Context: an optimization exercise on an open-source flow, tuned for a short achievable clock period and few clock cycles. The choices shown serve that exercise and are no tape-out recipe.
At most, simulation tests tie the RTL to the original design; equivalence was not proved.
Some runs may be left out. An edit can pass the tests and still lose a function that they never use.
The RTL of runs 2 to 8 was laid out without a check of its function.

--- design/flow/design.v ---
`timescale 1ns/100ps
`default_nettype none
module MU0_inv   (input wire a, output wire y);           assign y = ~a; endmodule
module MU0_nand2 (input wire a, b, output wire y);        assign y = ~(a & b); endmodule
module MU0_nor2  (input wire a, b, output wire y);        assign y = ~(a | b); endmodule
module MU0_aoi21 (input wire a1, a2, b1, output wire y);  assign y = ~((a1 & a2) | b1); endmodule
module MU0_oai21 (input wire a1, a2, b1, output wire y);  assign y = ~((a1 | a2) & b1); endmodule
module MU0_mux2  (input wire a0, a1, s, output wire y);   assign y = s ? a1 : a0; endmodule
`default_nettype wire
`timescale 1ns/100ps
`default_nettype none
module MU0 (
           input  wire         Clk,
           input  wire         Reset,
           input  wire [15:0]  Din,
           output wire         Rd,
           output wire         Wr,
           output wire [11:0]  Addr,
           output wire [15:0]  Dout,
           output wire         Halted
	   );
localparam S_FETCH = 2'd0;   
localparam S_OPER  = 2'd1;   
localparam S_STORE = 2'd2;   
localparam S_HALT  = 2'd3;   
reg [1:0]  state;
reg [11:0] addr_r;    
reg [11:0] ret_r;     
reg        rd_r, wr_r, halted_r;
reg [15:0] acc;
reg        nz_r;      
wire [2:0]  op = Din[14:12];
wire [11:0] s  = Din[11:0];
wire [11:0] addr_inc = addr_r + 12'd1;
wire to_s = ~op[2] | (op == 3'd4) |
            (op == 3'd5 & ~acc[15]) |
            (op == 3'd6 & nz_r);
reg  [15:0] x_r, y_r;
wire [15:0] gn0, pn0, g1, p1, gn2, pn2, g3, p3, gn4;
genvar i;
generate
  for (i = 0; i < 16; i = i + 1) begin : pfx
    MU0_nand2 l0g (.a(x_r[i]), .b(Din[i]), .y(gn0[i]));
    MU0_nor2  l0p (.a(x_r[i]), .b(Din[i]), .y(pn0[i]));
    if (i >= 1) begin : l1
      MU0_oai21 g (.a1(pn0[i]), .a2(gn0[i-1]), .b1(gn0[i]), .y(g1[i]));
    end else begin : l1
      MU0_inv   g (.a(gn0[i]), .y(g1[i]));
    end
    if (i >= 2) begin : l1p
      MU0_nor2  p (.a(pn0[i]), .b(pn0[i-1]), .y(p1[i]));
    end else begin : l1p
      assign p1[i] = 1'b0;
    end
    if (i >= 2) begin : l2
      MU0_aoi21 g (.a1(p1[i]), .a2(g1[i-2]), .b1(g1[i]), .y(gn2[i]));
    end else begin : l2
      MU0_inv   g (.a(g1[i]), .y(gn2[i]));
    end
    if (i >= 4) begin : l2p
      MU0_nand2 p (.a(p1[i]), .b(p1[i-2]), .y(pn2[i]));
    end else begin : l2p
      assign pn2[i] = 1'b1;
    end
    if (i >= 4) begin : l3
      MU0_oai21 g (.a1(pn2[i]), .a2(gn2[i-4]), .b1(gn2[i]), .y(g3[i]));
    end else begin : l3
      MU0_inv   g (.a(gn2[i]), .y(g3[i]));
    end
    if (i >= 8) begin : l3p
      MU0_nor2  p (.a(pn2[i]), .b(pn2[i-4]), .y(p3[i]));
    end else begin : l3p
      assign p3[i] = 1'b0;
    end
    if (i >= 8) begin : l4
      MU0_aoi21 g (.a1(p3[i]), .a2(g3[i-8]), .b1(g3[i]), .y(gn4[i]));
    end else begin : l4
      MU0_inv   g (.a(g3[i]), .y(gn4[i]));
    end
  end
endgenerate
wire [15:0] h   = y_r ^ Din;
wire [15:0] sum = h ^ ~{gn4[14:0], 1'b1};
wire        en = (state == S_OPER);
wire [15:0] nc = en ? h  : acc;    
wire [15:0] wc = en ? ~h : acc;    
wire [15:0] acc_next;
assign acc_next[0] = nc[0];
generate
  for (i = 1; i < 16; i = i + 1) begin : fin
    MU0_mux2 m (.a0(wc[i]), .a1(nc[i]), .s(gn4[i-1]), .y(acc_next[i]));
  end
endgenerate
wire [14:0] carry_ok;
generate
  for (i = 0; i < 15; i = i + 1) begin : zchk
    assign carry_ok[i] = h[i+1] == ((x_r[i] & Din[i]) | (x_r[i] & h[i]) | (Din[i] & h[i]));
  end
endgenerate
wire sum_zero = ~h[0] & (&carry_ok);
always @(posedge Clk) begin
  x_r   <= (op == 3'd0) ? 16'd0 : (op == 3'd3) ? ~acc : acc;
  y_r   <= (op == 3'd0) ? 16'd0 : acc;
  ret_r <= addr_inc;
end
always @(posedge Clk or posedge Reset)
  if (Reset) begin
    state    <= S_FETCH;
    addr_r   <= 12'd0;
    rd_r     <= 1'b1;
    wr_r     <= 1'b0;
    halted_r <= 1'b0;
    acc      <= 16'd0;
    nz_r     <= 1'b0;
  end else begin
    acc <= acc_next;
    case (state)
      S_FETCH: begin
        addr_r   <= to_s ? s : addr_inc;
        state    <= (op == 3'd1) ? S_STORE :
                    ~op[2]       ? S_OPER  :
                    (op == 3'd7) ? S_HALT  : S_FETCH;
        rd_r     <= ~((op == 3'd1) | (op == 3'd7));
        wr_r     <= (op == 3'd1);
        halted_r <= (op == 3'd7);
      end
      S_OPER: begin
        nz_r   <= ~sum_zero;
        state  <= S_FETCH;
        addr_r <= ret_r;
        rd_r   <= 1'b1;
        wr_r   <= 1'b0;
      end
      S_STORE: begin
        state  <= S_FETCH;
        addr_r <= ret_r;
        rd_r   <= 1'b1;
        wr_r   <= 1'b0;
      end
      default: ;
    endcase
  end
assign Addr   = addr_r;
assign Rd     = rd_r;
assign Wr     = wr_r;
assign Dout   = acc;
assign Halted = halted_r;
endmodule
`default_nettype wire
--- design/flow/run.sh ---
#!/bin/bash
# synth_recipe.tcl (not shown) runs the flow's synth.tcl, then flattens the netlist and writes it again
# the make line also repeats each setting of config.mk as NAME=value (left out here)
make -C /OpenROAD-flow-scripts/flow DESIGN_CONFIG=/design/flow/config.mk WORK_HOME=/design/flow/orfs CLKGATE_MAP_FILE= SYNTH_SCRIPT=/design/flow/synth_recipe.tcl finish
--- design/flow/config.mk ---
export PLATFORM = sky130hd
export DESIGN_NAME = MU0
export DESIGN_NICKNAME = MU0
export VERILOG_FILES = /design/flow/design.v
export SDC_FILE = /design/flow/constraint.sdc
export NUM_CORES = 4
export LEC_CHECK = 0
export CAP_MARGIN = 20
export CORE_MARGIN = 2
export CORE_UTILIZATION = 40
export SETUP_SLACK_MARGIN = 2.5
export SLEW_MARGIN = 20
export SYNTH_HIERARCHICAL = 1
export SYNTH_MINIMUM_KEEP_SIZE = 0
--- design/flow/constraint.sdc ---
create_clock -name core_clock -period 4.0 [get_ports {Clk}]
set_input_delay 0.8000 -clock core_clock [delete_from_list [all_inputs] [get_ports {Clk}]]
set_output_delay 0.8000 -clock core_clock [all_outputs]
set_load 0.01 [all_outputs]
Fig. 1: run 1, wires after detailed routing
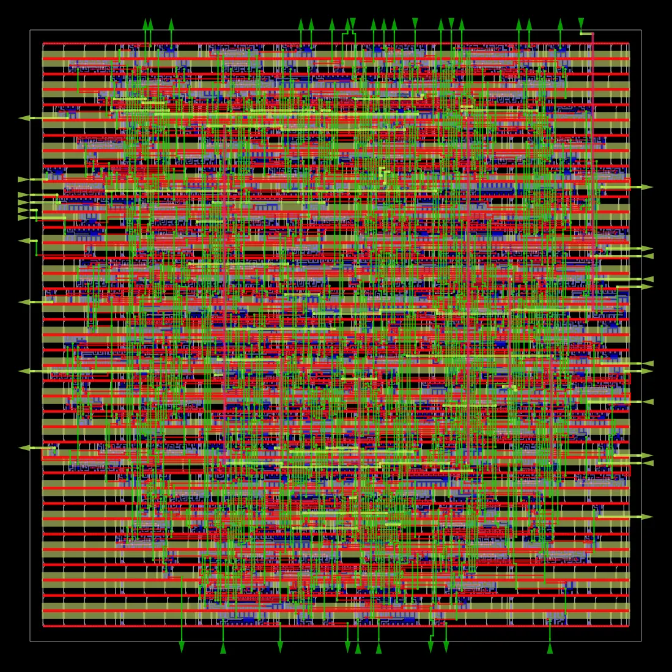
DR top layer: met4
vias: 4206
Post-Route M1 WL: 6.507 mm

Fig. 2: run 1, nets reached from selected ports
Scale bar: 20 um.
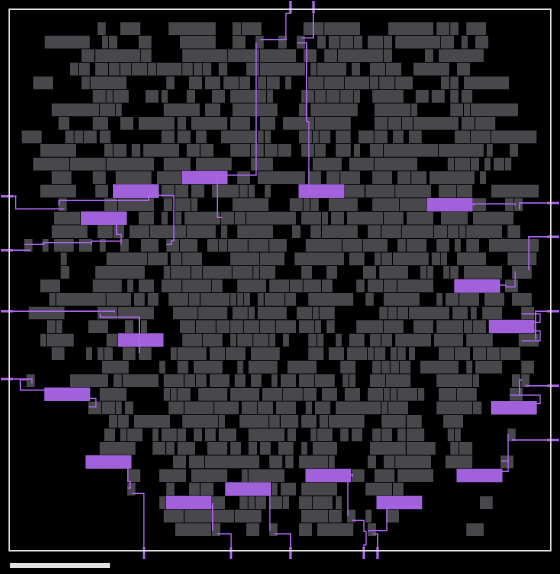
- purple: Dout (bits 16; direction output; end cells 16; wire 420 um)

Fig. 3: run 1, the metal 2 layer
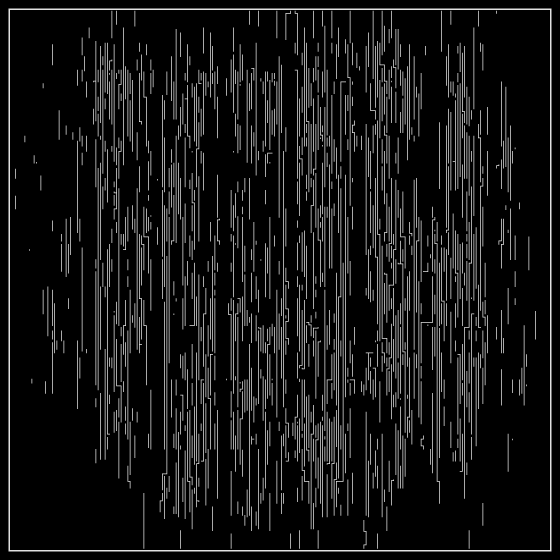
- longest straight run: 51.3 um
- wire length on this layer: 6870 um
- main direction: vertical

Fig. 4: run 1, zoomed window
Region (66, 12) to (96, 42) um. Cells in grey, sequential cells in the stronger grey; small squares are vias.
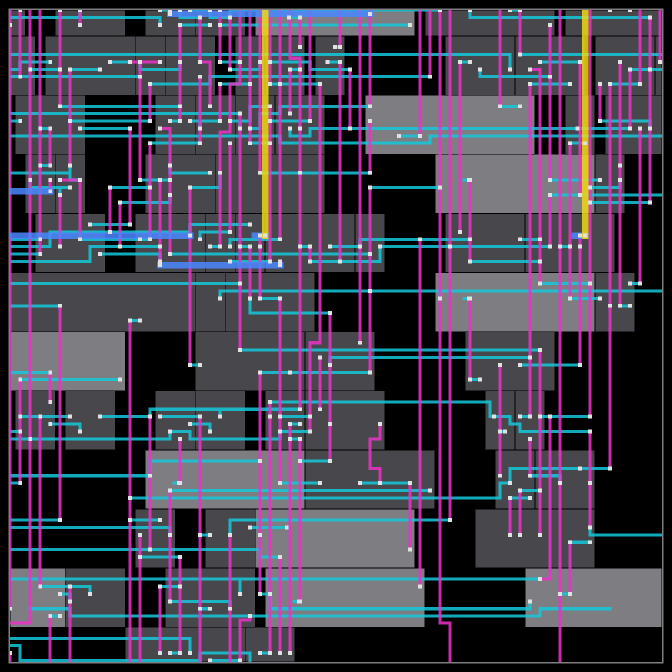
- yellow: met4
- blue: met3
- magenta: met2
- cyan: met1
- most frequent: nand2_1 (7), o21ai_1 (7), dfxtp_1 (6)
- netlist names of flops here include: y_r (4), x_r (3)
- cells with their middle in the window: 61
- sequential cells in the window: 8

-- run 1: Yosys cell counts (all sizes together) --
library cell  number  area share (%)
or4                1            0.17
and4               1            0.20
and3               1            0.14
a21oi             43             6.7
a311o              2            0.46
a31o               1            0.20
dfrtp             33              19
nand3              3            0.34
nand4              8             1.1
nor2b             10             1.4
a22o               3            0.60
ha                 4             1.1
nand2             64             5.5
a21o               9             1.5
nor2              56             4.8
o21ai             56             6.4
a22oi              1            0.17
inv               41             3.5
and2               1            0.14
o31a               1            0.20
clkbuf            13             1.1
dfxtp             43              20
a32o               1            0.23
o21a              13             2.2
nand3b             2            0.34
nand2b             1            0.14
nor3               6            0.69
xor2               7             1.4
a31oi              2            0.29
mux2i             13             3.0
o22ai              2            0.29
xnor2             35             7.0
a211oi             1            0.17
buf                7            0.72
o32a               1            0.23
mux2              17             5.7
o31ai              1            0.17
dfstp              1            0.60
a32oi              1            0.20
o211ai             8             1.4
nor4b              2            0.40
a211o              1            0.20
==> run notes, run 1 <==
status complete, no violations; Met2 Routed Length just under 7 mm; Die H 108.5 um; Bufs and invs on worst path 1; largest net degree at the start of global routing 31; Least-Margin Pin Slew around 550 ps; Syn Area/Cell 8.441 sq um; Tapcell Cnt between 100 and 150; PortBufs between 40 and 50; # hold bufs at CTS 0; met3 Usage GRT 3.918%; total wire length around 14 mm; setup TNS 0 ps; grt met1 use roughly a third; drc violations 0; Die Wd about 110 um; Via density 5.351; layout clock buffer count 12; Final Cell Area 6842 sq um; CP Launch Type input pin; RSZ-0062 raised after global routing yes; DRT iter0 DRCs 200; WHS Path Cells 2; setup bufs post-CTS 62; CP delay by family, top simple AND/OR/NAND/NOR gates; CP endpoint kind flip-flop; FFs & Latches between 70 and 80; xor/xnor share of the synthesized area 8.429%; Area growth, synth to finish 56.77%; Top Usage Layer GRT met2; non-filler cells, final between 700 and 800; Yosys cell types 47; Final setup violation count 0; CP max-delay cell or4_1; Synth Area in Compound Gates a little over a fifth; Max Cap Violations 0; Yosys warning count 7; final design utilization between 60% and 70%; clk root buf clkbuf_8; Nets ~660; Inverters excl. clock between 40 and 50; clk buf depth 2; setup slack, reg-to-reg ~2200 ps; drt first pass iters 4; non-clock buffer count between 100 and 150; final hold violation count 0; most frequent cells in the layout buf_4 (59), nand2_1 (41), dfxtp_1 (40); main combinational cell family by area after synthesis compound AO/OA/AOI/OAI gates; Period Utilization, post-route 47.77%; max_slew headroom between 60% and 70%; Clock transition at path regs 80 ps; Fillers between 900 and 1000; Core ar. about 11000 sq um; commonest non-fill, non-tap cell in the layout buf_4; Post-DP Area roughly 5300 sq um; CP Cell Sequence buf_12 -> xnor2_4 -> xnor2_2 -> nand4_1 -> or4_1 -> o32a_1; dpl ws between 900 and 1000 ps; post-route ant nets 0; hold_ws about 480 ps; Mapped Area between 4000 and 5000 sq um; post_cts resized 324; path depth of the worst reg2reg path 5; Crit path largest cell delay ~500 ps; register area share after synthesis roughly two fifths; post-synthesis simple-gate area fraction 15.48%; min setup slack post-route 2089 ps
Testbench counts for the RTL of run 1, summed over its fixed seeds: cycles 83,782.
Fig. 5: run 1, cell placement
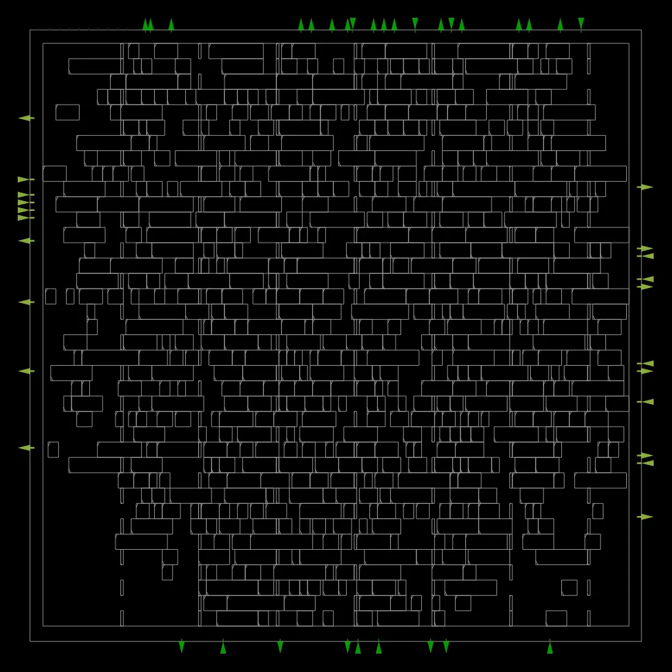

--- run 2 (diff from run 1) ---
==> design/flow/design.v (replaced) <==
`timescale 1ns/100ps
`default_nettype none
module MU0 (
           input  wire         Clk,
           input  wire         Reset,
           input  wire [15:0]  Din,
           output wire         Rd,
           output wire         Wr,
           output wire [11:0]  Addr,
           output wire [15:0]  Dout,
           output wire         Halted
	   );
localparam S_FETCH = 2'd0;   
localparam S_OPER  = 2'd1;   
localparam S_STORE = 2'd2;   
localparam S_HALT  = 2'd3;   
reg [1:0]  state;
reg [11:0] pc;        
reg [11:0] addr_r;
reg        rd_r, wr_r, halted_r;
reg [15:0] acc;
reg        op_lda, op_sub;   
wire [2:0]  op = Din[14:12];
wire [11:0] s  = Din[11:0];
wire [11:0] pc_inc = pc + 12'd1;
wire taken = (op == 3'd4) |
             (op == 3'd5 & ~acc[15]) |
             (op == 3'd6 & (|acc));
wire [15:0] sum = acc + (Din ^ {16{op_sub}}) + {15'd0, op_sub};
always @(posedge Clk or posedge Reset)
  if (Reset) begin
    state    <= S_FETCH;
    pc       <= 12'd0;
    addr_r   <= 12'd0;
    rd_r     <= 1'b1;
    wr_r     <= 1'b0;
    halted_r <= 1'b0;
    acc      <= 16'd0;
    op_lda   <= 1'b0;
    op_sub   <= 1'b0;
  end else begin
    case (state)
      S_FETCH: begin
        op_lda <= (op == 3'd0);
        op_sub <= (op == 3'd3);
        case (op)
          3'd0, 3'd2, 3'd3: begin
            state  <= S_OPER;
            addr_r <= s;
            pc     <= pc_inc;
            rd_r   <= 1'b1;
            wr_r   <= 1'b0;
          end
          3'd1: begin
            state  <= S_STORE;
            addr_r <= s;
            pc     <= pc_inc;
            rd_r   <= 1'b0;
            wr_r   <= 1'b1;
          end
          3'd7: begin
            state    <= S_HALT;
            rd_r     <= 1'b0;
            wr_r     <= 1'b0;
            halted_r <= 1'b1;
          end
          default: begin
            addr_r <= taken ? s : pc_inc;
            pc     <= taken ? s : pc_inc;
            rd_r   <= 1'b1;
            wr_r   <= 1'b0;
          end
        endcase
      end
      S_OPER: begin
        acc    <= op_lda ? Din : sum;
        state  <= S_FETCH;
        addr_r <= pc;
        rd_r   <= 1'b1;
        wr_r   <= 1'b0;
      end
      S_STORE: begin
        state  <= S_FETCH;
        addr_r <= pc;
        rd_r   <= 1'b1;
        wr_r   <= 1'b0;
      end
      default: ;
    endcase
  end
assign Addr   = addr_r;
assign Rd     = rd_r;
assign Wr     = wr_r;
assign Dout   = acc;
assign Halted = halted_r;
endmodule
`default_nettype wire
--- a/design/flow/config.mk
+++ b/design/flow/config.mk
@@ -7,2 +7,3 @@
 export LEC_CHECK = 0
+export ABC_CLOCK_PERIOD_IN_PS = 1000
 export CAP_MARGIN = 20
@@ -12,3 +13 @@
 export SLEW_MARGIN = 20
-export SYNTH_HIERARCHICAL = 1
-export SYNTH_MINIMUM_KEEP_SIZE = 0
Fig. 6: run 2, cell placement
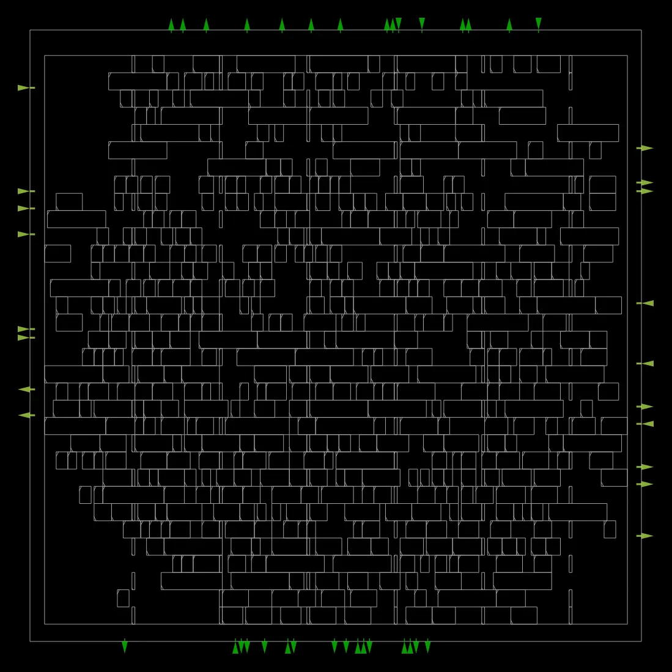
Fillers: 765
Tapcell Cnt: 105
FFs & Latches: 47
final design utilization: 59.76%

Fig. 7: run 2, the metal 2 layer
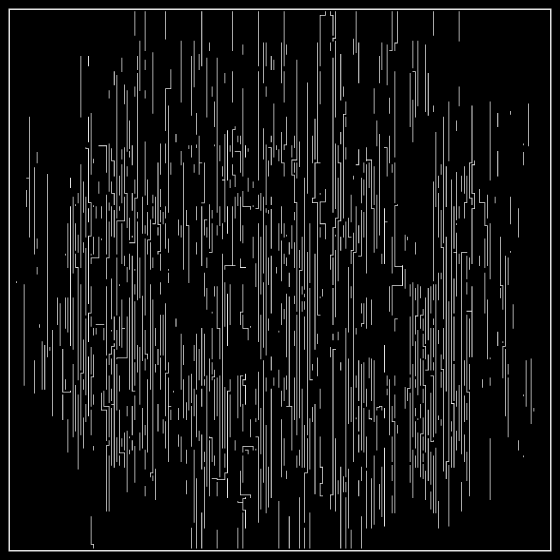
- wire length on this layer: 5140 um
- nets with wire on the layer: 485
- share of all routed wire: 48%
- longest straight run: 39.9 um
- main direction: vertical

Fig. 8: run 2, sequential cells grouped by signal name
Scale bar: 20 um.
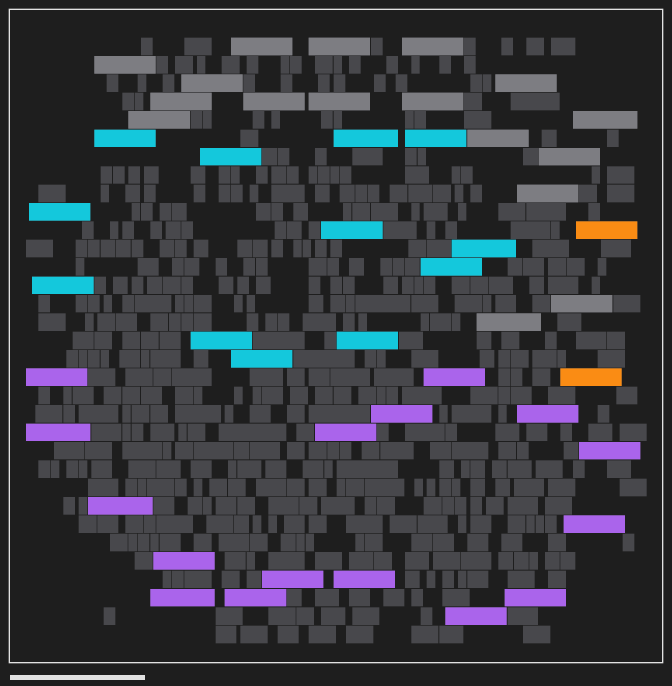
- cyan: pc (flops 12)
- purple: acc (flops 16)
- orange: state (flops 2)

Fig. 9: run 2, zoomed window
Region (57, 9) to (87, 39) um. Cells in grey, sequential cells in the stronger grey; small squares are vias.
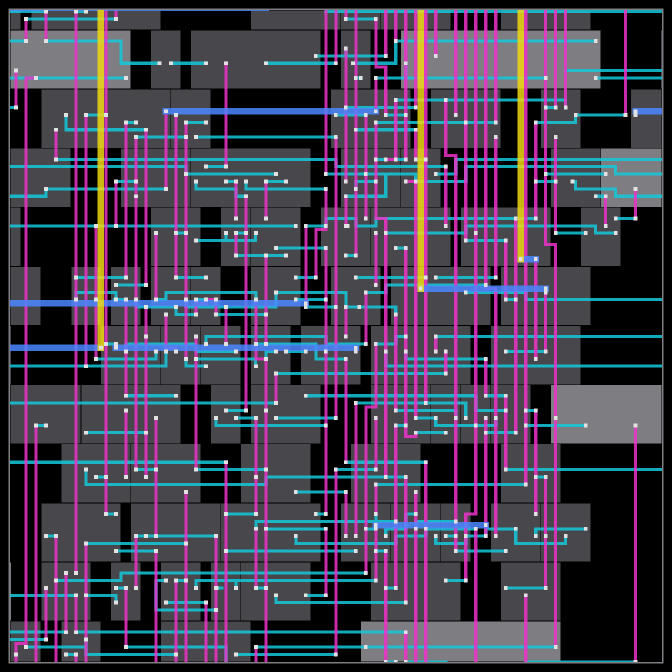
- cyan: met1
- magenta: met2
- yellow: met4
- blue: met3
- sequential cells in the window: 4
- cells with their middle in the window: 70
- most frequent: nor2_1 (7), buf_6 (7)
- netlist names of flops here include: acc (4)

==> run 2 against run 1 <==
Against the previous run: synthesized area is 22% lower; maximum frequency is 35% lower; non-clock buffer count is 1 higher; first-iteration DRC count is 5.0% lower.
==> run notes, run 2 <==
CP Launch Type input pin; hold_ws 467.8 ps (-15.49 ps); drc violations 0 (unchanged); post_cts resized 203 (-37%); path depth of the worst reg2reg path 12 (+7); setup TNS 0 ps (unchanged); DR top layer met4; CP max-delay cell o311a_1; final hold violation count 0 (unchanged); initial antenna violation count 0; Area growth, synth to finish 44.15%; area share of the largest cell type after synthesis 33.63% (+14 points); met3 Usage GRT 3.181% (-0.74 points); Post-DP Area 4149 sq um (-22%); Max Cap Violations 0 (unchanged); commonest cells in the netlist a21oi_1 (54), nor2_1 (48), dfrtp_1 (46), nand2_1 (33), o21ai_0 (31); max_slew headroom 44.22% (-19 points); dominant cell type by area after synthesis dfrtp_1; Clock transition at path regs 100 ps (+20 ps); Final setup violation count 0 (unchanged); # hold bufs at CTS 0 (unchanged); setup slack, reg-to-reg 1090 ps (-1080 ps); Clock Latency Late Sink 310 ps; Synth Flop Type dfrtp_1; Met2 Routed Length 5.144 mm (-25%); CP endpoint kind flip-flop; RD Place Congestion 0.8650; Yosys warning count 1 (-6); Syn Area/Cell 8.074 sq um (-4.4%); clk buf depth 2 (unchanged); PortBufs 48 (unchanged); status complete, no violations; vias in the first global route roughly 3300; top-count cell post-synth a21oi_1; total wire length 10.69 mm (-25%); Top Usage Layer GRT met2; Die Wd 96.51 um (-11%); RSZ-0062 raised after global routing yes; Core ar. 8258 sq um (-23%); Mapped Area 3423 sq um (-22%); Tot GR Track Use a little under a quarter; WHS Path Cells 1 (-1); min setup slack post-route 1060 ps (-1029 ps); Nets 576 (-13%); register area share after synthesis 34.39% (-4.9 points); post-route ant nets 0 (unchanged); clk root buf clkbuf_8; CP Cell Sequence buf_2 -> xor2_1 -> ha_1 -> nor3_2 -> o311a_1 -> a2111oi_4 -> a211oi_2 -> a221oi_2 -> xnor2_2 -> buf_4 -> mux2i_1 -> nand4b_1; Period Utilization, post-route 73.50% (+26 points); Least-Margin Pin Slew 836.8 ps (+282.4 ps); vias 3547 (-16%); dpl ws 226.0 ps (-723.1 ps); TritonCTS Buffers 5; non-filler cells, final 643 (-18%); largest net degree at the start of global routing 36 (+16%); Post-Route M1 WL 4.861 mm (-25%); commonest non-fill, non-tap cell in the layout buf_4; Via density 5.516 (+3.1%); Area contributors post-synth dfrtp_1 (34%), a21oi_1 (7.9%), ha_1 (7.3%); DRT iter0 DRCs 190 (-5.0%); asr flop ratio synth 100.0% (+56 points); CTS tree built; Die H 96.51 um (-11%); Yosys cell types 44 (-6.4%); Crit path largest cell delay 380 ps (-120 ps); drt first pass iters 4 (unchanged); most frequent cells in the layout buf_4 (58), a21oi_1 (48), nor2_1 (47); Peak Freq between 0.3 and 0.4 GHz; Final Cell Area 4935 sq um (-28%); setup bufs post-CTS 47 (-24%); clock tree sinks 47; grt met1 use 30.13% (-3.2 points); EDFF count, synth 0 (unchanged)
## run 2: area by class of cell
cell class	count	area [sq um]	share of cell area [%]
Tap cell	105	131.4	2.662
Clock buffer	5	68.82	1.395
Timing Repair Buffer	131	1119	22.67
Inverter	11	45.04	0.9128
Clock inverter	3	18.77	0.3803
Timing Repair inverter	1	5.005	0.1014
Multi-Input combinational cell	340	2362	47.87
Sequential cell	47	1185	24.01
## run 2: worst max-delay path, delay by kind of cell
family,cells,cell delay [ps]
compound gates,4,1050
xor+xnor,2,320
fa+ha+maj,1,350
buf+inv,2,270
mux,1,190
simple gates,2,160
## run 2: cells by family (layout without fill, tap and decap cells)
family,after synthesis,in the layout,share of synthesized area [%]
AO/OA/AOI/OAI,134,134,22.88
XOR/XNOR,28,28,7.164
adder cells (fa/ha/maj),21,21,7.895
buffers and inverters,37,151,4.130
flip-flops,47,47,34.39
multiplexers,13,13,3.947
AND/OR/NAND/NOR,144,144,19.59
Fig. 10: run 2, wires after detailed routing
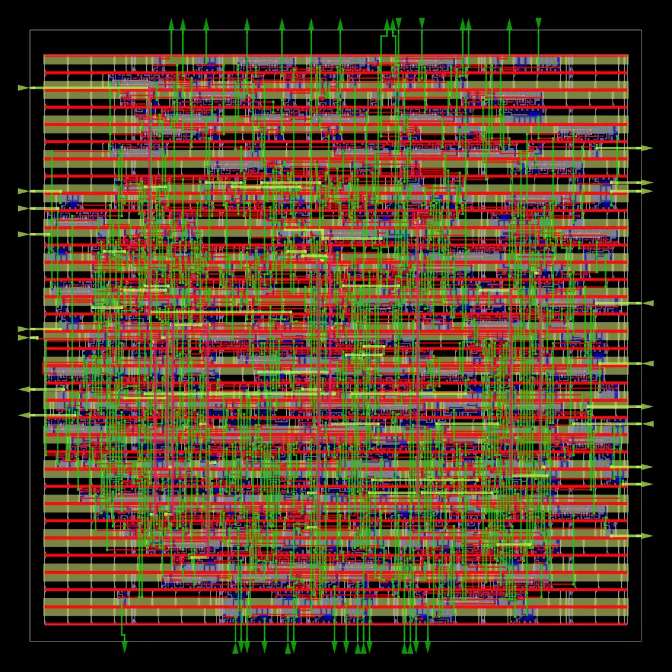

--- run 3 (diff from run 2) ---
--- a/design/flow/config.mk
+++ b/design/flow/config.mk
@@ -7,3 +7,2 @@
 export LEC_CHECK = 0
-export ABC_CLOCK_PERIOD_IN_PS = 1000
 export CAP_MARGIN = 20
@@ -11,3 +10,2 @@
 export CORE_UTILIZATION = 40
-export SETUP_SLACK_MARGIN = 2.5
 export SLEW_MARGIN = 20
Fig. 11: run 3, wires after detailed routing
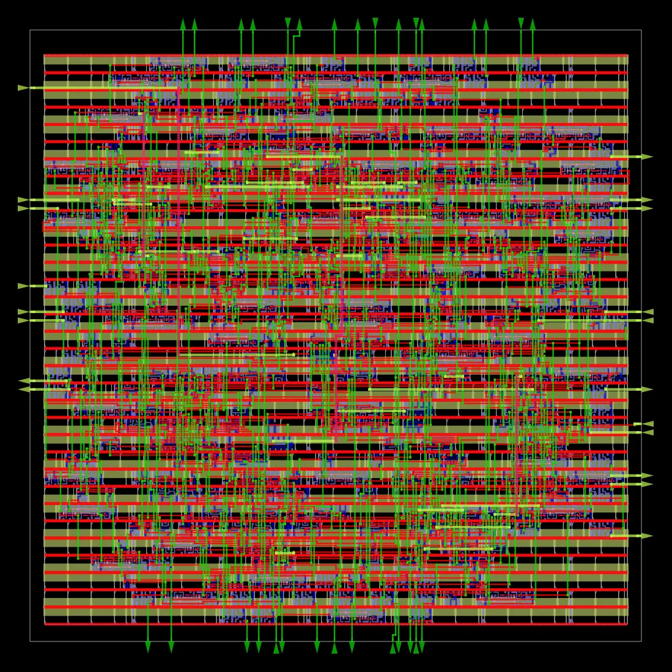
Tot GR Track Use: 21.10%
WL/cell: 16.25 um
Met2 Routed Length: 4.362 mm

Fig. 12: run 3, cell placement
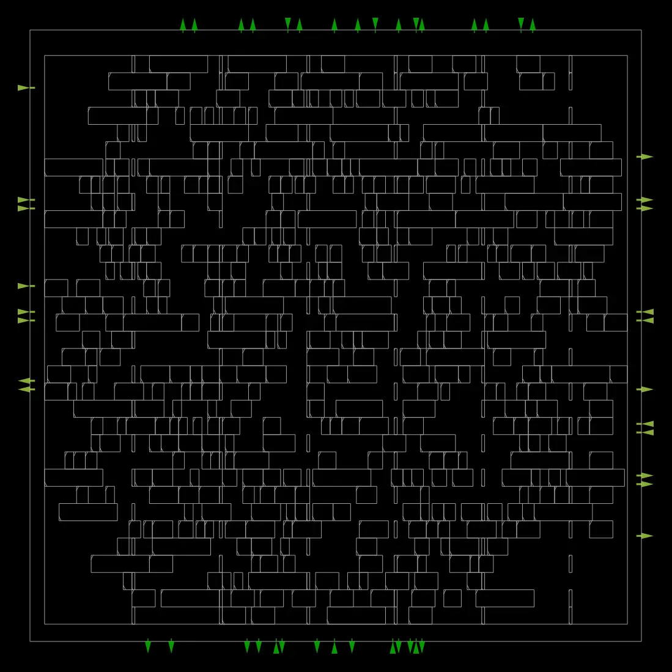
Seq/total area: 28.18%
Core ar.: 8258 sq um
final design utilization: 50.59%
Cell Rows: 33

Fig. 13: run 3, nets reached from selected ports
Scale bar: 20 um.
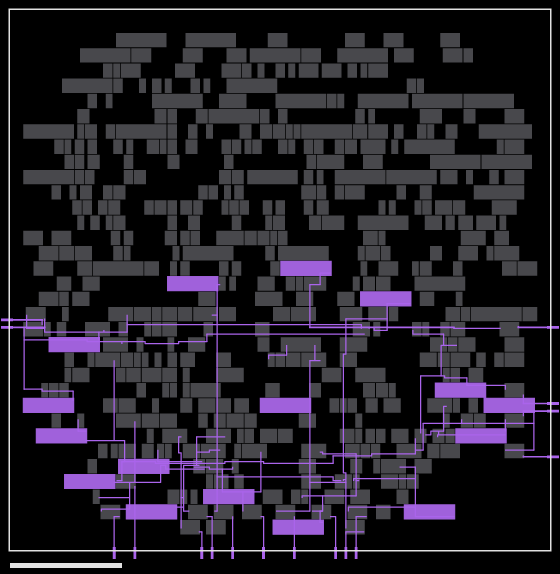
- purple: Dout (bits 16; direction output; end cells 16; wire 877 um)
PortBufs: 48
Ports: 49

Fig. 14: run 3, zoomed window
Region (57, 9) to (87, 39) um. Cells in grey, sequential cells in the stronger grey; small squares are vias.
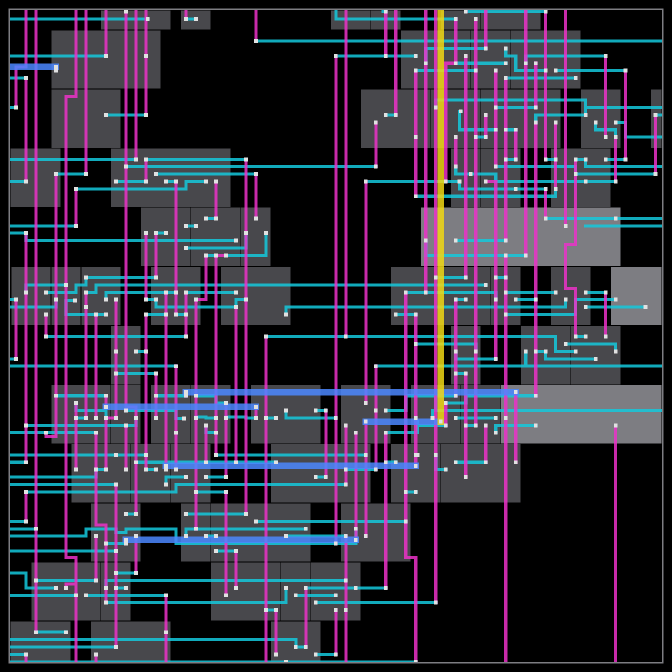
- magenta: met2
- blue: met3
- cyan: met1
- yellow: met4
- netlist names of flops here include: acc (2)
- sequential cells in the window: 2
- most frequent: nor2_1 (6), o21ai_0 (4)
- cells with their middle in the window: 57

==> run 3 against run 2 <==
Against the previous run: still clean on timing, DRC and antenna; design area fell by 15%; synthesized area did not move; cell count fell by 10%; first-iteration DRC count rose by 28%; flip-flop and latch count did not move; setup slack got worse by 620 ps; critical endpoint unchanged; highest routed layer unchanged.
==> run notes, run 3 <==
clk root buf clkbuf_8; dominant cell type by area after synthesis dfrtp_1; Die Wd 96.51 um (unchanged); CP endpoint kind flip-flop; Post-Route M1 WL 4.534 mm (-6.7%); CP delay by family, top compound AO/OA/AOI/OAI gates; Peak Freq 0.2806 GHz (-18%); clk buf depth 2 (unchanged); Bufs and invs on worst path 2 (unchanged); CP Launch Type input pin; post-route ant nets 0 (unchanged); Crit path largest cell delay 430 ps (+50 ps); worst-path fanout max 4; Period Utilization, post-route 89.10% (+16 points); DR top layer met4; Syn Area/Cell 8.074 sq um (unchanged); # hold bufs at CTS 0 (unchanged); Top Usage Layer GRT met2; Yosys cell types 44 (unchanged); path depth of the worst reg2reg path 11 (-1); met3 Usage GRT 3.103% (-0.078 points); drt first pass iters 5 (+1); Area growth, synth to finish 22.04%; Clock Latency Late Sink 310 ps (about the same); top-count cell post-synth a21oi_1; Post-DP Area 4078 sq um (-1.7%); status complete, no violations; Clock transition at path regs 100 ps (about the same); most frequent cells in the layout a21oi_1 (54), nor2_1 (48), clkdlybuf4s50_1 (48); DRT iter0 DRCs 243 (+28%); setup TNS 0 ps (unchanged); Via density 5.606 (+1.6%); Area contributors post-synth dfrtp_1 (34%), a21oi_1 (7.9%), ha_1 (7.3%); commonest non-fill, non-tap cell in the layout a21oi_1; post_cts resized 0 (-100%); setup bufs post-CTS 0 (-100%); Mapped Area 3423 sq um (unchanged); Least-Margin Pin Slew 880.1 ps (+43.35 ps); WHS Path Cells 1 (unchanged); setup slack, reg-to-reg 860 ps (-230 ps); Synth Flop Type dfrtp_1; RD Place Congestion 0.8943 (+3.4%); commonest cells in the netlist a21oi_1 (54), nor2_1 (48), dfrtp_1 (46), nand2_1 (33), o21ai_0 (31); area share of the largest cell type after synthesis 33.63% (unchanged); asr flop ratio synth 100.0% (unchanged); grt met1 use 29.70% (-0.42 points); initial antenna violation count 0 (unchanged); largest net degree at the start of global routing 48 (+33%); Fillers 831 (+8.6%); CTS tree built; total wire length 9.392 mm (-12%); Final Cell Area 4178 sq um (-15%); Die H 96.51 um (unchanged); clock tree sinks 47 (unchanged); drc violations 0 (unchanged); EDFF count, synth 0 (unchanged); Final setup violation count 0 (unchanged); CP max-delay cell clkdlybuf4s50_1; vias in the first global route 3011 (-9.3%); CP Cell Sequence clkdlybuf4s50_1 -> xor2_1 -> ha_1 -> nand2_1 -> o311a_1 -> a2111oi_2 -> a211oi_1 -> buf_4 -> a221oi_2 -> xnor2_1 -> or4_1 -> nand4b_1; TritonCTS Buffers 5 (unchanged); vias 3240 (-8.7%)
run 3: per-stage QoR:
step | util, % | std cells | setup slack (ps) | hold WS [ps]
4_1_cts | 50.58 | 578 | 438.8 | 478.1
6_report | 50.59 | 578 | 436.0 | 471.4
3_3_place_gp | 49.38 | 570 | 215.4 | 449.3
5_1_grt | 50.59 | 578 | 249.4 | 493.3
2_1_floorplan | - | 424 | 803.5 | 471.5
3_5_place_dp | 49.38 | 570 | 124.1 | 454.2
run 3: layout make-up:
class | instances | area, sq um | area share (%)
Multi-Input combinational cell | 340 | 2105 | 50.37
Sequential cell | 47 | 1177 | 28.18
Timing Repair Buffer | 67 | 623.1 | 14.91
Tap cell | 105 | 131.4 | 3.145
Clock buffer | 6 | 82.58 | 1.977
Inverter | 11 | 42.54 | 1.018
Clock inverter | 2 | 16.27 | 0.3893
run 3: kinds of logic (layout without fill, tap and decap cells):
family,Yosys count,count (layout),share of synthesized area [%]
compound gates,134,134,22.88
xor+xnor,28,28,7.164
fa+ha+maj,21,21,7.895
buf+inv,37,86,4.130
flops,47,47,34.39
mux,13,13,3.947
simple gates,144,144,19.59
Fig. 15: run 3, the metal 2 layer
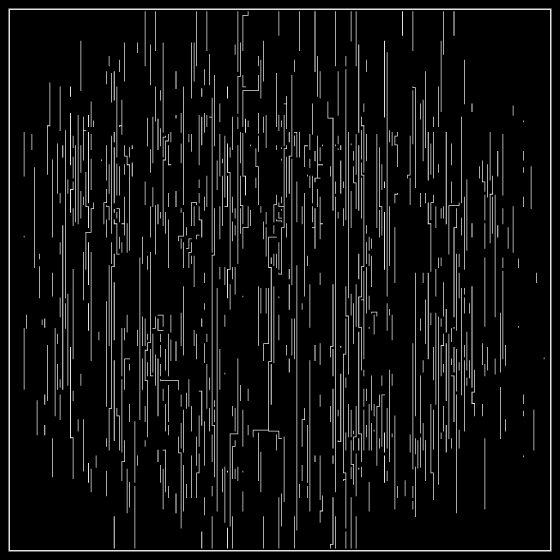

--- run 4 (diff from run 3) ---
--- a/design/flow/design.v
+++ b/design/flow/design.v
@@ -28,3 +28,38 @@
              (op == 3'd6 & (|acc));
-wire [15:0] sum = acc + (Din ^ {16{op_sub}}) + {15'd0, op_sub};
+wire [15:0] x = op_lda ? 16'd0 : (acc ^ {16{op_sub}});
+wire [15:0] g0 = x & Din;
+wire [15:0] p0 = x ^ Din;
+wire [15:0] g1, p1, g2, p2, g3, p3, g4;
+genvar i;
+generate
+  for (i = 0; i < 16; i = i + 1) begin : pfx
+    if (i >= 1) begin
+      assign g1[i] = g0[i] | (p0[i] & g0[i-1]);
+      assign p1[i] = p0[i] & p0[i-1];
+    end else begin
+      assign g1[i] = g0[i];
+      assign p1[i] = p0[i];
+    end
+    if (i >= 2) begin
+      assign g2[i] = g1[i] | (p1[i] & g1[i-2]);
+      assign p2[i] = p1[i] & p1[i-2];
+    end else begin
+      assign g2[i] = g1[i];
+      assign p2[i] = p1[i];
+    end
+    if (i >= 4) begin
+      assign g3[i] = g2[i] | (p2[i] & g2[i-4]);
+      assign p3[i] = p2[i] & p2[i-4];
+    end else begin
+      assign g3[i] = g2[i];
+      assign p3[i] = p2[i];
+    end
+    if (i >= 8) begin
+      assign g4[i] = g3[i] | (p3[i] & g3[i-8]);
+    end else begin
+      assign g4[i] = g3[i];
+    end
+  end
+endgenerate
+wire [15:0] sum = p0 ^ {g4[14:0], 1'b0};
 always @(posedge Clk or posedge Reset)
@@ -75,3 +110,3 @@
       S_OPER: begin
-        acc    <= op_lda ? Din : sum;
+        acc    <= sum ^ {16{op_sub}};
         state  <= S_FETCH;
--- a/design/flow/config.mk
+++ b/design/flow/config.mk
@@ -7,2 +7,3 @@
 export LEC_CHECK = 0
+export ABC_CLOCK_PERIOD_IN_PS = 1000
 export CAP_MARGIN = 20
@@ -10,2 +11,3 @@
 export CORE_UTILIZATION = 40
+export SETUP_SLACK_MARGIN = 2.5
 export SLEW_MARGIN = 20
Fig. 16: run 4, the metal 2 layer
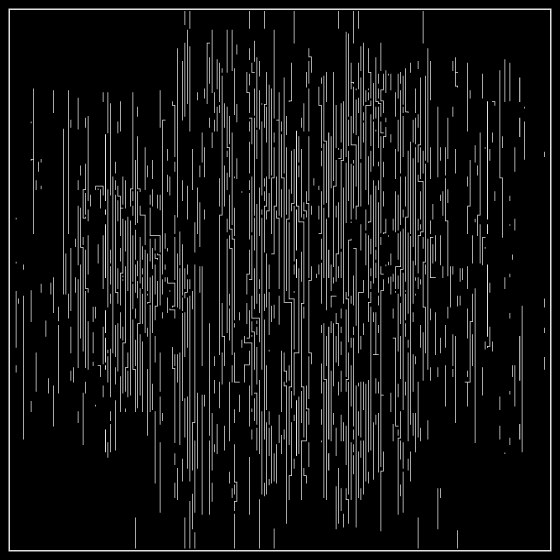
- main direction: vertical
- longest straight run: 34.9 um
- wire length on this layer: 5780 um
- share of all routed wire: 50%
- nets with wire on the layer: 503
met2 GRT Util: 38.46%
total wire length: 11.60 mm
vias: 3725

Fig. 17: run 4, wires after detailed routing
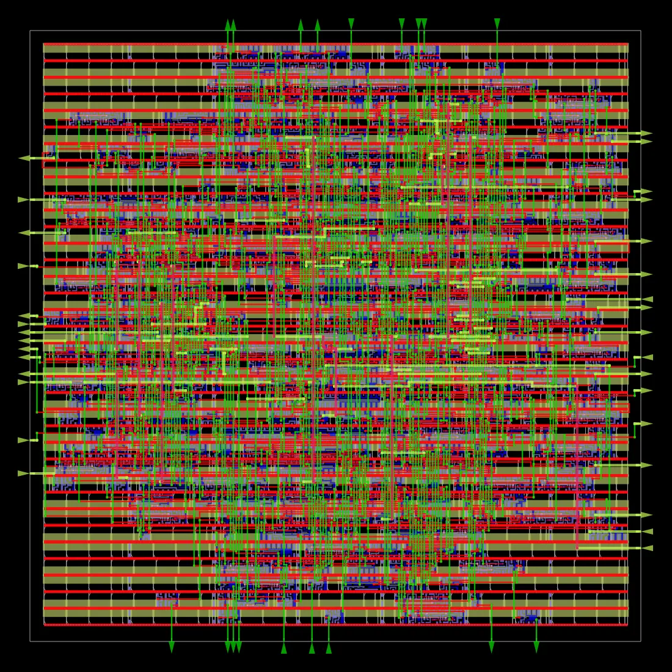
Tot GR Track Use: 22.34%
WL/cell: 17.87 um

==> run 4 against run 3 <==
Against the previous run: clock skew down 2.7 ps; maximum frequency up 20%; non-clock buffer count increased by 52; flip-flop and latch count stayed put; still clean; core utilization grew 11 points.
==> run notes, run 4 <==
clk buf depth 2 (unchanged); Die Wd 100.1 um (+3.8%); Area contributors post-synth dfrtp_1 (31%), xnor2_1 (9.7%), a21oi_1 (7.9%); most frequent cells in the layout a21oi_1 (40), buf_4 (38), nor2_1 (37); Met2 Routed Length 5.776 mm (+32%); setup TNS 0 ps (unchanged); post_cts resized 215 (+215); largest cell class by area multi-input combinational cells; Least-Margin Pin Slew 663.5 ps (-216.6 ps); # hold bufs at CTS 0 (unchanged); post-route ant nets 0 (unchanged); Syn Area/Cell 8.539 sq um (+5.8%); Cell Rows 35 (+6.1%); FF+latch area 1192 sq um (+1.3%); DRT iter0 DRCs 270 (+11%); non-filler cells, final 649 (+12%); Via density 5.740 (+2.4%); Peak Freq 0.3367 GHz (+20%); FFs & Latches 47 (unchanged); top-count cell post-synth a21oi_1; CP endpoint kind flip-flop; TritonCTS Buffers 5 (unchanged); placed cells 571 (+0.18%); path depth of the worst reg2reg path 12 (+1); Bufs and invs on worst path 2 (unchanged); CP delay by family, top compound AO/OA/AOI/OAI gates; Synth Flop Type dfrtp_1; #MultiIn Comb 349 (+2.6%); setup bufs post-CTS 51 (+51); commonest cells in the netlist a21oi_1 (58), dfrtp_1 (46), nor2_1 (44), xnor2_1 (41), o21ai_0 (33); Top Usage Layer GRT met2; RD Place Congestion 0.9359 (+4.7%); grt met1 use 28.62% (-1.1 points); Yosys cell types 64 (+45%); Core ar. 9109 sq um (+10%); area of the multi-input gates 2939 sq um (+40%); DR top layer met4; PortBufs 48 (unchanged); multi-input gate share of total cell area 52.79% (+2.4 points); area share of the largest cell type after synthesis 31.13% (-2.5 points); initial antenna violation count 0 (unchanged); Ports 49 (unchanged); dominant cell type by area after synthesis dfrtp_1; Period Utilization, post-route 74.24% (-15 points); final design utilization 61.13% (+11 points); Mapped Area 3697 sq um (+8.0%); Signal buf overhead 19.75% (+4.8 points); Die H 100.1 um (+3.8%); largest net degree at the start of global routing 33 (-31%); status complete, no violations; WHS Path Cells 2 (+1); drc violations 0 (unchanged); Tapcell Cnt 111 (+5.7%); CP max-delay cell dfrtp_4; asr flop ratio synth 100.0% (unchanged)
Fig. 18: run 4, zoomed window
Region (60, 10) to (90, 40) um. Cells in grey, sequential cells in the stronger grey; small squares are vias.
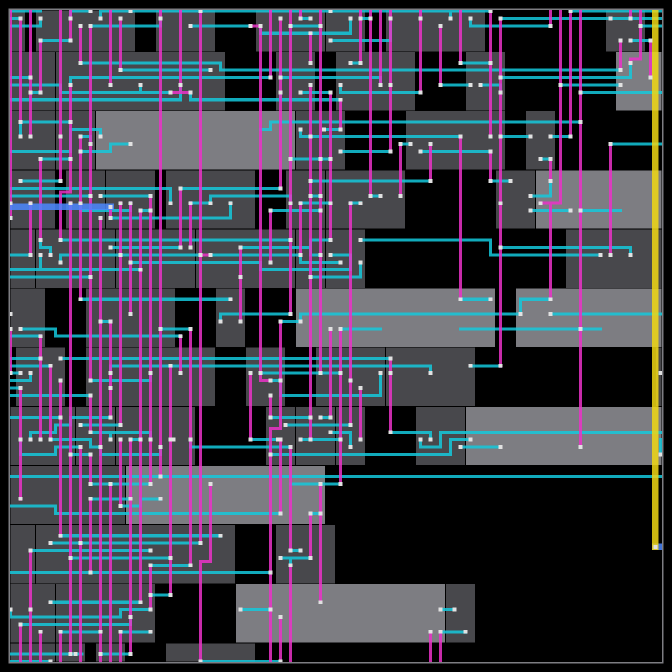
- yellow: met4
- magenta: met2
- blue: met3
- cyan: met1
- most frequent: o21ai_1 (8), dfrtp_1 (6), nand2_1 (4)
- sequential cells in the window: 7
- cells with their middle in the window: 57
- netlist names of flops here include: addr_r (2), pc (2)

Fig. 19: run 4, sequential cells grouped by signal name
Scale bar: 20 um.
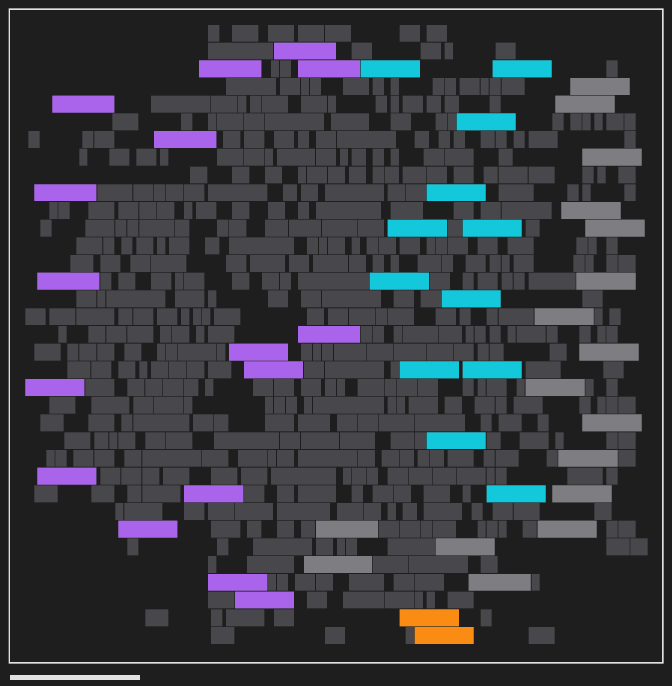
- orange: state (flops 2)
- purple: acc (flops 16)
- cyan: pc (flops 12)

-- run 4: changes by cell type after synthesis, moves of 5 or more --
| cell | delta |
|---|---|
| xor2_1 | -11 |
| nand3_1 | -12 |
| and3_1 | -8 |
| o21ai_1 | +5 |
| o22ai_1 | -5 |
| clkbuf_1 | -8 |
| a31oi_1 | -12 |
| xnor2_1 | +31 |
-- run 4: cells by family after synthesis --
group,after synthesis,synth area share [%]
adders and majority gates,20,6.971
buffers and inverters,40,6.294
DFF,47,31.84
muxes,14,4.027
and+or+nand+nor,124,16.58
AOI/OAI and AO/OA,140,22.91
xor gates and xnor gates,48,11.37
-- run 4: through the flow --
step | setup slack (ps) | hold WS [ps] | cell area [sq um]
finish | 1030 | 489.0 | 5568
global route | 954.8 | 509.9 | 5568
CTS | 1115 | 493.7 | 5092
detailed placement | 507.2 | 456.3 | 4269
global placement | 552.2 | 453.0 | 4269
floorplan | 1003 | 470.0 | 3836
Fig. 20: run 4, nets reached from selected ports
Scale bar: 20 um.
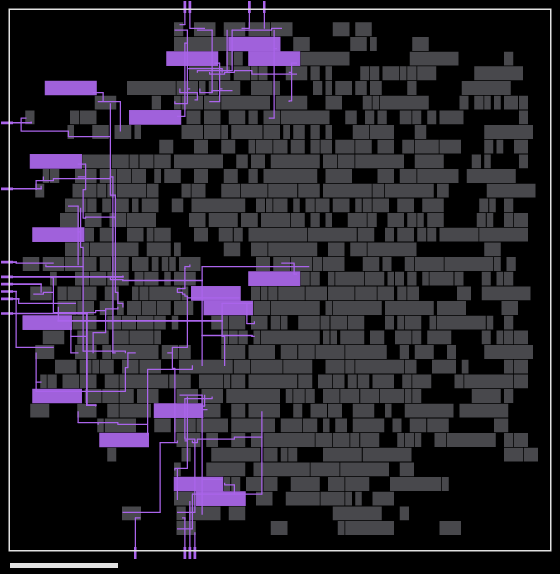

--- run 5 (diff from run 4) ---
--- a/design/flow/design.v
+++ b/design/flow/design.v
@@ -21,3 +21,2 @@
 reg [15:0] acc;
-reg        op_lda, op_sub;   
 wire [2:0]  op = Din[14:12];
@@ -28,3 +27,4 @@
              (op == 3'd6 & (|acc));
-wire [15:0] x = op_lda ? 16'd0 : (acc ^ {16{op_sub}});
+reg  [15:0] x_r, y_r;
+wire [15:0] x = x_r;
 wire [15:0] g0 = x & Din;
@@ -63,3 +63,7 @@
 endgenerate
-wire [15:0] sum = p0 ^ {g4[14:0], 1'b0};
+wire [15:0] sum = y_r ^ Din ^ {g4[14:0], 1'b0};
+always @(posedge Clk) begin
+  x_r <= (op == 3'd0) ? 16'd0 : (op == 3'd3) ? ~acc : acc;
+  y_r <= (op == 3'd0) ? 16'd0 : acc;
+end
 always @(posedge Clk or posedge Reset)
@@ -73,4 +77,2 @@
     acc      <= 16'd0;
-    op_lda   <= 1'b0;
-    op_sub   <= 1'b0;
   end else begin
@@ -78,4 +80,2 @@
       S_FETCH: begin
-        op_lda <= (op == 3'd0);
-        op_sub <= (op == 3'd3);
         case (op)
@@ -110,3 +110,3 @@
       S_OPER: begin
-        acc    <= sum ^ {16{op_sub}};
+        acc    <= sum;
         state  <= S_FETCH;
Fig. 21: run 5, nets reached from selected ports
Scale bar: 20 um.
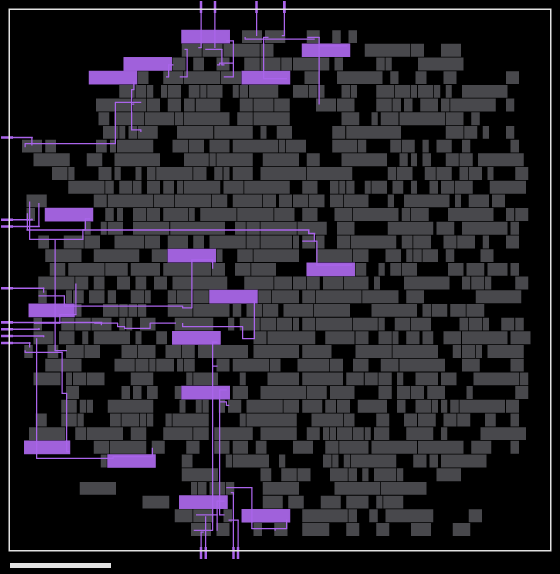
- purple: Dout (bits 16; direction output; end cells 16; wire 656 um)

Fig. 22: run 5, sequential cells grouped by signal name
Scale bar: 20 um.
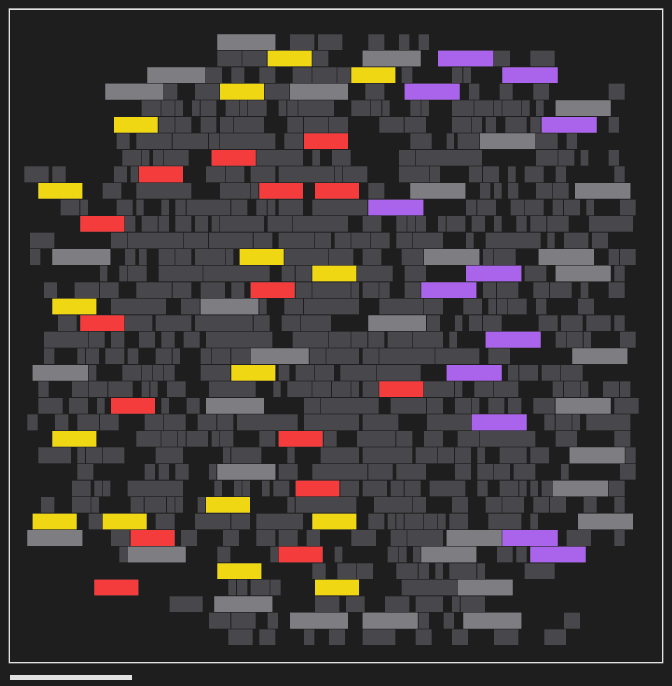
- yellow: y_r (flops 16)
- purple: pc (flops 12)
- red: x (flops 15)
- not coloured: 33

Fig. 23: run 5, zoomed window
Region (65, 12) to (95, 42) um. Cells in grey, sequential cells in the stronger grey; small squares are vias.
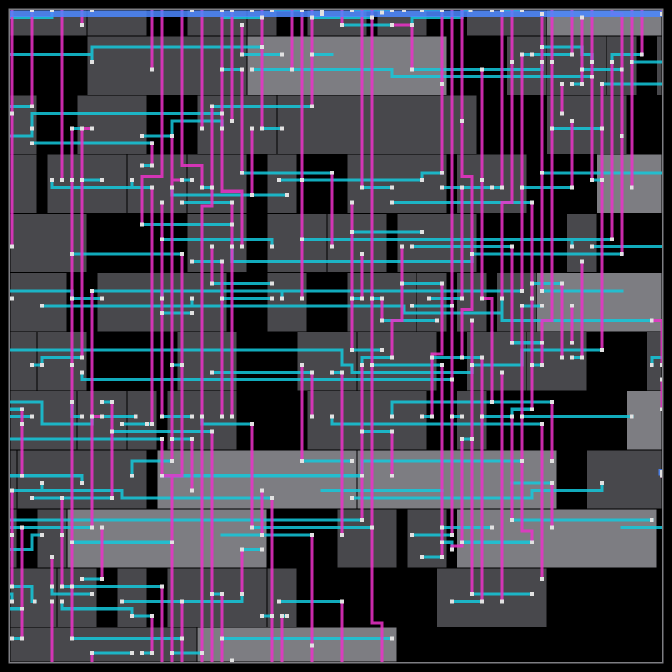
- cyan: met1
- blue: met3
- magenta: met2
- sequential cells in the window: 7
- netlist names of flops here include: pc (3), addr_r (2), state (2)
- cells with their middle in the window: 58
- most frequent: buf_4 (8), dfrtp_1 (7), nand2_1 (5)

Fig. 24: run 5, the metal 2 layer
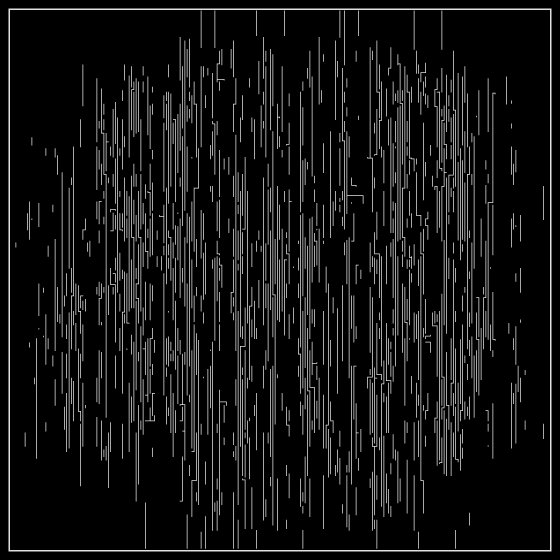
- nets with wire on the layer: 531
- main direction: vertical
- longest straight run: 48.3 um
total wire length: 12.50 mm
vias: 3807
met2 GRT Util: 36.08%

==> run 5 against run 4 <==
Against the previous run: setup slack improved by 940 ps; wire length rose by 7.8%; first-iteration DRC count fell by 55%; critical endpoint unchanged; maximum frequency rose by 46%; hold slack got worse by 24 ps; flip-flop and latch count rose by 29; cell count rose by 11%; die area rose by 15%.
==> run notes, run 5 <==
Ports 49 (unchanged); first-pass GRT wire length just under 20 mm; PortBufs 48 (unchanged); status complete, no violations; placed cells 619 (+8.4%); max-slew violation total from the final report 0; Top Usage Layer GRT met2; drc violations 0 (unchanged); register area share after synthesis between 40% and 50%; post-synthesis mux area share 5.748% (+1.7 points); Max Cap Violations 0; # hold bufs at CTS 0 (unchanged); FF+latch area 1765 sq um (+48%); post-route ant nets 0 (unchanged); Syn Area/Cell 9.419 sq um (+10%); most frequent cells in the layout buf_4 (64), nor2_1 (37), nand2_1 (34); Post-Synth Adder-Cell Area 5.279% (-1.7 points); dominant cell type by area after synthesis dfrtp_1; Period Utilization, post-route 50.81% (-23 points); WL/cell 17.37 um (-2.8%); crit path kind in2reg; Tot GR Track Use 21.44% (-0.90 points); Synth Flop Type dfrtp_1; CP delay by family, top compound AO/OA/AOI/OAI gates; area of the multi-input gates 2888 sq um (-1.7%); non-filler cells, final 720 (+11%); multi-input gate share of total cell area 44.90% (-7.9 points); commonest cells in the netlist dfrtp_1 (44), nor2_1 (38), nand2_1 (37), dfxtp_1 (31), xor2_1 (28); Area contributors post-synth dfrtp_1 (26%), dfxtp_1 (15%), xor2_1 (5.7%); Cell Rows 37 (+5.7%); initial antenna violation count 0 (unchanged); largest net degree at the start of global routing 28 (-15%); Mapped Area 4267 sq um (+15%); DRT iter0 DRCs 121 (-55%); Nets about 620; setup bufs post-CTS 48 (-5.9%); area share of the largest cell type after synthesis 25.81% (-5.3 points); min Tclk post-route around 2000 ps; CP max-delay cell ha_4; CTS tree built; RD Place Congestion 0.7831 (-16%); Die Wd 107.3 um (+7.1%); max_slew headroom approximately three fifths; Tapcell Cnt 136 (+23%); Bufs and invs on worst path 2 (unchanged); Signal buf overhead 19.86% (+0.11 points); non-clock buffer count 136; post_cts resized 267 (+24%); Core ar. 10320 sq um (+13%); grt ovf 0; #MultiIn Comb 337 (-3.4%); clk buf depth 2 (unchanged); Least-Margin Pin Slew 623.1 ps (-40.44 ps); grt met1 use 28.75% (+0.13 points); largest cell class by area multi-input combinational cells; xor/xnor share of the synthesized area 10.06% (-1.3 points); top-count cell post-synth dfrtp_1; post-synthesis simple-gate area fraction 17.83% (+1.2 points); clock-cell share of area ~3.8%; main combinational cell family by area after synthesis simple AND/OR/NAND/NOR gates; asr flop ratio synth 59.21% (-41 points); Worst Min Path Start halted_r; FFs & Latches 76 (+62%); setup TNS 0 ps (unchanged); Synth Area in Compound Gates 15.16% (-7.7 points); TritonCTS Buffers 9 (+4); CP endpoint kind flip-flop; DR top layer met4; Gate Count Post-Synth between 400 and 500; worst setup path start Din[4]; Peak Freq 0.4920 GHz (+46%); Via density 5.288 (-7.9%); worst-path fanout max 6; Met2 Routed Length 6.282 mm (+8.8%); Die H 107.3 um (+7.1%); Yosys cell types 61 (-4.7%)
## run 5: changes by cell type in the layout (fill, tap and decap cells not counted), sizes merged, moves of 7 or more
cell / change
a21oi: -34
buf: +31
dfxtp: +31
xor2: +21
xnor2: -20
o21ai: -18
mux2i: +16
nor2b: +16
dlygate4sd2: -11
o211ai: +11
clkbuf: +8
nand3: +7
## run 5: worst paths after layout
| kind | to | slack (ps) | cells after the start |
|---|---|---|---|
| max | acc[15] | 1970 | 8 |
| min | halted_r | 470 | 1 |
| max reg2reg | pc[2] | 1970 | 7 |
| min reg2reg | halted_r | 470 | 1 |
| max in group asynchronous | rd_r | 2580 | 2 |
| min in group asynchronous | acc[0] | 990 | 2 |
## run 5: metrics by stage
stage          utilization (%)  instance area, sq um  setup WS, ps  hold slack [ps]
3_5_place_dp             49.67                  5127         810.9            451.3
2_1_floorplan                -                  4661          1905            470.0
3_3_place_gp             49.67                  5127         878.3            450.3
4_1_cts                  56.73                  5857          1989            472.4
6_report                 62.30                  6431          1968            465.0
5_1_grt                  62.30                  6431          1922            487.9
Fig. 25: run 5, wires after detailed routing
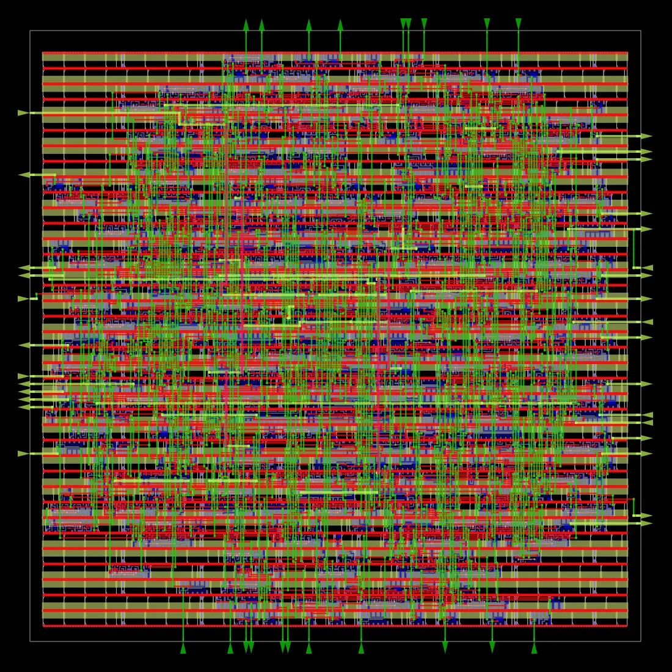

--- run 6 (diff from run 5) ---
--- a/design/flow/design.v
+++ b/design/flow/design.v
@@ -17,16 +17,16 @@
 reg [1:0]  state;
-reg [11:0] pc;        
-reg [11:0] addr_r;
+reg [11:0] addr_r;    
+reg [11:0] ret_r;     
 reg        rd_r, wr_r, halted_r;
 reg [15:0] acc;
+reg        nz_r;      
 wire [2:0]  op = Din[14:12];
 wire [11:0] s  = Din[11:0];
-wire [11:0] pc_inc = pc + 12'd1;
-wire taken = (op == 3'd4) |
-             (op == 3'd5 & ~acc[15]) |
-             (op == 3'd6 & (|acc));
+wire [11:0] addr_inc = addr_r + 12'd1;
+wire to_s = ~op[2] | (op == 3'd4) |
+            (op == 3'd5 & ~acc[15]) |
+            (op == 3'd6 & nz_r);
 reg  [15:0] x_r, y_r;
-wire [15:0] x = x_r;
-wire [15:0] g0 = x & Din;
-wire [15:0] p0 = x ^ Din;
+wire [15:0] g0 = x_r & Din;
+wire [15:0] p0 = x_r ^ Din;
 wire [15:0] g1, p1, g2, p2, g3, p3, g4;
@@ -63,6 +63,15 @@
 endgenerate
-wire [15:0] sum = y_r ^ Din ^ {g4[14:0], 1'b0};
+wire [15:0] h   = y_r ^ Din;
+wire [15:0] sum = h ^ {g4[14:0], 1'b0};
+wire [14:0] carry_ok;
+generate
+  for (i = 0; i < 15; i = i + 1) begin : zchk
+    assign carry_ok[i] = h[i+1] == ((x_r[i] & Din[i]) | (x_r[i] & h[i]) | (Din[i] & h[i]));
+  end
+endgenerate
+wire sum_zero = ~h[0] & (&carry_ok);
 always @(posedge Clk) begin
-  x_r <= (op == 3'd0) ? 16'd0 : (op == 3'd3) ? ~acc : acc;
-  y_r <= (op == 3'd0) ? 16'd0 : acc;
+  x_r   <= (op == 3'd0) ? 16'd0 : (op == 3'd3) ? ~acc : acc;
+  y_r   <= (op == 3'd0) ? 16'd0 : acc;
+  ret_r <= addr_inc;
 end
@@ -71,3 +80,2 @@
     state    <= S_FETCH;
-    pc       <= 12'd0;
     addr_r   <= 12'd0;
@@ -77,2 +85,3 @@
     acc      <= 16'd0;
+    nz_r     <= 1'b0;
   end else begin
@@ -80,30 +89,9 @@
       S_FETCH: begin
-        case (op)
-          3'd0, 3'd2, 3'd3: begin
-            state  <= S_OPER;
-            addr_r <= s;
-            pc     <= pc_inc;
-            rd_r   <= 1'b1;
-            wr_r   <= 1'b0;
-          end
-          3'd1: begin
-            state  <= S_STORE;
-            addr_r <= s;
-            pc     <= pc_inc;
-            rd_r   <= 1'b0;
-            wr_r   <= 1'b1;
-          end
-          3'd7: begin
-            state    <= S_HALT;
-            rd_r     <= 1'b0;
-            wr_r     <= 1'b0;
-            halted_r <= 1'b1;
-          end
-          default: begin
-            addr_r <= taken ? s : pc_inc;
-            pc     <= taken ? s : pc_inc;
-            rd_r   <= 1'b1;
-            wr_r   <= 1'b0;
-          end
-        endcase
+        addr_r   <= to_s ? s : addr_inc;
+        state    <= (op == 3'd1) ? S_STORE :
+                    ~op[2]       ? S_OPER  :
+                    (op == 3'd7) ? S_HALT  : S_FETCH;
+        rd_r     <= ~((op == 3'd1) | (op == 3'd7));
+        wr_r     <= (op == 3'd1);
+        halted_r <= (op == 3'd7);
       end
@@ -111,4 +99,5 @@
         acc    <= sum;
+        nz_r   <= ~sum_zero;
         state  <= S_FETCH;
-        addr_r <= pc;
+        addr_r <= ret_r;
         rd_r   <= 1'b1;
@@ -118,3 +107,3 @@
         state  <= S_FETCH;
-        addr_r <= pc;
+        addr_r <= ret_r;
         rd_r   <= 1'b1;
Fig. 26: run 6, wires after detailed routing
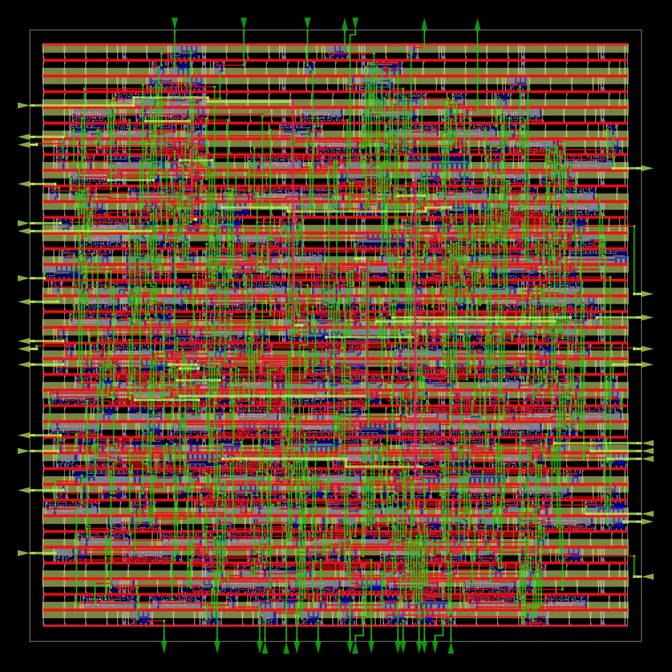
total wire length: 11.55 mm
Met2 Routed Length: 5.425 mm
Post-Route M1 WL: 5.577 mm

Fig. 27: run 6, cell placement
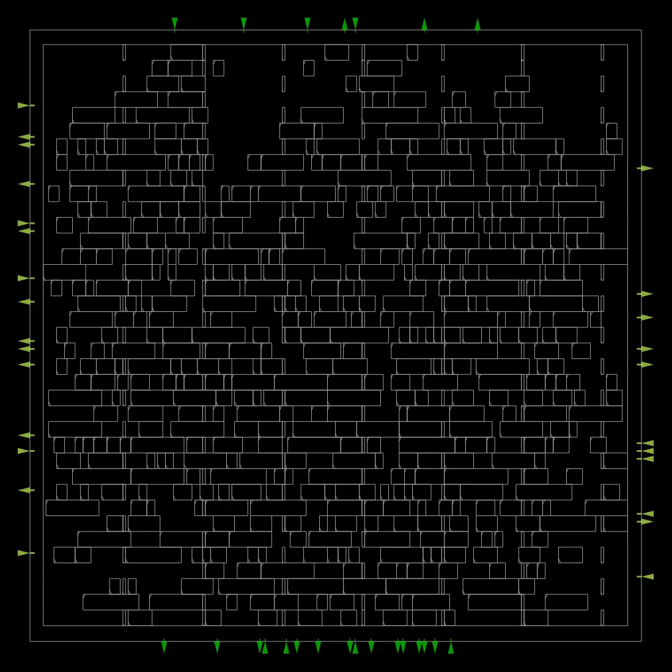
non-filler cells, final: 675
Cell Rows: 37

==> run 6 against run 5 <==
Against the previous run: first-iteration DRC count decreased by 9.9%; setup slack got worse by 150 ps; largest cell class unchanged; still clean; sequential share of layout area increased by 1.2 points; critical endpoint is now acc[13]; highest routed layer unchanged; die area decreased by 2.6%; register-to-register slack about the same.
==> run notes, run 6 <==
grt met1 use 27.37% (-1.4 points); Bufs and invs on worst path 1 (-1); status complete, no violations; DRT iter0 DRCs 109 (-9.9%); area share of the largest cell type after synthesis 20.73% (-5.1 points); Synth Flop Type dfxtp_1; Via density 5.093 (-3.7%); CP endpoint kind flip-flop; largest net degree at the start of global routing 37 (+32%); clk buf depth 2 (unchanged); WL/cell 17.11 um (-1.5%); Mapped Area 4153 sq um (-2.7%); WHS Path Cells 2 (+1); CP delay by family, top compound AO/OA/AOI/OAI gates; Post-DP Area 4933 sq um (-3.8%); worst setup path start Din[7]; Area contributors post-synth dfxtp_1 (21%), dfrtp_1 (20%), xor2_1 (6.7%); setup slack, reg-to-reg 1980 ps (about the same); vias in the first global route approximately 3300; Core ar. 10180 sq um (-1.3%); setup bufs post-CTS 41 (-15%); clk root buf clkbuf_8; dominant cell type by area after synthesis dfxtp_1; asr flop ratio synth 44.16% (-15 points); commonest cells in the netlist dfxtp_1 (43), dfrtp_1 (33), nor2_1 (32), xor2_1 (32), xnor2_1 (30); hold_ws 477.0 ps (+11.97 ps); Die Wd 105.9 um (-1.3%); Final Cell Area 6020 sq um (-6.4%); grt ovf 0 (unchanged); DR top layer met4; Worst path depth 8 (unchanged); Die H 105.9 um (-1.3%); Gate Count Post-Synth 427 (-5.7%); Peak Freq 0.4577 GHz (-7.0%); r2r endpoint acc[13]; PortBufs 48 (unchanged); Syn Area/Cell 9.725 sq um (+3.3%); top-count cell post-synth dfxtp_1; CP endpoint acc[13]; Area growth, synth to finish 44.95%; Top Usage Layer GRT met2; TritonCTS Buffers 9 (unchanged); Worst Min Path Start rd_r; worst-path fanout max 6 (unchanged); crit path kind in2reg; Nets 570 (-7.3%); post_cts resized 261 (-2.2%); CTS tree built; Yosys cell types 56 (-8.2%); final hold violation count 0; final design utilization 59.10% (-3.2 points); CP max-delay cell a41oi_4; Period Utilization, post-route 54.62% (+3.8 points); min Tclk post-route 2185 ps (+152.6 ps); register area share after synthesis 41.25% (+0.28 points); commonest non-fill, non-tap cell in the layout buf_4; drc violations 0 (unchanged); path depth of the worst reg2reg path 8 (+1); Tot GR Track Use 19.46% (-2.0 points); post-route ant nets 0 (unchanged); max-slew violation total from the final report 0 (unchanged); Hold Path End rd_r; Ports 49 (unchanged); Least-Margin Pin Slew 548.7 ps (-74.39 ps); Yosys warning count 1
Fig. 28: run 6, zoomed window
Region (64, 11) to (94, 41) um. Cells in grey, sequential cells in the stronger grey; small squares are vias.
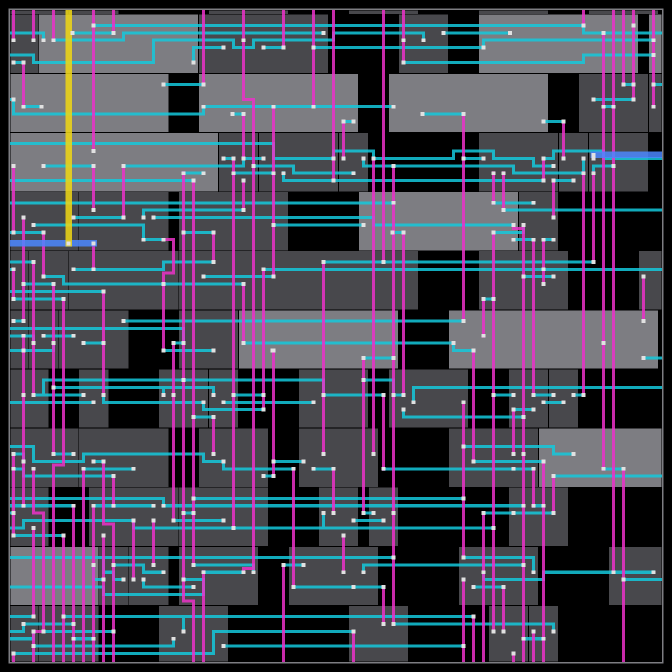
- cyan: met1
- magenta: met2
- yellow: met4
- blue: met3
- netlist names of flops here include: ret_r (5), addr_r (3), y_r (2)
- sequential cells in the window: 11
- cells with their middle in the window: 61
- most frequent: nand2_1 (8), dfxtp_1 (8)

Fig. 29: run 6, the metal 2 layer
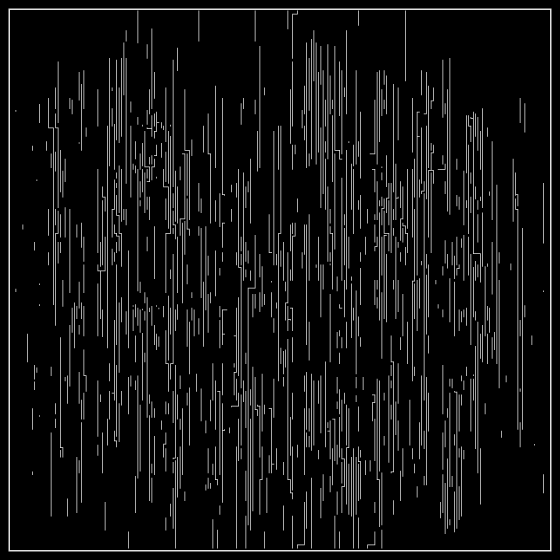
- main direction: vertical
- share of all routed wire: 47%
- longest straight run: 46.4 um
- wire length on this layer: 5430 um
- nets with wire on the layer: 484
vias: 3438
met2 GRT Util: 31.20%

[run 6: cell count changes after synthesis, moves of 6 or more]
cell      change
nand2_1      -10
dfxtp_1      +12
o211ai_1      -9
dfrtp_1      -11
o21ai_0      +11
mux2_2       +13
o21ai_1      -12
nand3_1      -11
xnor2_1       +9
nor2_1        -6
[run 6: cell families after synthesis]
kind of cell	share of synthesized area, %
XOR/XNOR	13.08
AND/OR/NAND/NOR	14.28
flip-flops	41.25
AO/OA/AOI/OAI	13.74
adder cells (fa/ha/maj)	5.423
multiplexers	8.617
buffers and inverters	3.615
[run 6: metrics by stage]
stage	setup WS (ps)	std cells
detailed placement	842.7	598
global route	1773	675
CTS	1745	656
floorplan	1699	427
global placement	916.6	598
finish	1815	675
[run 6: cell type report]
class                   instances  area, sq um  area share, %
clock buffers                  10        127.6          2.120
inverters                      15        60.06         0.9977
repair inverters                1        7.507         0.1247
well taps                     136        170.2          2.827
clock inverters                 6        86.33          1.434
multi-input cells             318         2813          46.73
flip-flops and latches         77         1727          28.68
repair buffers                112         1028          17.09
Fig. 30: run 6, sequential cells grouped by signal name
Scale bar: 20 um.
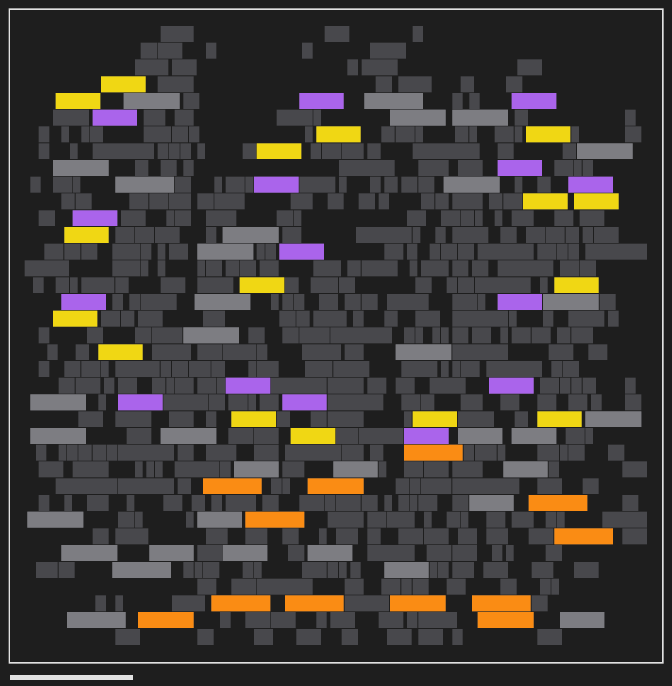

==> run 7: a larger rewrite; changed files in full <==
==> design/flow/design.v <==
`timescale 1ns/100ps
`default_nettype none
module MU0_inv   (input wire a, output wire y);           assign y = ~a; endmodule
module MU0_nand2 (input wire a, b, output wire y);        assign y = ~(a & b); endmodule
module MU0_nor2  (input wire a, b, output wire y);        assign y = ~(a | b); endmodule
module MU0_aoi21 (input wire a1, a2, b1, output wire y);  assign y = ~((a1 & a2) | b1); endmodule
module MU0_oai21 (input wire a1, a2, b1, output wire y);  assign y = ~((a1 | a2) & b1); endmodule
module MU0_mux2  (input wire a0, a1, s, output wire y);   assign y = s ? a1 : a0; endmodule
`default_nettype wire
`timescale 1ns/100ps
`default_nettype none
module MU0 (
           input  wire         Clk,
           input  wire         Reset,
           input  wire [15:0]  Din,
           output wire         Rd,
           output wire         Wr,
           output wire [11:0]  Addr,
           output wire [15:0]  Dout,
           output wire         Halted
	   );
reg        oper_r, store_r, halt_r;
reg [11:0] addr_r;    
reg [11:0] ret_r;     
reg        nrd_r, wr_r;
reg [15:0] acc;
reg        nz_r;      
reg        lda_r;     
reg [15:0] x_r;       
reg [15:0] k_r;       
wire [2:0]  op = Din[14:12];
wire [11:0] s  = Din[11:0];
wire [11:0] addr_inc = addr_r + 12'd1;
wire        is_lda = (op == 3'd0);
wire        is_sub = (op == 3'd3);
wire        fetch  = ~(oper_r | store_r | halt_r);
wire to_s = ~op[2] | (op == 3'd4) |
            (op == 3'd5 & ~acc[15]) |
            (op == 3'd6 & nz_r);
wire [15:0] gn0, pn0, g1, p1, gn2, pn2, g3, p3, gn4;
genvar i;
generate
  for (i = 0; i < 16; i = i + 1) begin : pfx
    MU0_nand2 l0g (.a(x_r[i]), .b(Din[i]), .y(gn0[i]));
    MU0_nor2  l0p (.a(x_r[i]), .b(Din[i]), .y(pn0[i]));
    if (i >= 1) begin : l1
      MU0_oai21 g (.a1(pn0[i]), .a2(gn0[i-1]), .b1(gn0[i]), .y(g1[i]));
    end else begin : l1
      MU0_inv   g (.a(gn0[i]), .y(g1[i]));
    end
    if (i >= 2) begin : l1p
      MU0_nor2  p (.a(pn0[i]), .b(pn0[i-1]), .y(p1[i]));
    end else begin : l1p
      assign p1[i] = 1'b0;
    end
    if (i >= 2) begin : l2
      MU0_aoi21 g (.a1(p1[i]), .a2(g1[i-2]), .b1(g1[i]), .y(gn2[i]));
    end else begin : l2
      MU0_inv   g (.a(g1[i]), .y(gn2[i]));
    end
    if (i >= 4) begin : l2p
      MU0_nand2 p (.a(p1[i]), .b(p1[i-2]), .y(pn2[i]));
    end else begin : l2p
      assign pn2[i] = 1'b1;
    end
    if (i >= 4) begin : l3
      MU0_oai21 g (.a1(pn2[i]), .a2(gn2[i-4]), .b1(gn2[i]), .y(g3[i]));
    end else begin : l3
      MU0_inv   g (.a(gn2[i]), .y(g3[i]));
    end
    if (i >= 8) begin : l3p
      MU0_nor2  p (.a(pn2[i]), .b(pn2[i-4]), .y(p3[i]));
    end else begin : l3p
      assign p3[i] = 1'b0;
    end
    if (i >= 8) begin : l4
      MU0_aoi21 g (.a1(p3[i]), .a2(g3[i-8]), .b1(g3[i]), .y(gn4[i]));
    end else begin : l4
      MU0_inv   g (.a(g3[i]), .y(gn4[i]));
    end
  end
endgenerate
wire [15:0] h = acc ^ Din;
wire [15:0] nc = ~oper_r ? acc : lda_r ? Din : h;    
wire [15:0] wc = ~oper_r ? acc : lda_r ? Din : ~h;   
wire [15:0] acc_next;
assign acc_next[0] = nc[0];
generate
  for (i = 1; i < 16; i = i + 1) begin : fin
    MU0_mux2 m (.a0(wc[i]), .a1(nc[i]), .s(gn4[i-1]), .y(acc_next[i]));
  end
endgenerate
wire        res_nz = |(Din ^ k_r);
wire [15:0] acc_neg = ~acc + 16'd1;
always @(posedge Clk) begin
  x_r   <= acc ^ {16{is_sub}};
  k_r   <= is_lda ? 16'd0 : is_sub ? acc : acc_neg;
  lda_r <= fetch & is_lda;
  ret_r <= addr_inc;
end
always @(posedge Clk or posedge Reset)
  if (Reset) begin
    oper_r  <= 1'b0;
    store_r <= 1'b0;
    halt_r  <= 1'b0;
    addr_r  <= 12'd0;
    nrd_r   <= 1'b0;
    wr_r    <= 1'b0;
    acc     <= 16'd0;
    nz_r    <= 1'b0;
  end else begin
    acc <= acc_next;
    if (oper_r)
      nz_r <= res_nz;
    if (fetch) begin
      addr_r  <= to_s ? s : addr_inc;
      oper_r  <= ~op[2] & (op != 3'd1);
      store_r <= (op == 3'd1);
      halt_r  <= (op == 3'd7);
      nrd_r   <= (op == 3'd1) | (op == 3'd7);
      wr_r    <= (op == 3'd1);
    end else if (~halt_r) begin
      addr_r  <= ret_r;
      oper_r  <= 1'b0;
      store_r <= 1'b0;
      nrd_r   <= 1'b0;
      wr_r    <= 1'b0;
    end
  end
assign Addr   = addr_r;
assign Rd     = ~nrd_r;
assign Wr     = wr_r;
assign Dout   = acc;
assign Halted = halt_r;
endmodule
`default_nettype wire
==> design/flow/config.mk <==
export PLATFORM = sky130hd
export DESIGN_NAME = MU0
export DESIGN_NICKNAME = MU0
export VERILOG_FILES = /design/flow/design.v
export SDC_FILE = /design/flow/constraint.sdc
export NUM_CORES = 4
export LEC_CHECK = 0
export CAP_MARGIN = 20
export CORE_MARGIN = 2
export CORE_UTILIZATION = 40
export SETUP_SLACK_MARGIN = 2.5
export SLEW_MARGIN = 20
export SYNTH_HIERARCHICAL = 1
export SYNTH_MINIMUM_KEEP_SIZE = 0
Fig. 31: run 7, sequential cells grouped by signal name
Scale bar: 20 um.
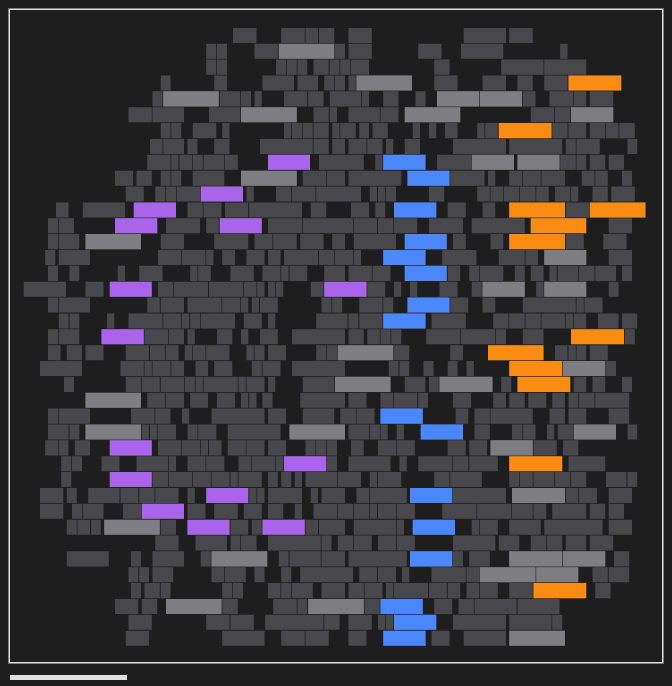
- blue: k_r (flops 16)
- orange: addr_r (flops 12)
- purple: x_r (flops 15)
- not coloured: 34
final design utilization: 64.45%
Seq/total area: 23.68%
FF+latch area: 1735 sq um

Fig. 32: run 7, wires after detailed routing
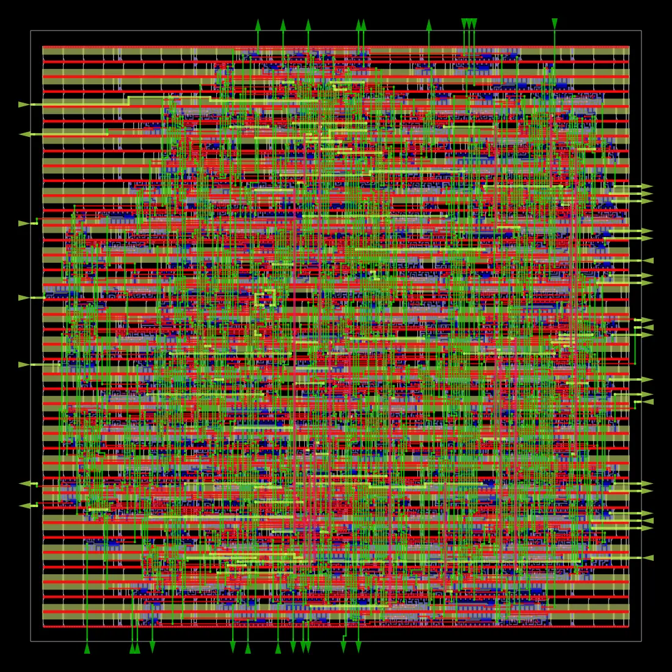
Tot GR Track Use: 23.69%
Post-Route M1 WL: 6.795 mm
met3 routed WL: 773 um
WL/cell: 19.82 um
total wire length: 16.47 mm

==> run 7 against run 6 <==
Against the previous run: still clean on timing, DRC and antenna; wire length increased by 43%; core utilization grew 5.4 points; cell count rose by 23%; first-iteration DRC count increased to 3.1 times the previous value; clock skew down 4.5 ps; via count up 38%; maximum frequency up 13%; synthesized cell count rose by 31%.
==> run notes, run 7 <==
crit path kind reg2reg; clk buf depth 2 (unchanged); Peak Freq 0.5158 GHz (+13%); largest cell class by area multi-input combinational cells; Area growth, synth to finish 57.66%; Yosys cell types 44 (-21%); min Tclk post-route 1939 ps (-246.3 ps); area share of the largest cell type after synthesis 18.95% (-1.8 points); Area contributors post-synth dfxtp_1 (19%), dfrtp_1 (18%), xnor2_1 (8.9%); PortBufs 48 (unchanged); final hold violation count 0 (unchanged); status complete, no violations; drc violations 0 (unchanged); Via density 5.724 (+12%); Signal buf overhead 22.54% (+5.5 points); asr flop ratio synth 42.86% (-1.3 points); Core ar. 11370 sq um (+12%); setup bufs post-CTS 61 (+49%); CP endpoint k_r[14]; clock-cell share of area 3.773% (+0.22 points); clk root buf clkbuf_16; WHS Path Cells 2 (unchanged); min setup slack post-route 2061 ps (+246.3 ps); max-slew violation total from the final report 0 (unchanged); Top Usage Layer GRT met2; worst setup path start acc[10]; dominant cell type by area after synthesis dfxtp_1; Synth Flop Type dfxtp_1; Die H 111.8 um (+5.6%); post-synthesis simple-gate area fraction 17.55% (+3.3 points); largest net degree at the start of global routing 63 (+70%); setup slack, reg-to-reg 2060 ps (+80 ps); DRT iter0 DRCs 340 (+210%); post_cts resized 344 (+32%); Syn Area/Cell 8.330 sq um (-14%); Gate Count Post-Synth 558 (+31%); path depth of the worst reg2reg path 6 (-2); TritonCTS Buffers 9 (unchanged); Tapcell Cnt 143 (+5.1%); grt ovf 0 (unchanged); Nets 703 (+23%); CP endpoint kind flip-flop; Synth Area in Compound Gates 23.10% (+9.4 points); placed cells 714 (+19%); Post-DP Area 5416 sq um (+9.8%); commonest non-fill, non-tap cell in the layout buf_4; Least-Margin Pin Slew 534.8 ps (-13.86 ps); post-synthesis mux area share 6.568% (-2.0 points); grt met1 use 29.99% (+2.6 points); Post-Synth Adder-Cell Area 0.5384% (-4.9 points); commonest cells in the netlist nor2_1 (57), o21ai_0 (56), xnor2_1 (47), dfxtp_1 (44), nand2_1 (42); worst-path fanout max 2 (-4)
Fig. 33: run 7, nets reached from selected ports
Scale bar: 20 um.
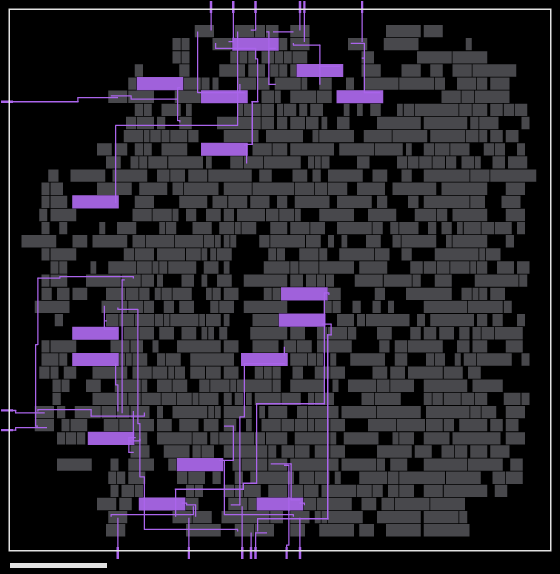
- purple: Dout (bits 16; direction output; end cells 16; wire 786 um)

Fig. 34: run 7, the metal 2 layer
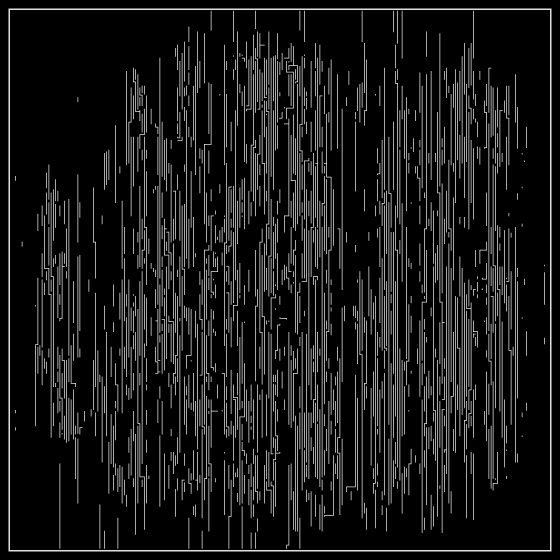
- longest straight run: 53.7 um
- main direction: vertical
- wire length on this layer: 8410 um
- nets with wire on the layer: 626
- share of all routed wire: 51%
vias: 4757
met2 GRT Util: 41.41%

## run 7: changes by cell type in the layout (fill, tap and decap cells not counted), sizes merged, moves of 16 or more
cell   previous run  this run
a32o              0        16
buf             103       146
ha               18         2
nor2             32        57
o21ai            20        83
xnor2            30        47
xor2             32         7
a21oi            27        45
## run 7: modules after synthesis (local to each module, per instance)
module / copies in the design / cells / cell area (sq um)
MU0: 1 / 423 / 3841
MU0_aoi21: 20 / 1 / 8.758
MU0_inv: 15 / 1 / 3.754
MU0_mux2: 15 / 1 / 15.01
MU0_nand2: 26 / 1 / 3.754
MU0_nor2: 34 / 1 / 3.754
MU0_oai21: 25 / 1 / 5.005
## run 7: critical path, cell delays in order, from the launching register on
cell     delay [ps]
dfrtp_2         400
buf_6           120
or4_4           530
or4_4           440
o21ai_2         140
xor2_1          160
nor2_1           50
## run 7: metal layers
metal | routed length [um] | vias to the layer above
met5 | 0 | -
met4 | 490 | 0
met3 | 773 | 38
met2 | 8412 | 144
met1 | 6795 | 2350
li1 | - | 2225
Fig. 35: run 7, cell placement
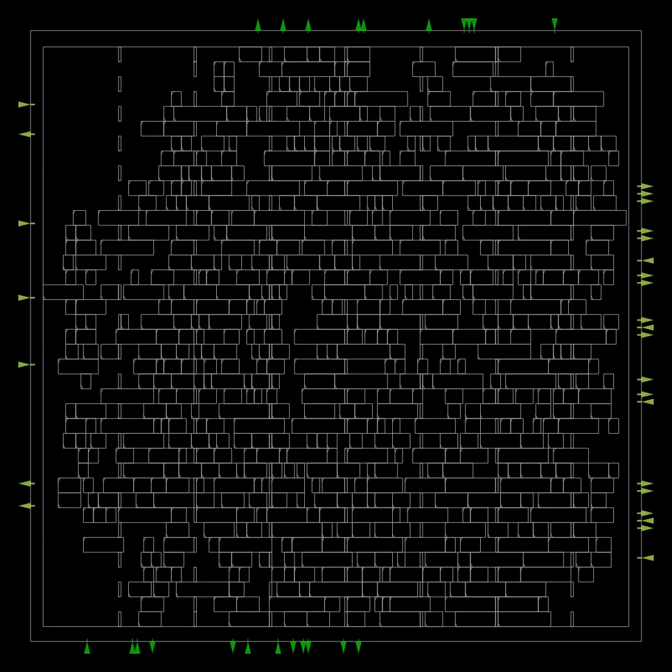

--- run 8 (diff from run 7) ---
--- a/design/flow/design.v
+++ b/design/flow/design.v
@@ -26,2 +26,3 @@
 reg [15:0] acc;
+reg [15:0] dout_r;    
 reg        nz_r;      
@@ -93,3 +94,28 @@
 wire        res_nz = |(Din ^ k_r);
-wire [15:0] acc_neg = ~acc + 16'd1;
+wire [15:0] on1, o2, on3, o4;
+generate
+  for (i = 0; i < 16; i = i + 1) begin : nor_pfx
+    if (i >= 1) begin : l1
+      MU0_nor2  g (.a(acc[i]), .b(acc[i-1]), .y(on1[i]));
+    end else begin : l1
+      MU0_inv   g (.a(acc[i]), .y(on1[i]));
+    end
+    if (i >= 2) begin : l2
+      MU0_nand2 g (.a(on1[i]), .b(on1[i-2]), .y(o2[i]));
+    end else begin : l2
+      MU0_inv   g (.a(on1[i]), .y(o2[i]));
+    end
+    if (i >= 4) begin : l3
+      MU0_nor2  g (.a(o2[i]), .b(o2[i-4]), .y(on3[i]));
+    end else begin : l3
+      MU0_inv   g (.a(o2[i]), .y(on3[i]));
+    end
+    if (i >= 8) begin : l4
+      MU0_nand2 g (.a(on3[i]), .b(on3[i-8]), .y(o4[i]));
+    end else begin : l4
+      MU0_inv   g (.a(on3[i]), .y(o4[i]));
+    end
+  end
+endgenerate
+wire [15:0] acc_neg = acc ^ {o4[14:0], 1'b0};
 always @(posedge Clk) begin
@@ -109,5 +135,7 @@
     acc     <= 16'd0;
+    dout_r  <= 16'd0;
     nz_r    <= 1'b0;
   end else begin
-    acc <= acc_next;
+    acc    <= acc_next;
+    dout_r <= acc_next;
     if (oper_r)
@@ -132,3 +160,3 @@
 assign Wr     = wr_r;
-assign Dout   = acc;
+assign Dout   = dout_r;
 assign Halted = halt_r;
Fig. 36: run 8, cell placement
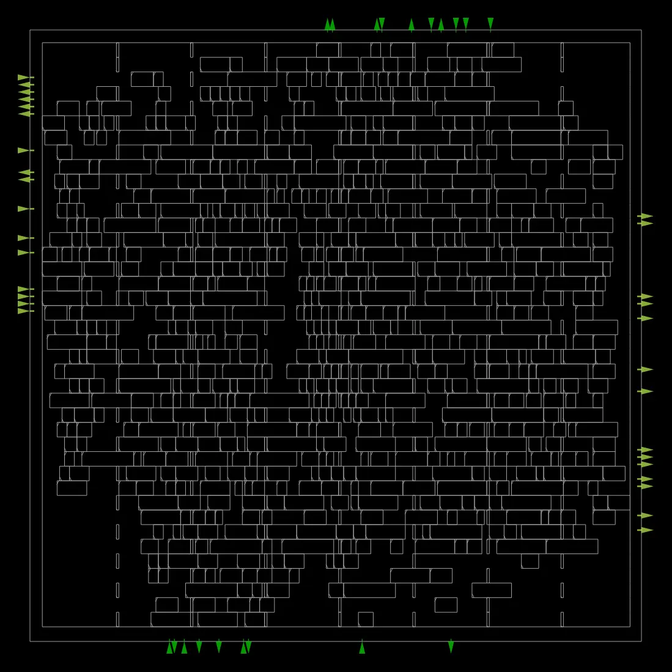
Seq/total area: 23.57%
Core ar.: 11910 sq um

Fig. 37: run 8, nets reached from selected ports
Scale bar: 20 um.
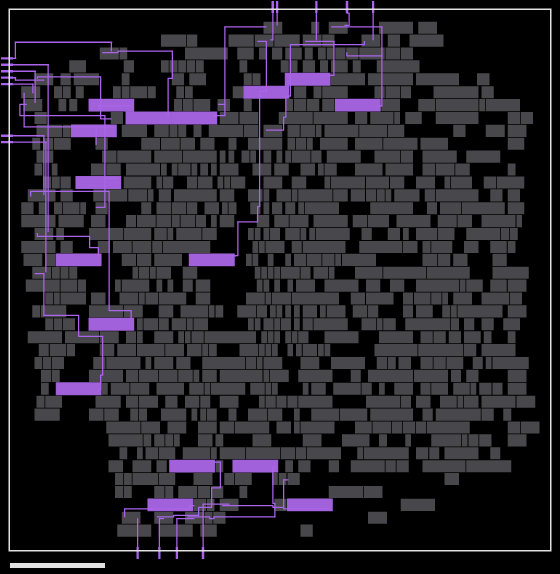
- purple: Dout (bits 16; direction output; end cells 16; wire 735 um)

Fig. 38: run 8, the metal 2 layer
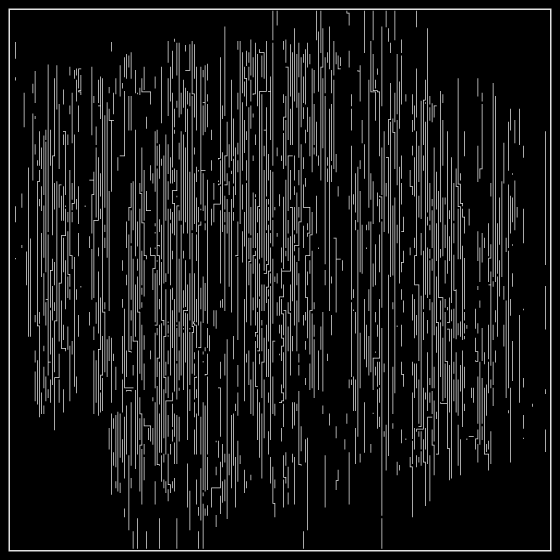
- main direction: vertical
- wire length on this layer: 8320 um

Fig. 39: run 8, wires after detailed routing
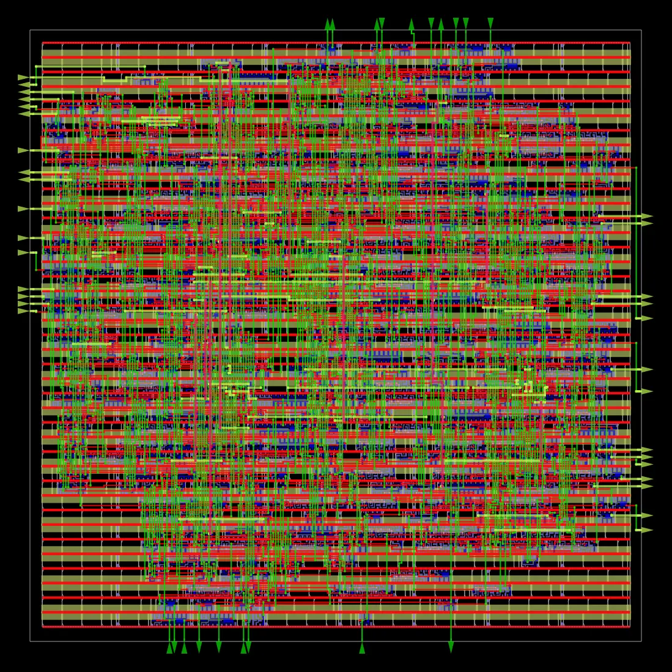
Post-Route M1 WL: 6.547 mm
total wire length: 15.89 mm
met3 routed WL: 640 um

==> run 8 against run 7 <==
Against the previous run: still clean on timing, DRC and antenna; clock-buffer cell count rose by 3; global-route usage fell by 0.17 points; design area grew 0.63%; critical path depth grew 1.
==> run notes, run 8 <==
status complete, no violations; Final setup violation count 0; Hold Path End nz_r; EDFF count, synth 0; crit path kind in2reg; vias 4760 (+0.063%); largest net degree at the start of global routing 63 (unchanged); met2 GRT Util 42.00% (+0.58 points); commonest cells in the netlist nor2_1 (81), nand2_1 (74), dfxtp_1 (44), o21ai_0 (40); area share of the largest cell type after synthesis 18.23% (-0.72 points); top-count cell post-synth nor2_1; Crit path required time between 4000 and 5000 ps; WHS Path Cells 2 (unchanged); min setup slack post-route 2184 ps (+122.6 ps); worst setup path start Din[4]; most frequent CP cell a21oi_2; share of layout cells above drive strength 1 a little under 50%; final design utilization 61.91% (-2.5 points); dominant cell type by area after synthesis dfxtp_1; Syn Area/Cell 8.106 sq um (-2.7%); Least-Margin Pin Slew 529.9 ps (-4.930 ps); PortBufs 48 (unchanged); Max Cap Violations 0; antenna diode count 0; Crit path largest cell delay 320 ps (-210 ps); CP Cell Sequence buf_12 -> nor2_4 -> o21ai_4 -> a21oi_2 -> o21ai_2 -> a21oi_2 -> mux2_4; Peak Freq 0.5506 GHz (+6.7%); RSZ-0062 raised after global routing yes; Initial Util between 40% and 50%; Ports around 50; drc violations 0 (unchanged); non-filler cells, final roughly 870; # hold bufs at CTS 0; Die H 113.9 um (+1.9%); Yosys warning count 7; Die ar. 12970 sq um; Post-DP Area 5594 sq um (+3.3%); Post-DP HPWL a little under 10 mm; Synth Flop Type dfxtp_1; post-route ant nets 0; worst path arrival time between 2000 and 2500 ps; max-slew violation total from the final report 0 (unchanged); CP delay by family, top compound AO/OA/AOI/OAI gates; grt ovf 0 (unchanged); Clock transition at path regs about 60 ps; placed cells 769 (+7.7%); RD Place Congestion around 0.96; DRT iter0 DRCs 282 (-17%); max_slew headroom ~65%; clock tree sinks between 70 and 80; path depth of the worst reg2reg path 6 (unchanged); Area growth, synth to finish 52.65%; Mapped Nets approximately 620; Mapped Area 4831 sq um; final hold violation count 0 (unchanged); Area contributors post-synth dfxtp_1 (18%), dfrtp_1 (17%), xnor2_1 (6.3%); Via density 5.465 (-4.5%); Yosys cell types 45 (+2.3%); Tot GR Track Use 23.52% (-0.17 points); clk root buf clkbuf_16; CP endpoint kind flip-flop; Gate Count Post-Synth 596 (+6.8%); CP endpoint acc[15]; commonest non-fill, non-tap cell in the layout buf_4; first-pass GRT wire length roughly 24 mm; WL/cell 18.24 um (-8.0%); skew final 7.481 ps; register area share after synthesis between 30% and 40%; Yosys reg bits 77; CP Launch Type input pin; Met2 Routed Length 8.323 mm (-1.1%); Period Utilization, post-route 45.40%; TritonCTS Buffers 9 (unchanged); initial antenna violation count 0; Nets 738 (+5.0%); grt met1 use 28.44% (-1.5 points); setup slack, reg-to-reg 2390 ps (+330 ps); H-tree depth 3; CP max-delay cell mux2_4; r2r endpoint acc[12]; met3 Usage GRT 3.401%; Die Wd 113.9 um; clk buf depth 2 (unchanged); Min-Delay Path Class reg2reg; Worst path depth 7 (+1); worst-path fanout max 4 (+2); Bufs and invs on worst path 1 (unchanged); Clock Latency Late Sink 340 ps; min Tclk post-route 1816 ps (-122.6 ps); asr flop ratio synth 42.86% (unchanged); DR top layer met4; hold_ws 525.3 ps; CTS tree built; Top Usage Layer GRT met2
## run 8: cells by family (layout without fill, tap and decap cells)
| kind of cell | count (synthesis) | in the layout | share of synthesized area [%] |
|---|---|---|---|
| buffers and inverters | 62 | 189 | 5.465 |
| DFF | 77 | 77 | 35.33 |
| adders and majority gates | 1 | 1 | 0.2590 |
| xor gates and xnor gates | 54 | 54 | 9.946 |
| and+or+nand+nor | 221 | 222 | 21.08 |
| AOI/OAI and AO/OA | 158 | 158 | 21.60 |
| muxes | 23 | 23 | 6.320 |
## run 8: cell type report
cell class	count	area (sq um)
clock buffers	12	256.5
fillers	976	4537
inverters	35	138.9
multi-input cells	458	3547
well taps	147	183.9
clock inverters	4	47.55
repair inverters	2	15.01
flip-flops and latches	77	1738
repair buffers	136	1448
## run 8: what timing repair did
item | CTS | global route
gates cloned | 4 | 4
pin swaps | 38 | 61
gates resized for setup | 364 | 94
endpoints found under the setup margin | 96 | 109
buffers inserted | 55 | 23
Fig. 40: run 8, zoomed window
Region (70, 13) to (100, 43) um. Cells in grey, sequential cells in the stronger grey; small squares are vias.
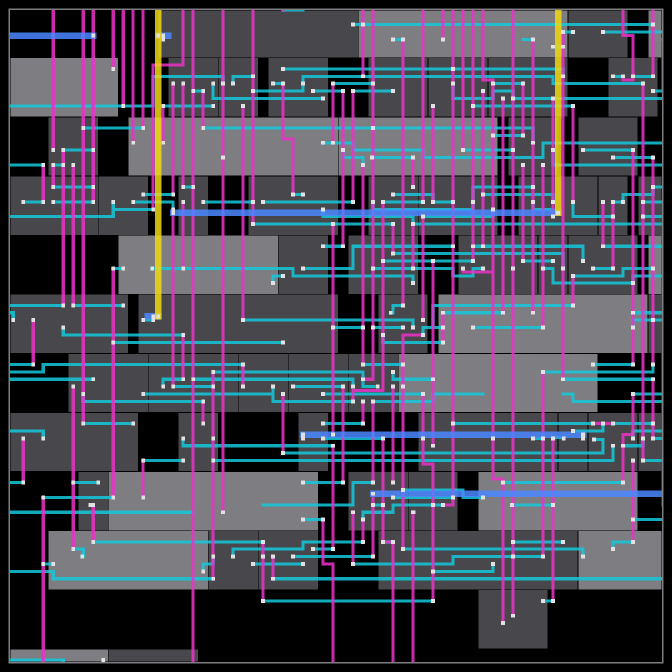

--- run 9 (diff from run 8) ---
--- a/design/flow/design.v
+++ b/design/flow/design.v
@@ -7,2 +7,3 @@
 module MU0_oai21 (input wire a1, a2, b1, output wire y);  assign y = ~((a1 | a2) & b1); endmodule
+module MU0_xnor2 (input wire a, b, output wire y);        assign y = ~(a ^ b); endmodule
 module MU0_mux2  (input wire a0, a1, s, output wire y);   assign y = s ? a1 : a0; endmodule
@@ -24,3 +25,3 @@
 reg [11:0] ret_r;     
-reg        nrd_r, wr_r;
+reg        rd_r, wr_r;
 reg [15:0] acc;
@@ -84,9 +85,8 @@
 wire [15:0] h = acc ^ Din;
-wire [15:0] nc = ~oper_r ? acc : lda_r ? Din : h;    
-wire [15:0] wc = ~oper_r ? acc : lda_r ? Din : ~h;   
+wire [15:0] a = ~oper_r ? acc : lda_r ? Din : h;
 wire [15:0] acc_next;
-assign acc_next[0] = nc[0];
+assign acc_next[0] = a[0];
 generate
   for (i = 1; i < 16; i = i + 1) begin : fin
-    MU0_mux2 m (.a0(wc[i]), .a1(nc[i]), .s(gn4[i-1]), .y(acc_next[i]));
+    MU0_xnor2 x (.a(a[i]), .b(gn4[i-1]), .y(acc_next[i]));
   end
@@ -121,6 +121,19 @@
 always @(posedge Clk) begin
-  x_r   <= acc ^ {16{is_sub}};
-  k_r   <= is_lda ? 16'd0 : is_sub ? acc : acc_neg;
-  lda_r <= fetch & is_lda;
-  ret_r <= addr_inc;
+  k_r    <= is_lda ? 16'd0 : is_sub ? acc : acc_neg;
+  lda_r  <= fetch & is_lda;
+  ret_r  <= addr_inc;
+  dout_r <= acc;
+end
+always @(posedge Clk) begin
+  x_r <= (~Reset & fetch & ~op[2] & op[1]) ? acc ^ {16{is_sub}} : 16'd0;
+  if (Reset) begin
+    addr_r <= 12'd0;
+    rd_r   <= 1'b1;
+  end else if (fetch) begin
+    addr_r <= to_s ? s : addr_inc;
+    rd_r   <= ~((op == 3'd1) | (op == 3'd7));
+  end else if (~halt_r) begin
+    addr_r <= ret_r;
+    rd_r   <= 1'b1;
+  end
 end
@@ -131,11 +144,7 @@
     halt_r  <= 1'b0;
-    addr_r  <= 12'd0;
-    nrd_r   <= 1'b0;
     wr_r    <= 1'b0;
     acc     <= 16'd0;
-    dout_r  <= 16'd0;
     nz_r    <= 1'b0;
   end else begin
-    acc    <= acc_next;
-    dout_r <= acc_next;
+    acc <= acc_next;
     if (oper_r)
@@ -143,3 +152,2 @@
     if (fetch) begin
-      addr_r  <= to_s ? s : addr_inc;
       oper_r  <= ~op[2] & (op != 3'd1);
@@ -147,9 +155,6 @@
       halt_r  <= (op == 3'd7);
-      nrd_r   <= (op == 3'd1) | (op == 3'd7);
       wr_r    <= (op == 3'd1);
     end else if (~halt_r) begin
-      addr_r  <= ret_r;
       oper_r  <= 1'b0;
       store_r <= 1'b0;
-      nrd_r   <= 1'b0;
       wr_r    <= 1'b0;
@@ -158,3 +163,3 @@
 assign Addr   = addr_r;
-assign Rd     = ~nrd_r;
+assign Rd     = rd_r;
 assign Wr     = wr_r;
Fig. 41: run 9, zoomed window
Region (70, 13) to (100, 43) um. Cells in grey, sequential cells in the stronger grey; small squares are vias.
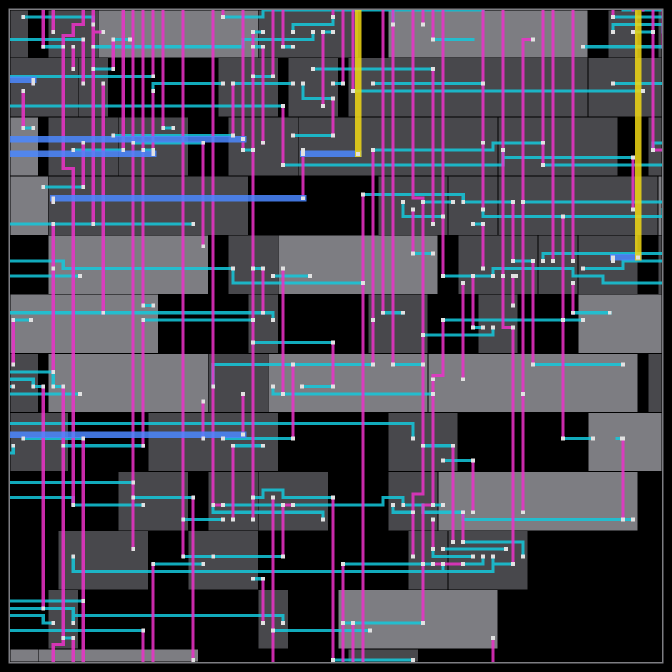
- magenta: met2
- blue: met3
- yellow: met4
- cyan: met1
- most frequent: xnor2_1 (8), dfxtp_1 (7), nor2_1 (5)
- sequential cells in the window: 10
- netlist names of flops here include: k_r (7), acc (2)
- cells with their middle in the window: 49

Fig. 42: run 9, nets reached from selected ports
Scale bar: 20 um.
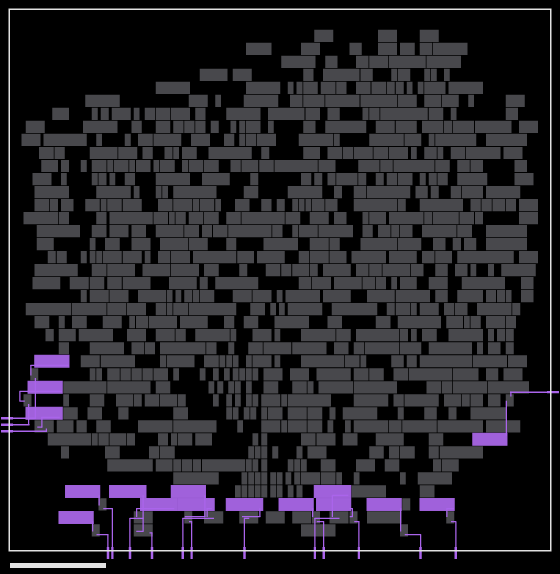
- purple: Dout (bits 16; direction output; end cells 16; wire 223 um)

Fig. 43: run 9, the metal 2 layer
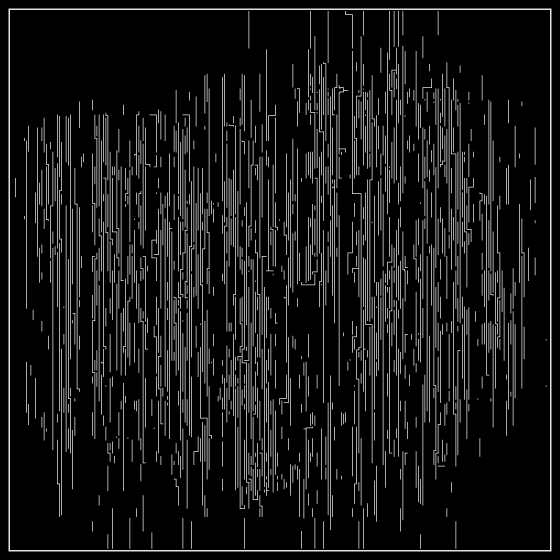
- wire length on this layer: 7740 um
- nets with wire on the layer: 598
- share of all routed wire: 51%
- longest straight run: 51.3 um

Fig. 44: run 9, cell placement
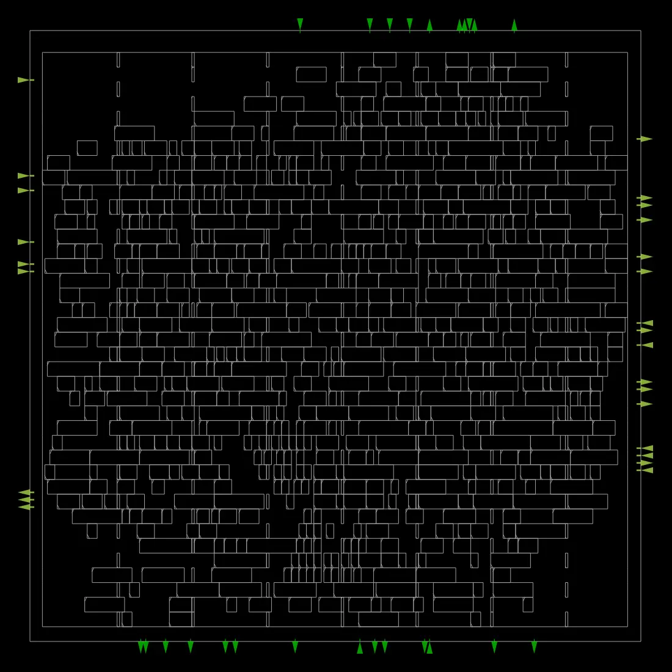
Core ar.: 11470 sq um
final design utilization: 61.25%
Fillers: 974

==> run 9 against run 8 <==
Against the previous run: clock-buffer cell count fell by 3; maximum frequency grew 7.9%; core utilization decreased by 0.66 points; global-route usage down 0.43 points; synthesized cell count down 4.0%; die area decreased by 1.8%; critical path type is now reg2out; largest cell class unchanged.
==> run notes, run 9 <==
initial antenna violation count 0 (unchanged); worst path arrival time 880 ps (-1160 ps); Final setup violation count 0 (unchanged); Min-Delay Path Class reg2reg; CP max-delay cell dfrtp_1; clk buf depth 2 (unchanged); crit path kind reg2out; min Tclk post-route 1684 ps (-132.2 ps); asr flop ratio synth 21.51% (-21 points); top-count cell post-synth nor2_1; Initial Util 41.32% (+0.76 points); EDFF count, synth 0 (unchanged); Period Utilization, post-route 42.10% (-3.3 points); xor/xnor share of the synthesized area 13.31% (+3.4 points); TritonCTS Buffers 9 (unchanged); Ports 49 (unchanged); clk root buf clkbuf_16; drc violations 0 (unchanged); Max Cap Violations 0 (unchanged); worst-path fanout max 2 (-2); largest net degree at the start of global routing 33 (-48%); Synth Flop Type dfxtp_1; RSZ-0062 raised after global routing yes; PortBufs 48 (unchanged); RD Place Congestion 0.8420 (-13%); Mapped Nets 591 (-3.9%); Yosys cell types 48 (+6.7%); Gate Count Post-Synth 572 (-4.0%); Die Wd 112.8 um (-0.93%); Via density 5.376 (-1.6%); hold_ws 512.4 ps (-12.85 ps); path depth of the worst reg2reg path 6 (unchanged); CP endpoint kind output pin; Least-Margin Pin Slew 604.3 ps (+74.39 ps); Clock Latency Late Sink 350 ps (about the same); Nets 687 (-6.9%); CP delay by family, top flip-flops; commonest cells in the netlist nor2_1 (98), dfxtp_1 (73), nand2_1 (67), inv_1 (43), xnor2_1 (38); H-tree depth 3 (unchanged); Yosys reg bits 93 (+21%); WHS Path Cells 0 (-2); status complete, no violations; commonest non-fill, non-tap cell in the layout nor2_1; share of layout cells above drive strength 1 42.05% (-6.0 points); first-pass GRT wire length 22.67 mm (-3.8%); CTS tree built; main combinational cell family by area after synthesis simple AND/OR/NAND/NOR gates; setup bufs post-CTS 35 (-36%); DRT iter0 DRCs 275 (-2.5%); Worst path depth 1 (-6); r2r endpoint addr_r[9]; Area growth, synth to finish 48.24%; Worst Min Path Start acc[2]; max-slew violation total from the final report 0 (unchanged); Crit path required time 3200 ps (-1020 ps); Mapped Area 4738 sq um (-1.9%); post_cts resized 311 (-15%); max_slew headroom 59.58% (-5.0 points); Post-Synth Adder-Cell Area 0.2641% (+0.0051 points); dominant cell type by area after synthesis dfxtp_1; clock tree sinks 93 (+21%); worst setup path start halt_r; total wire length 15.18 mm (-4.5%); post-synthesis simple-gate area fraction 21.76% (+0.68 points); Final Cell Area roughly 7000 sq um; final hold violation count 0 (unchanged); Die H 112.8 um (-0.93%); CP Launch Type flip-flop; post-route ant nets 0 (unchanged); antenna diode count 0 (unchanged); WL/cell 18.60 um (+2.0%); post-synthesis mux area share 0.4489% (-5.9 points); Post-DP HPWL 9.407 mm (-2.1%); vias 4387 (-7.8%); Crit path largest cell delay 390 ps (+70 ps); skew final 4.228 ps (-3.253 ps); # hold bufs at CTS 0 (unchanged); Synth Area in Compound Gates 17.22% (-4.4 points); Syn Area/Cell 8.284 sq um (+2.2%); Area contributors post-synth dfxtp_1 (31%), dfrtp_1 (11%), nor2_1 (7.8%); register area share after synthesis 41.40% (+6.1 points); Yosys warning count 7 (unchanged); Post-DP Area 5577 sq um (-0.31%); Tot GR Track Use 23.09% (-0.43 points); setup slack, reg-to-reg 2340 ps (-50 ps); Clock transition at path regs 70 ps (about the same); area share of the largest cell type after synthesis 30.84% (+13 points); Die ar. 12730 sq um (-1.8%); Bufs and invs on worst path 1 (unchanged); Peak Freq 0.5939 GHz (+7.9%)
Testbench counts for the RTL of run 9, summed over its fixed seeds: cycles 83,782.
-- run 9: per-stage QoR --
stage	util (%)	std cells	setup slack, ps
detailed placement	48.63	745	1028
floorplan	-	572	2128
finish	61.25	816	2316
global placement	48.63	745	1160
global route	61.25	816	2269
CTS	55.81	798	2316
-- run 9: cell type report --
class	count	area [sq um]
inverter	43	165.2
sequential	93	2012
multi-input combinational	414	3188
fill	974	4443
clock inverter	7	83.83
tap	143	178.9
timing repair buffer	107	1171
clock buffer	9	225.2
-- run 9: routing by layer --
metal  share of wire (%)  vias to the layer above  global-route usage (%)
li1                    -                     2094                       -
met1                  41                     2119                   29.35
met2                  51                      144                   40.60
met3                 5.6                       30                   3.696
met4                 2.5                        0                   6.504
met5                   0                        -                       0
-- run 9: how the worst min path moves through the flow --
stage / endpoint
4_1_cts: addr_r[1]
6_report: dout_r[2]
2_1_floorplan: dout_r[0]
3_5_place_dp: addr_r[1]
3_3_place_gp: ret_r[0]
5_1_grt: dout_r[2]

==> gallery <==
Sequential cells grouped by signal name.
Scale bar: 20 um.
Plate I
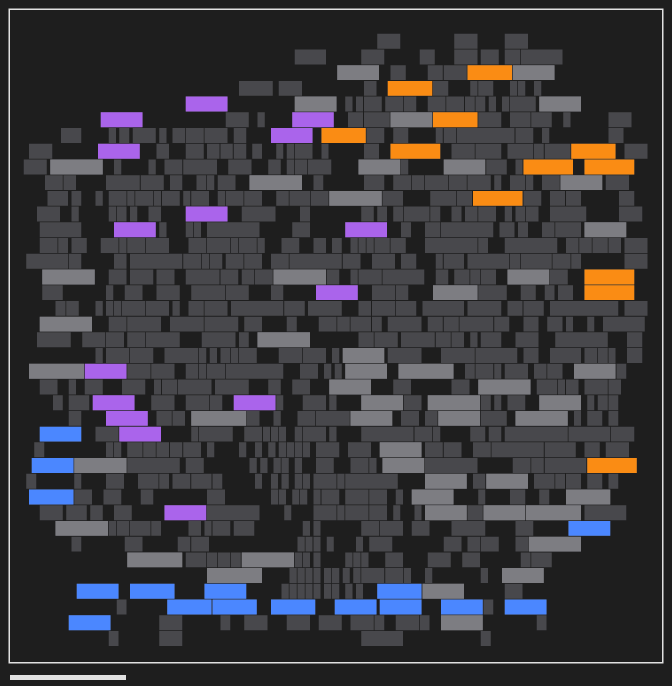
Plate II
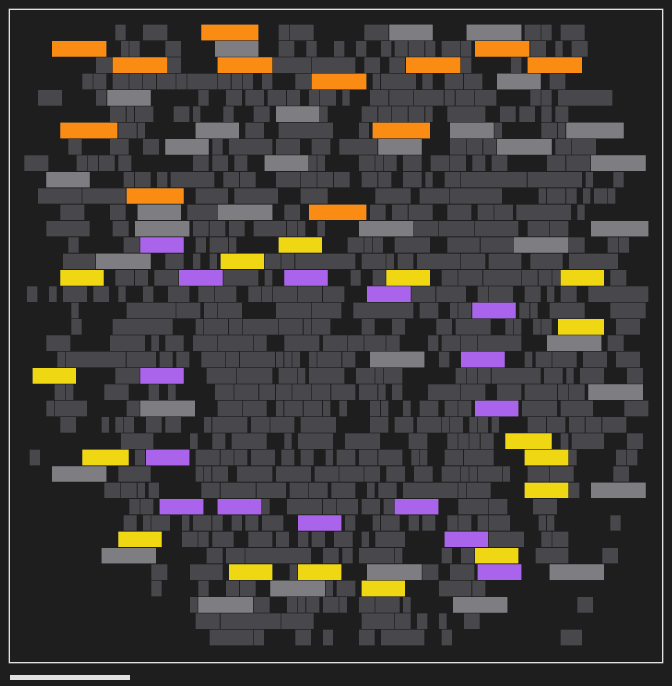
Plate III
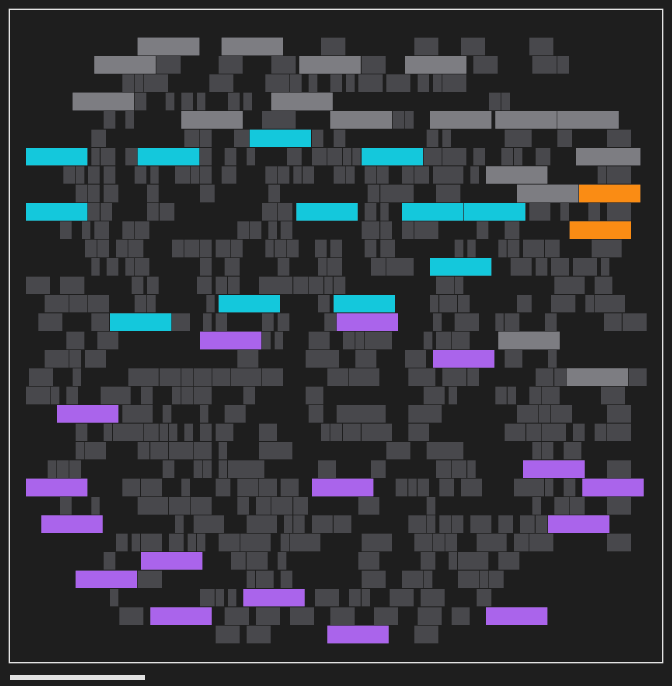
Plate IV
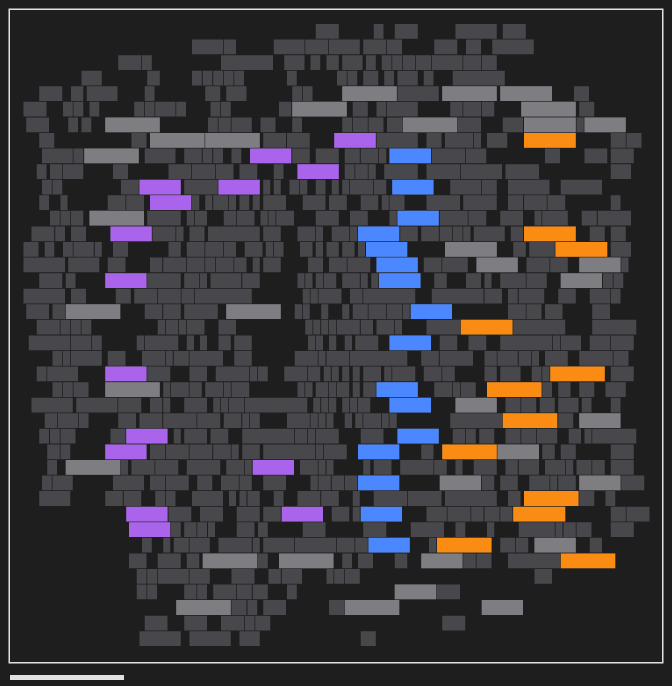
Plate IV: run 8
Plate I: run 9
Plate III: run 3
Plate II: run 1
- fewest sequential cells: Plate III

Key to Plate II:
- orange: addr_r (flops 12)
- yellow: y_r (flops 16)
- purple: x_r (flops 15)
- not coloured: 34

[port drivers added, routing unchanged]
The flow's constraints put no driver on any port. The routed layouts listed below were extracted and timed again, unchanged, in two steps. Step 1 (the two cells are an assumption about what drives the block):
set clk [get_ports {Clk}]
set_driving_cell -lib_cell sky130_fd_sc_hd__clkbuf_16 $clk
set_driving_cell -lib_cell sky130_fd_sc_hd__buf_2 [delete_from_list [all_inputs] $clk]
Step 2 moves the port delays by t, midway between the first and last clock arrival at a register: inputs arrive t later, outputs are due t later. That takes back most of the time a late clock gives input paths. a / b / c = ideal / step 1 / step 2; a / b = the first two.
run	t, ns	setup slack, ns	latest minus earliest clock arrival (ns)
run 1	0.396	2.089 / 2.075 / 1.680	0.008 / 0.009
run 2	0.337	1.060 / 1.066 / 0.729	0.012 / 0.011
run 3	0.342	0.436 / 0.448 / 0.106	0.007 / 0.007
run 4	0.336	1.030 / 1.030 / 0.857	0.005 / 0.004
run 5	0.379	1.968 / 1.961 / 1.582	0.013 / 0.014
run 6	0.381	1.815 / 1.801 / 1.420	0.012 / 0.012
run 7	0.383	2.061 / 2.046 / 1.864	0.007 / 0.007
run 8	0.379	2.184 / 2.166 / 1.787	0.007 / 0.007
run 9	0.380	2.316 / 2.280 / 2.018	0.005 / 0.005
After both steps setup and hold are still met in every run listed. For run 1, which loses most, drivers alone change the setup slack by -0.014 ns; drivers and shift together by -0.409 ns.
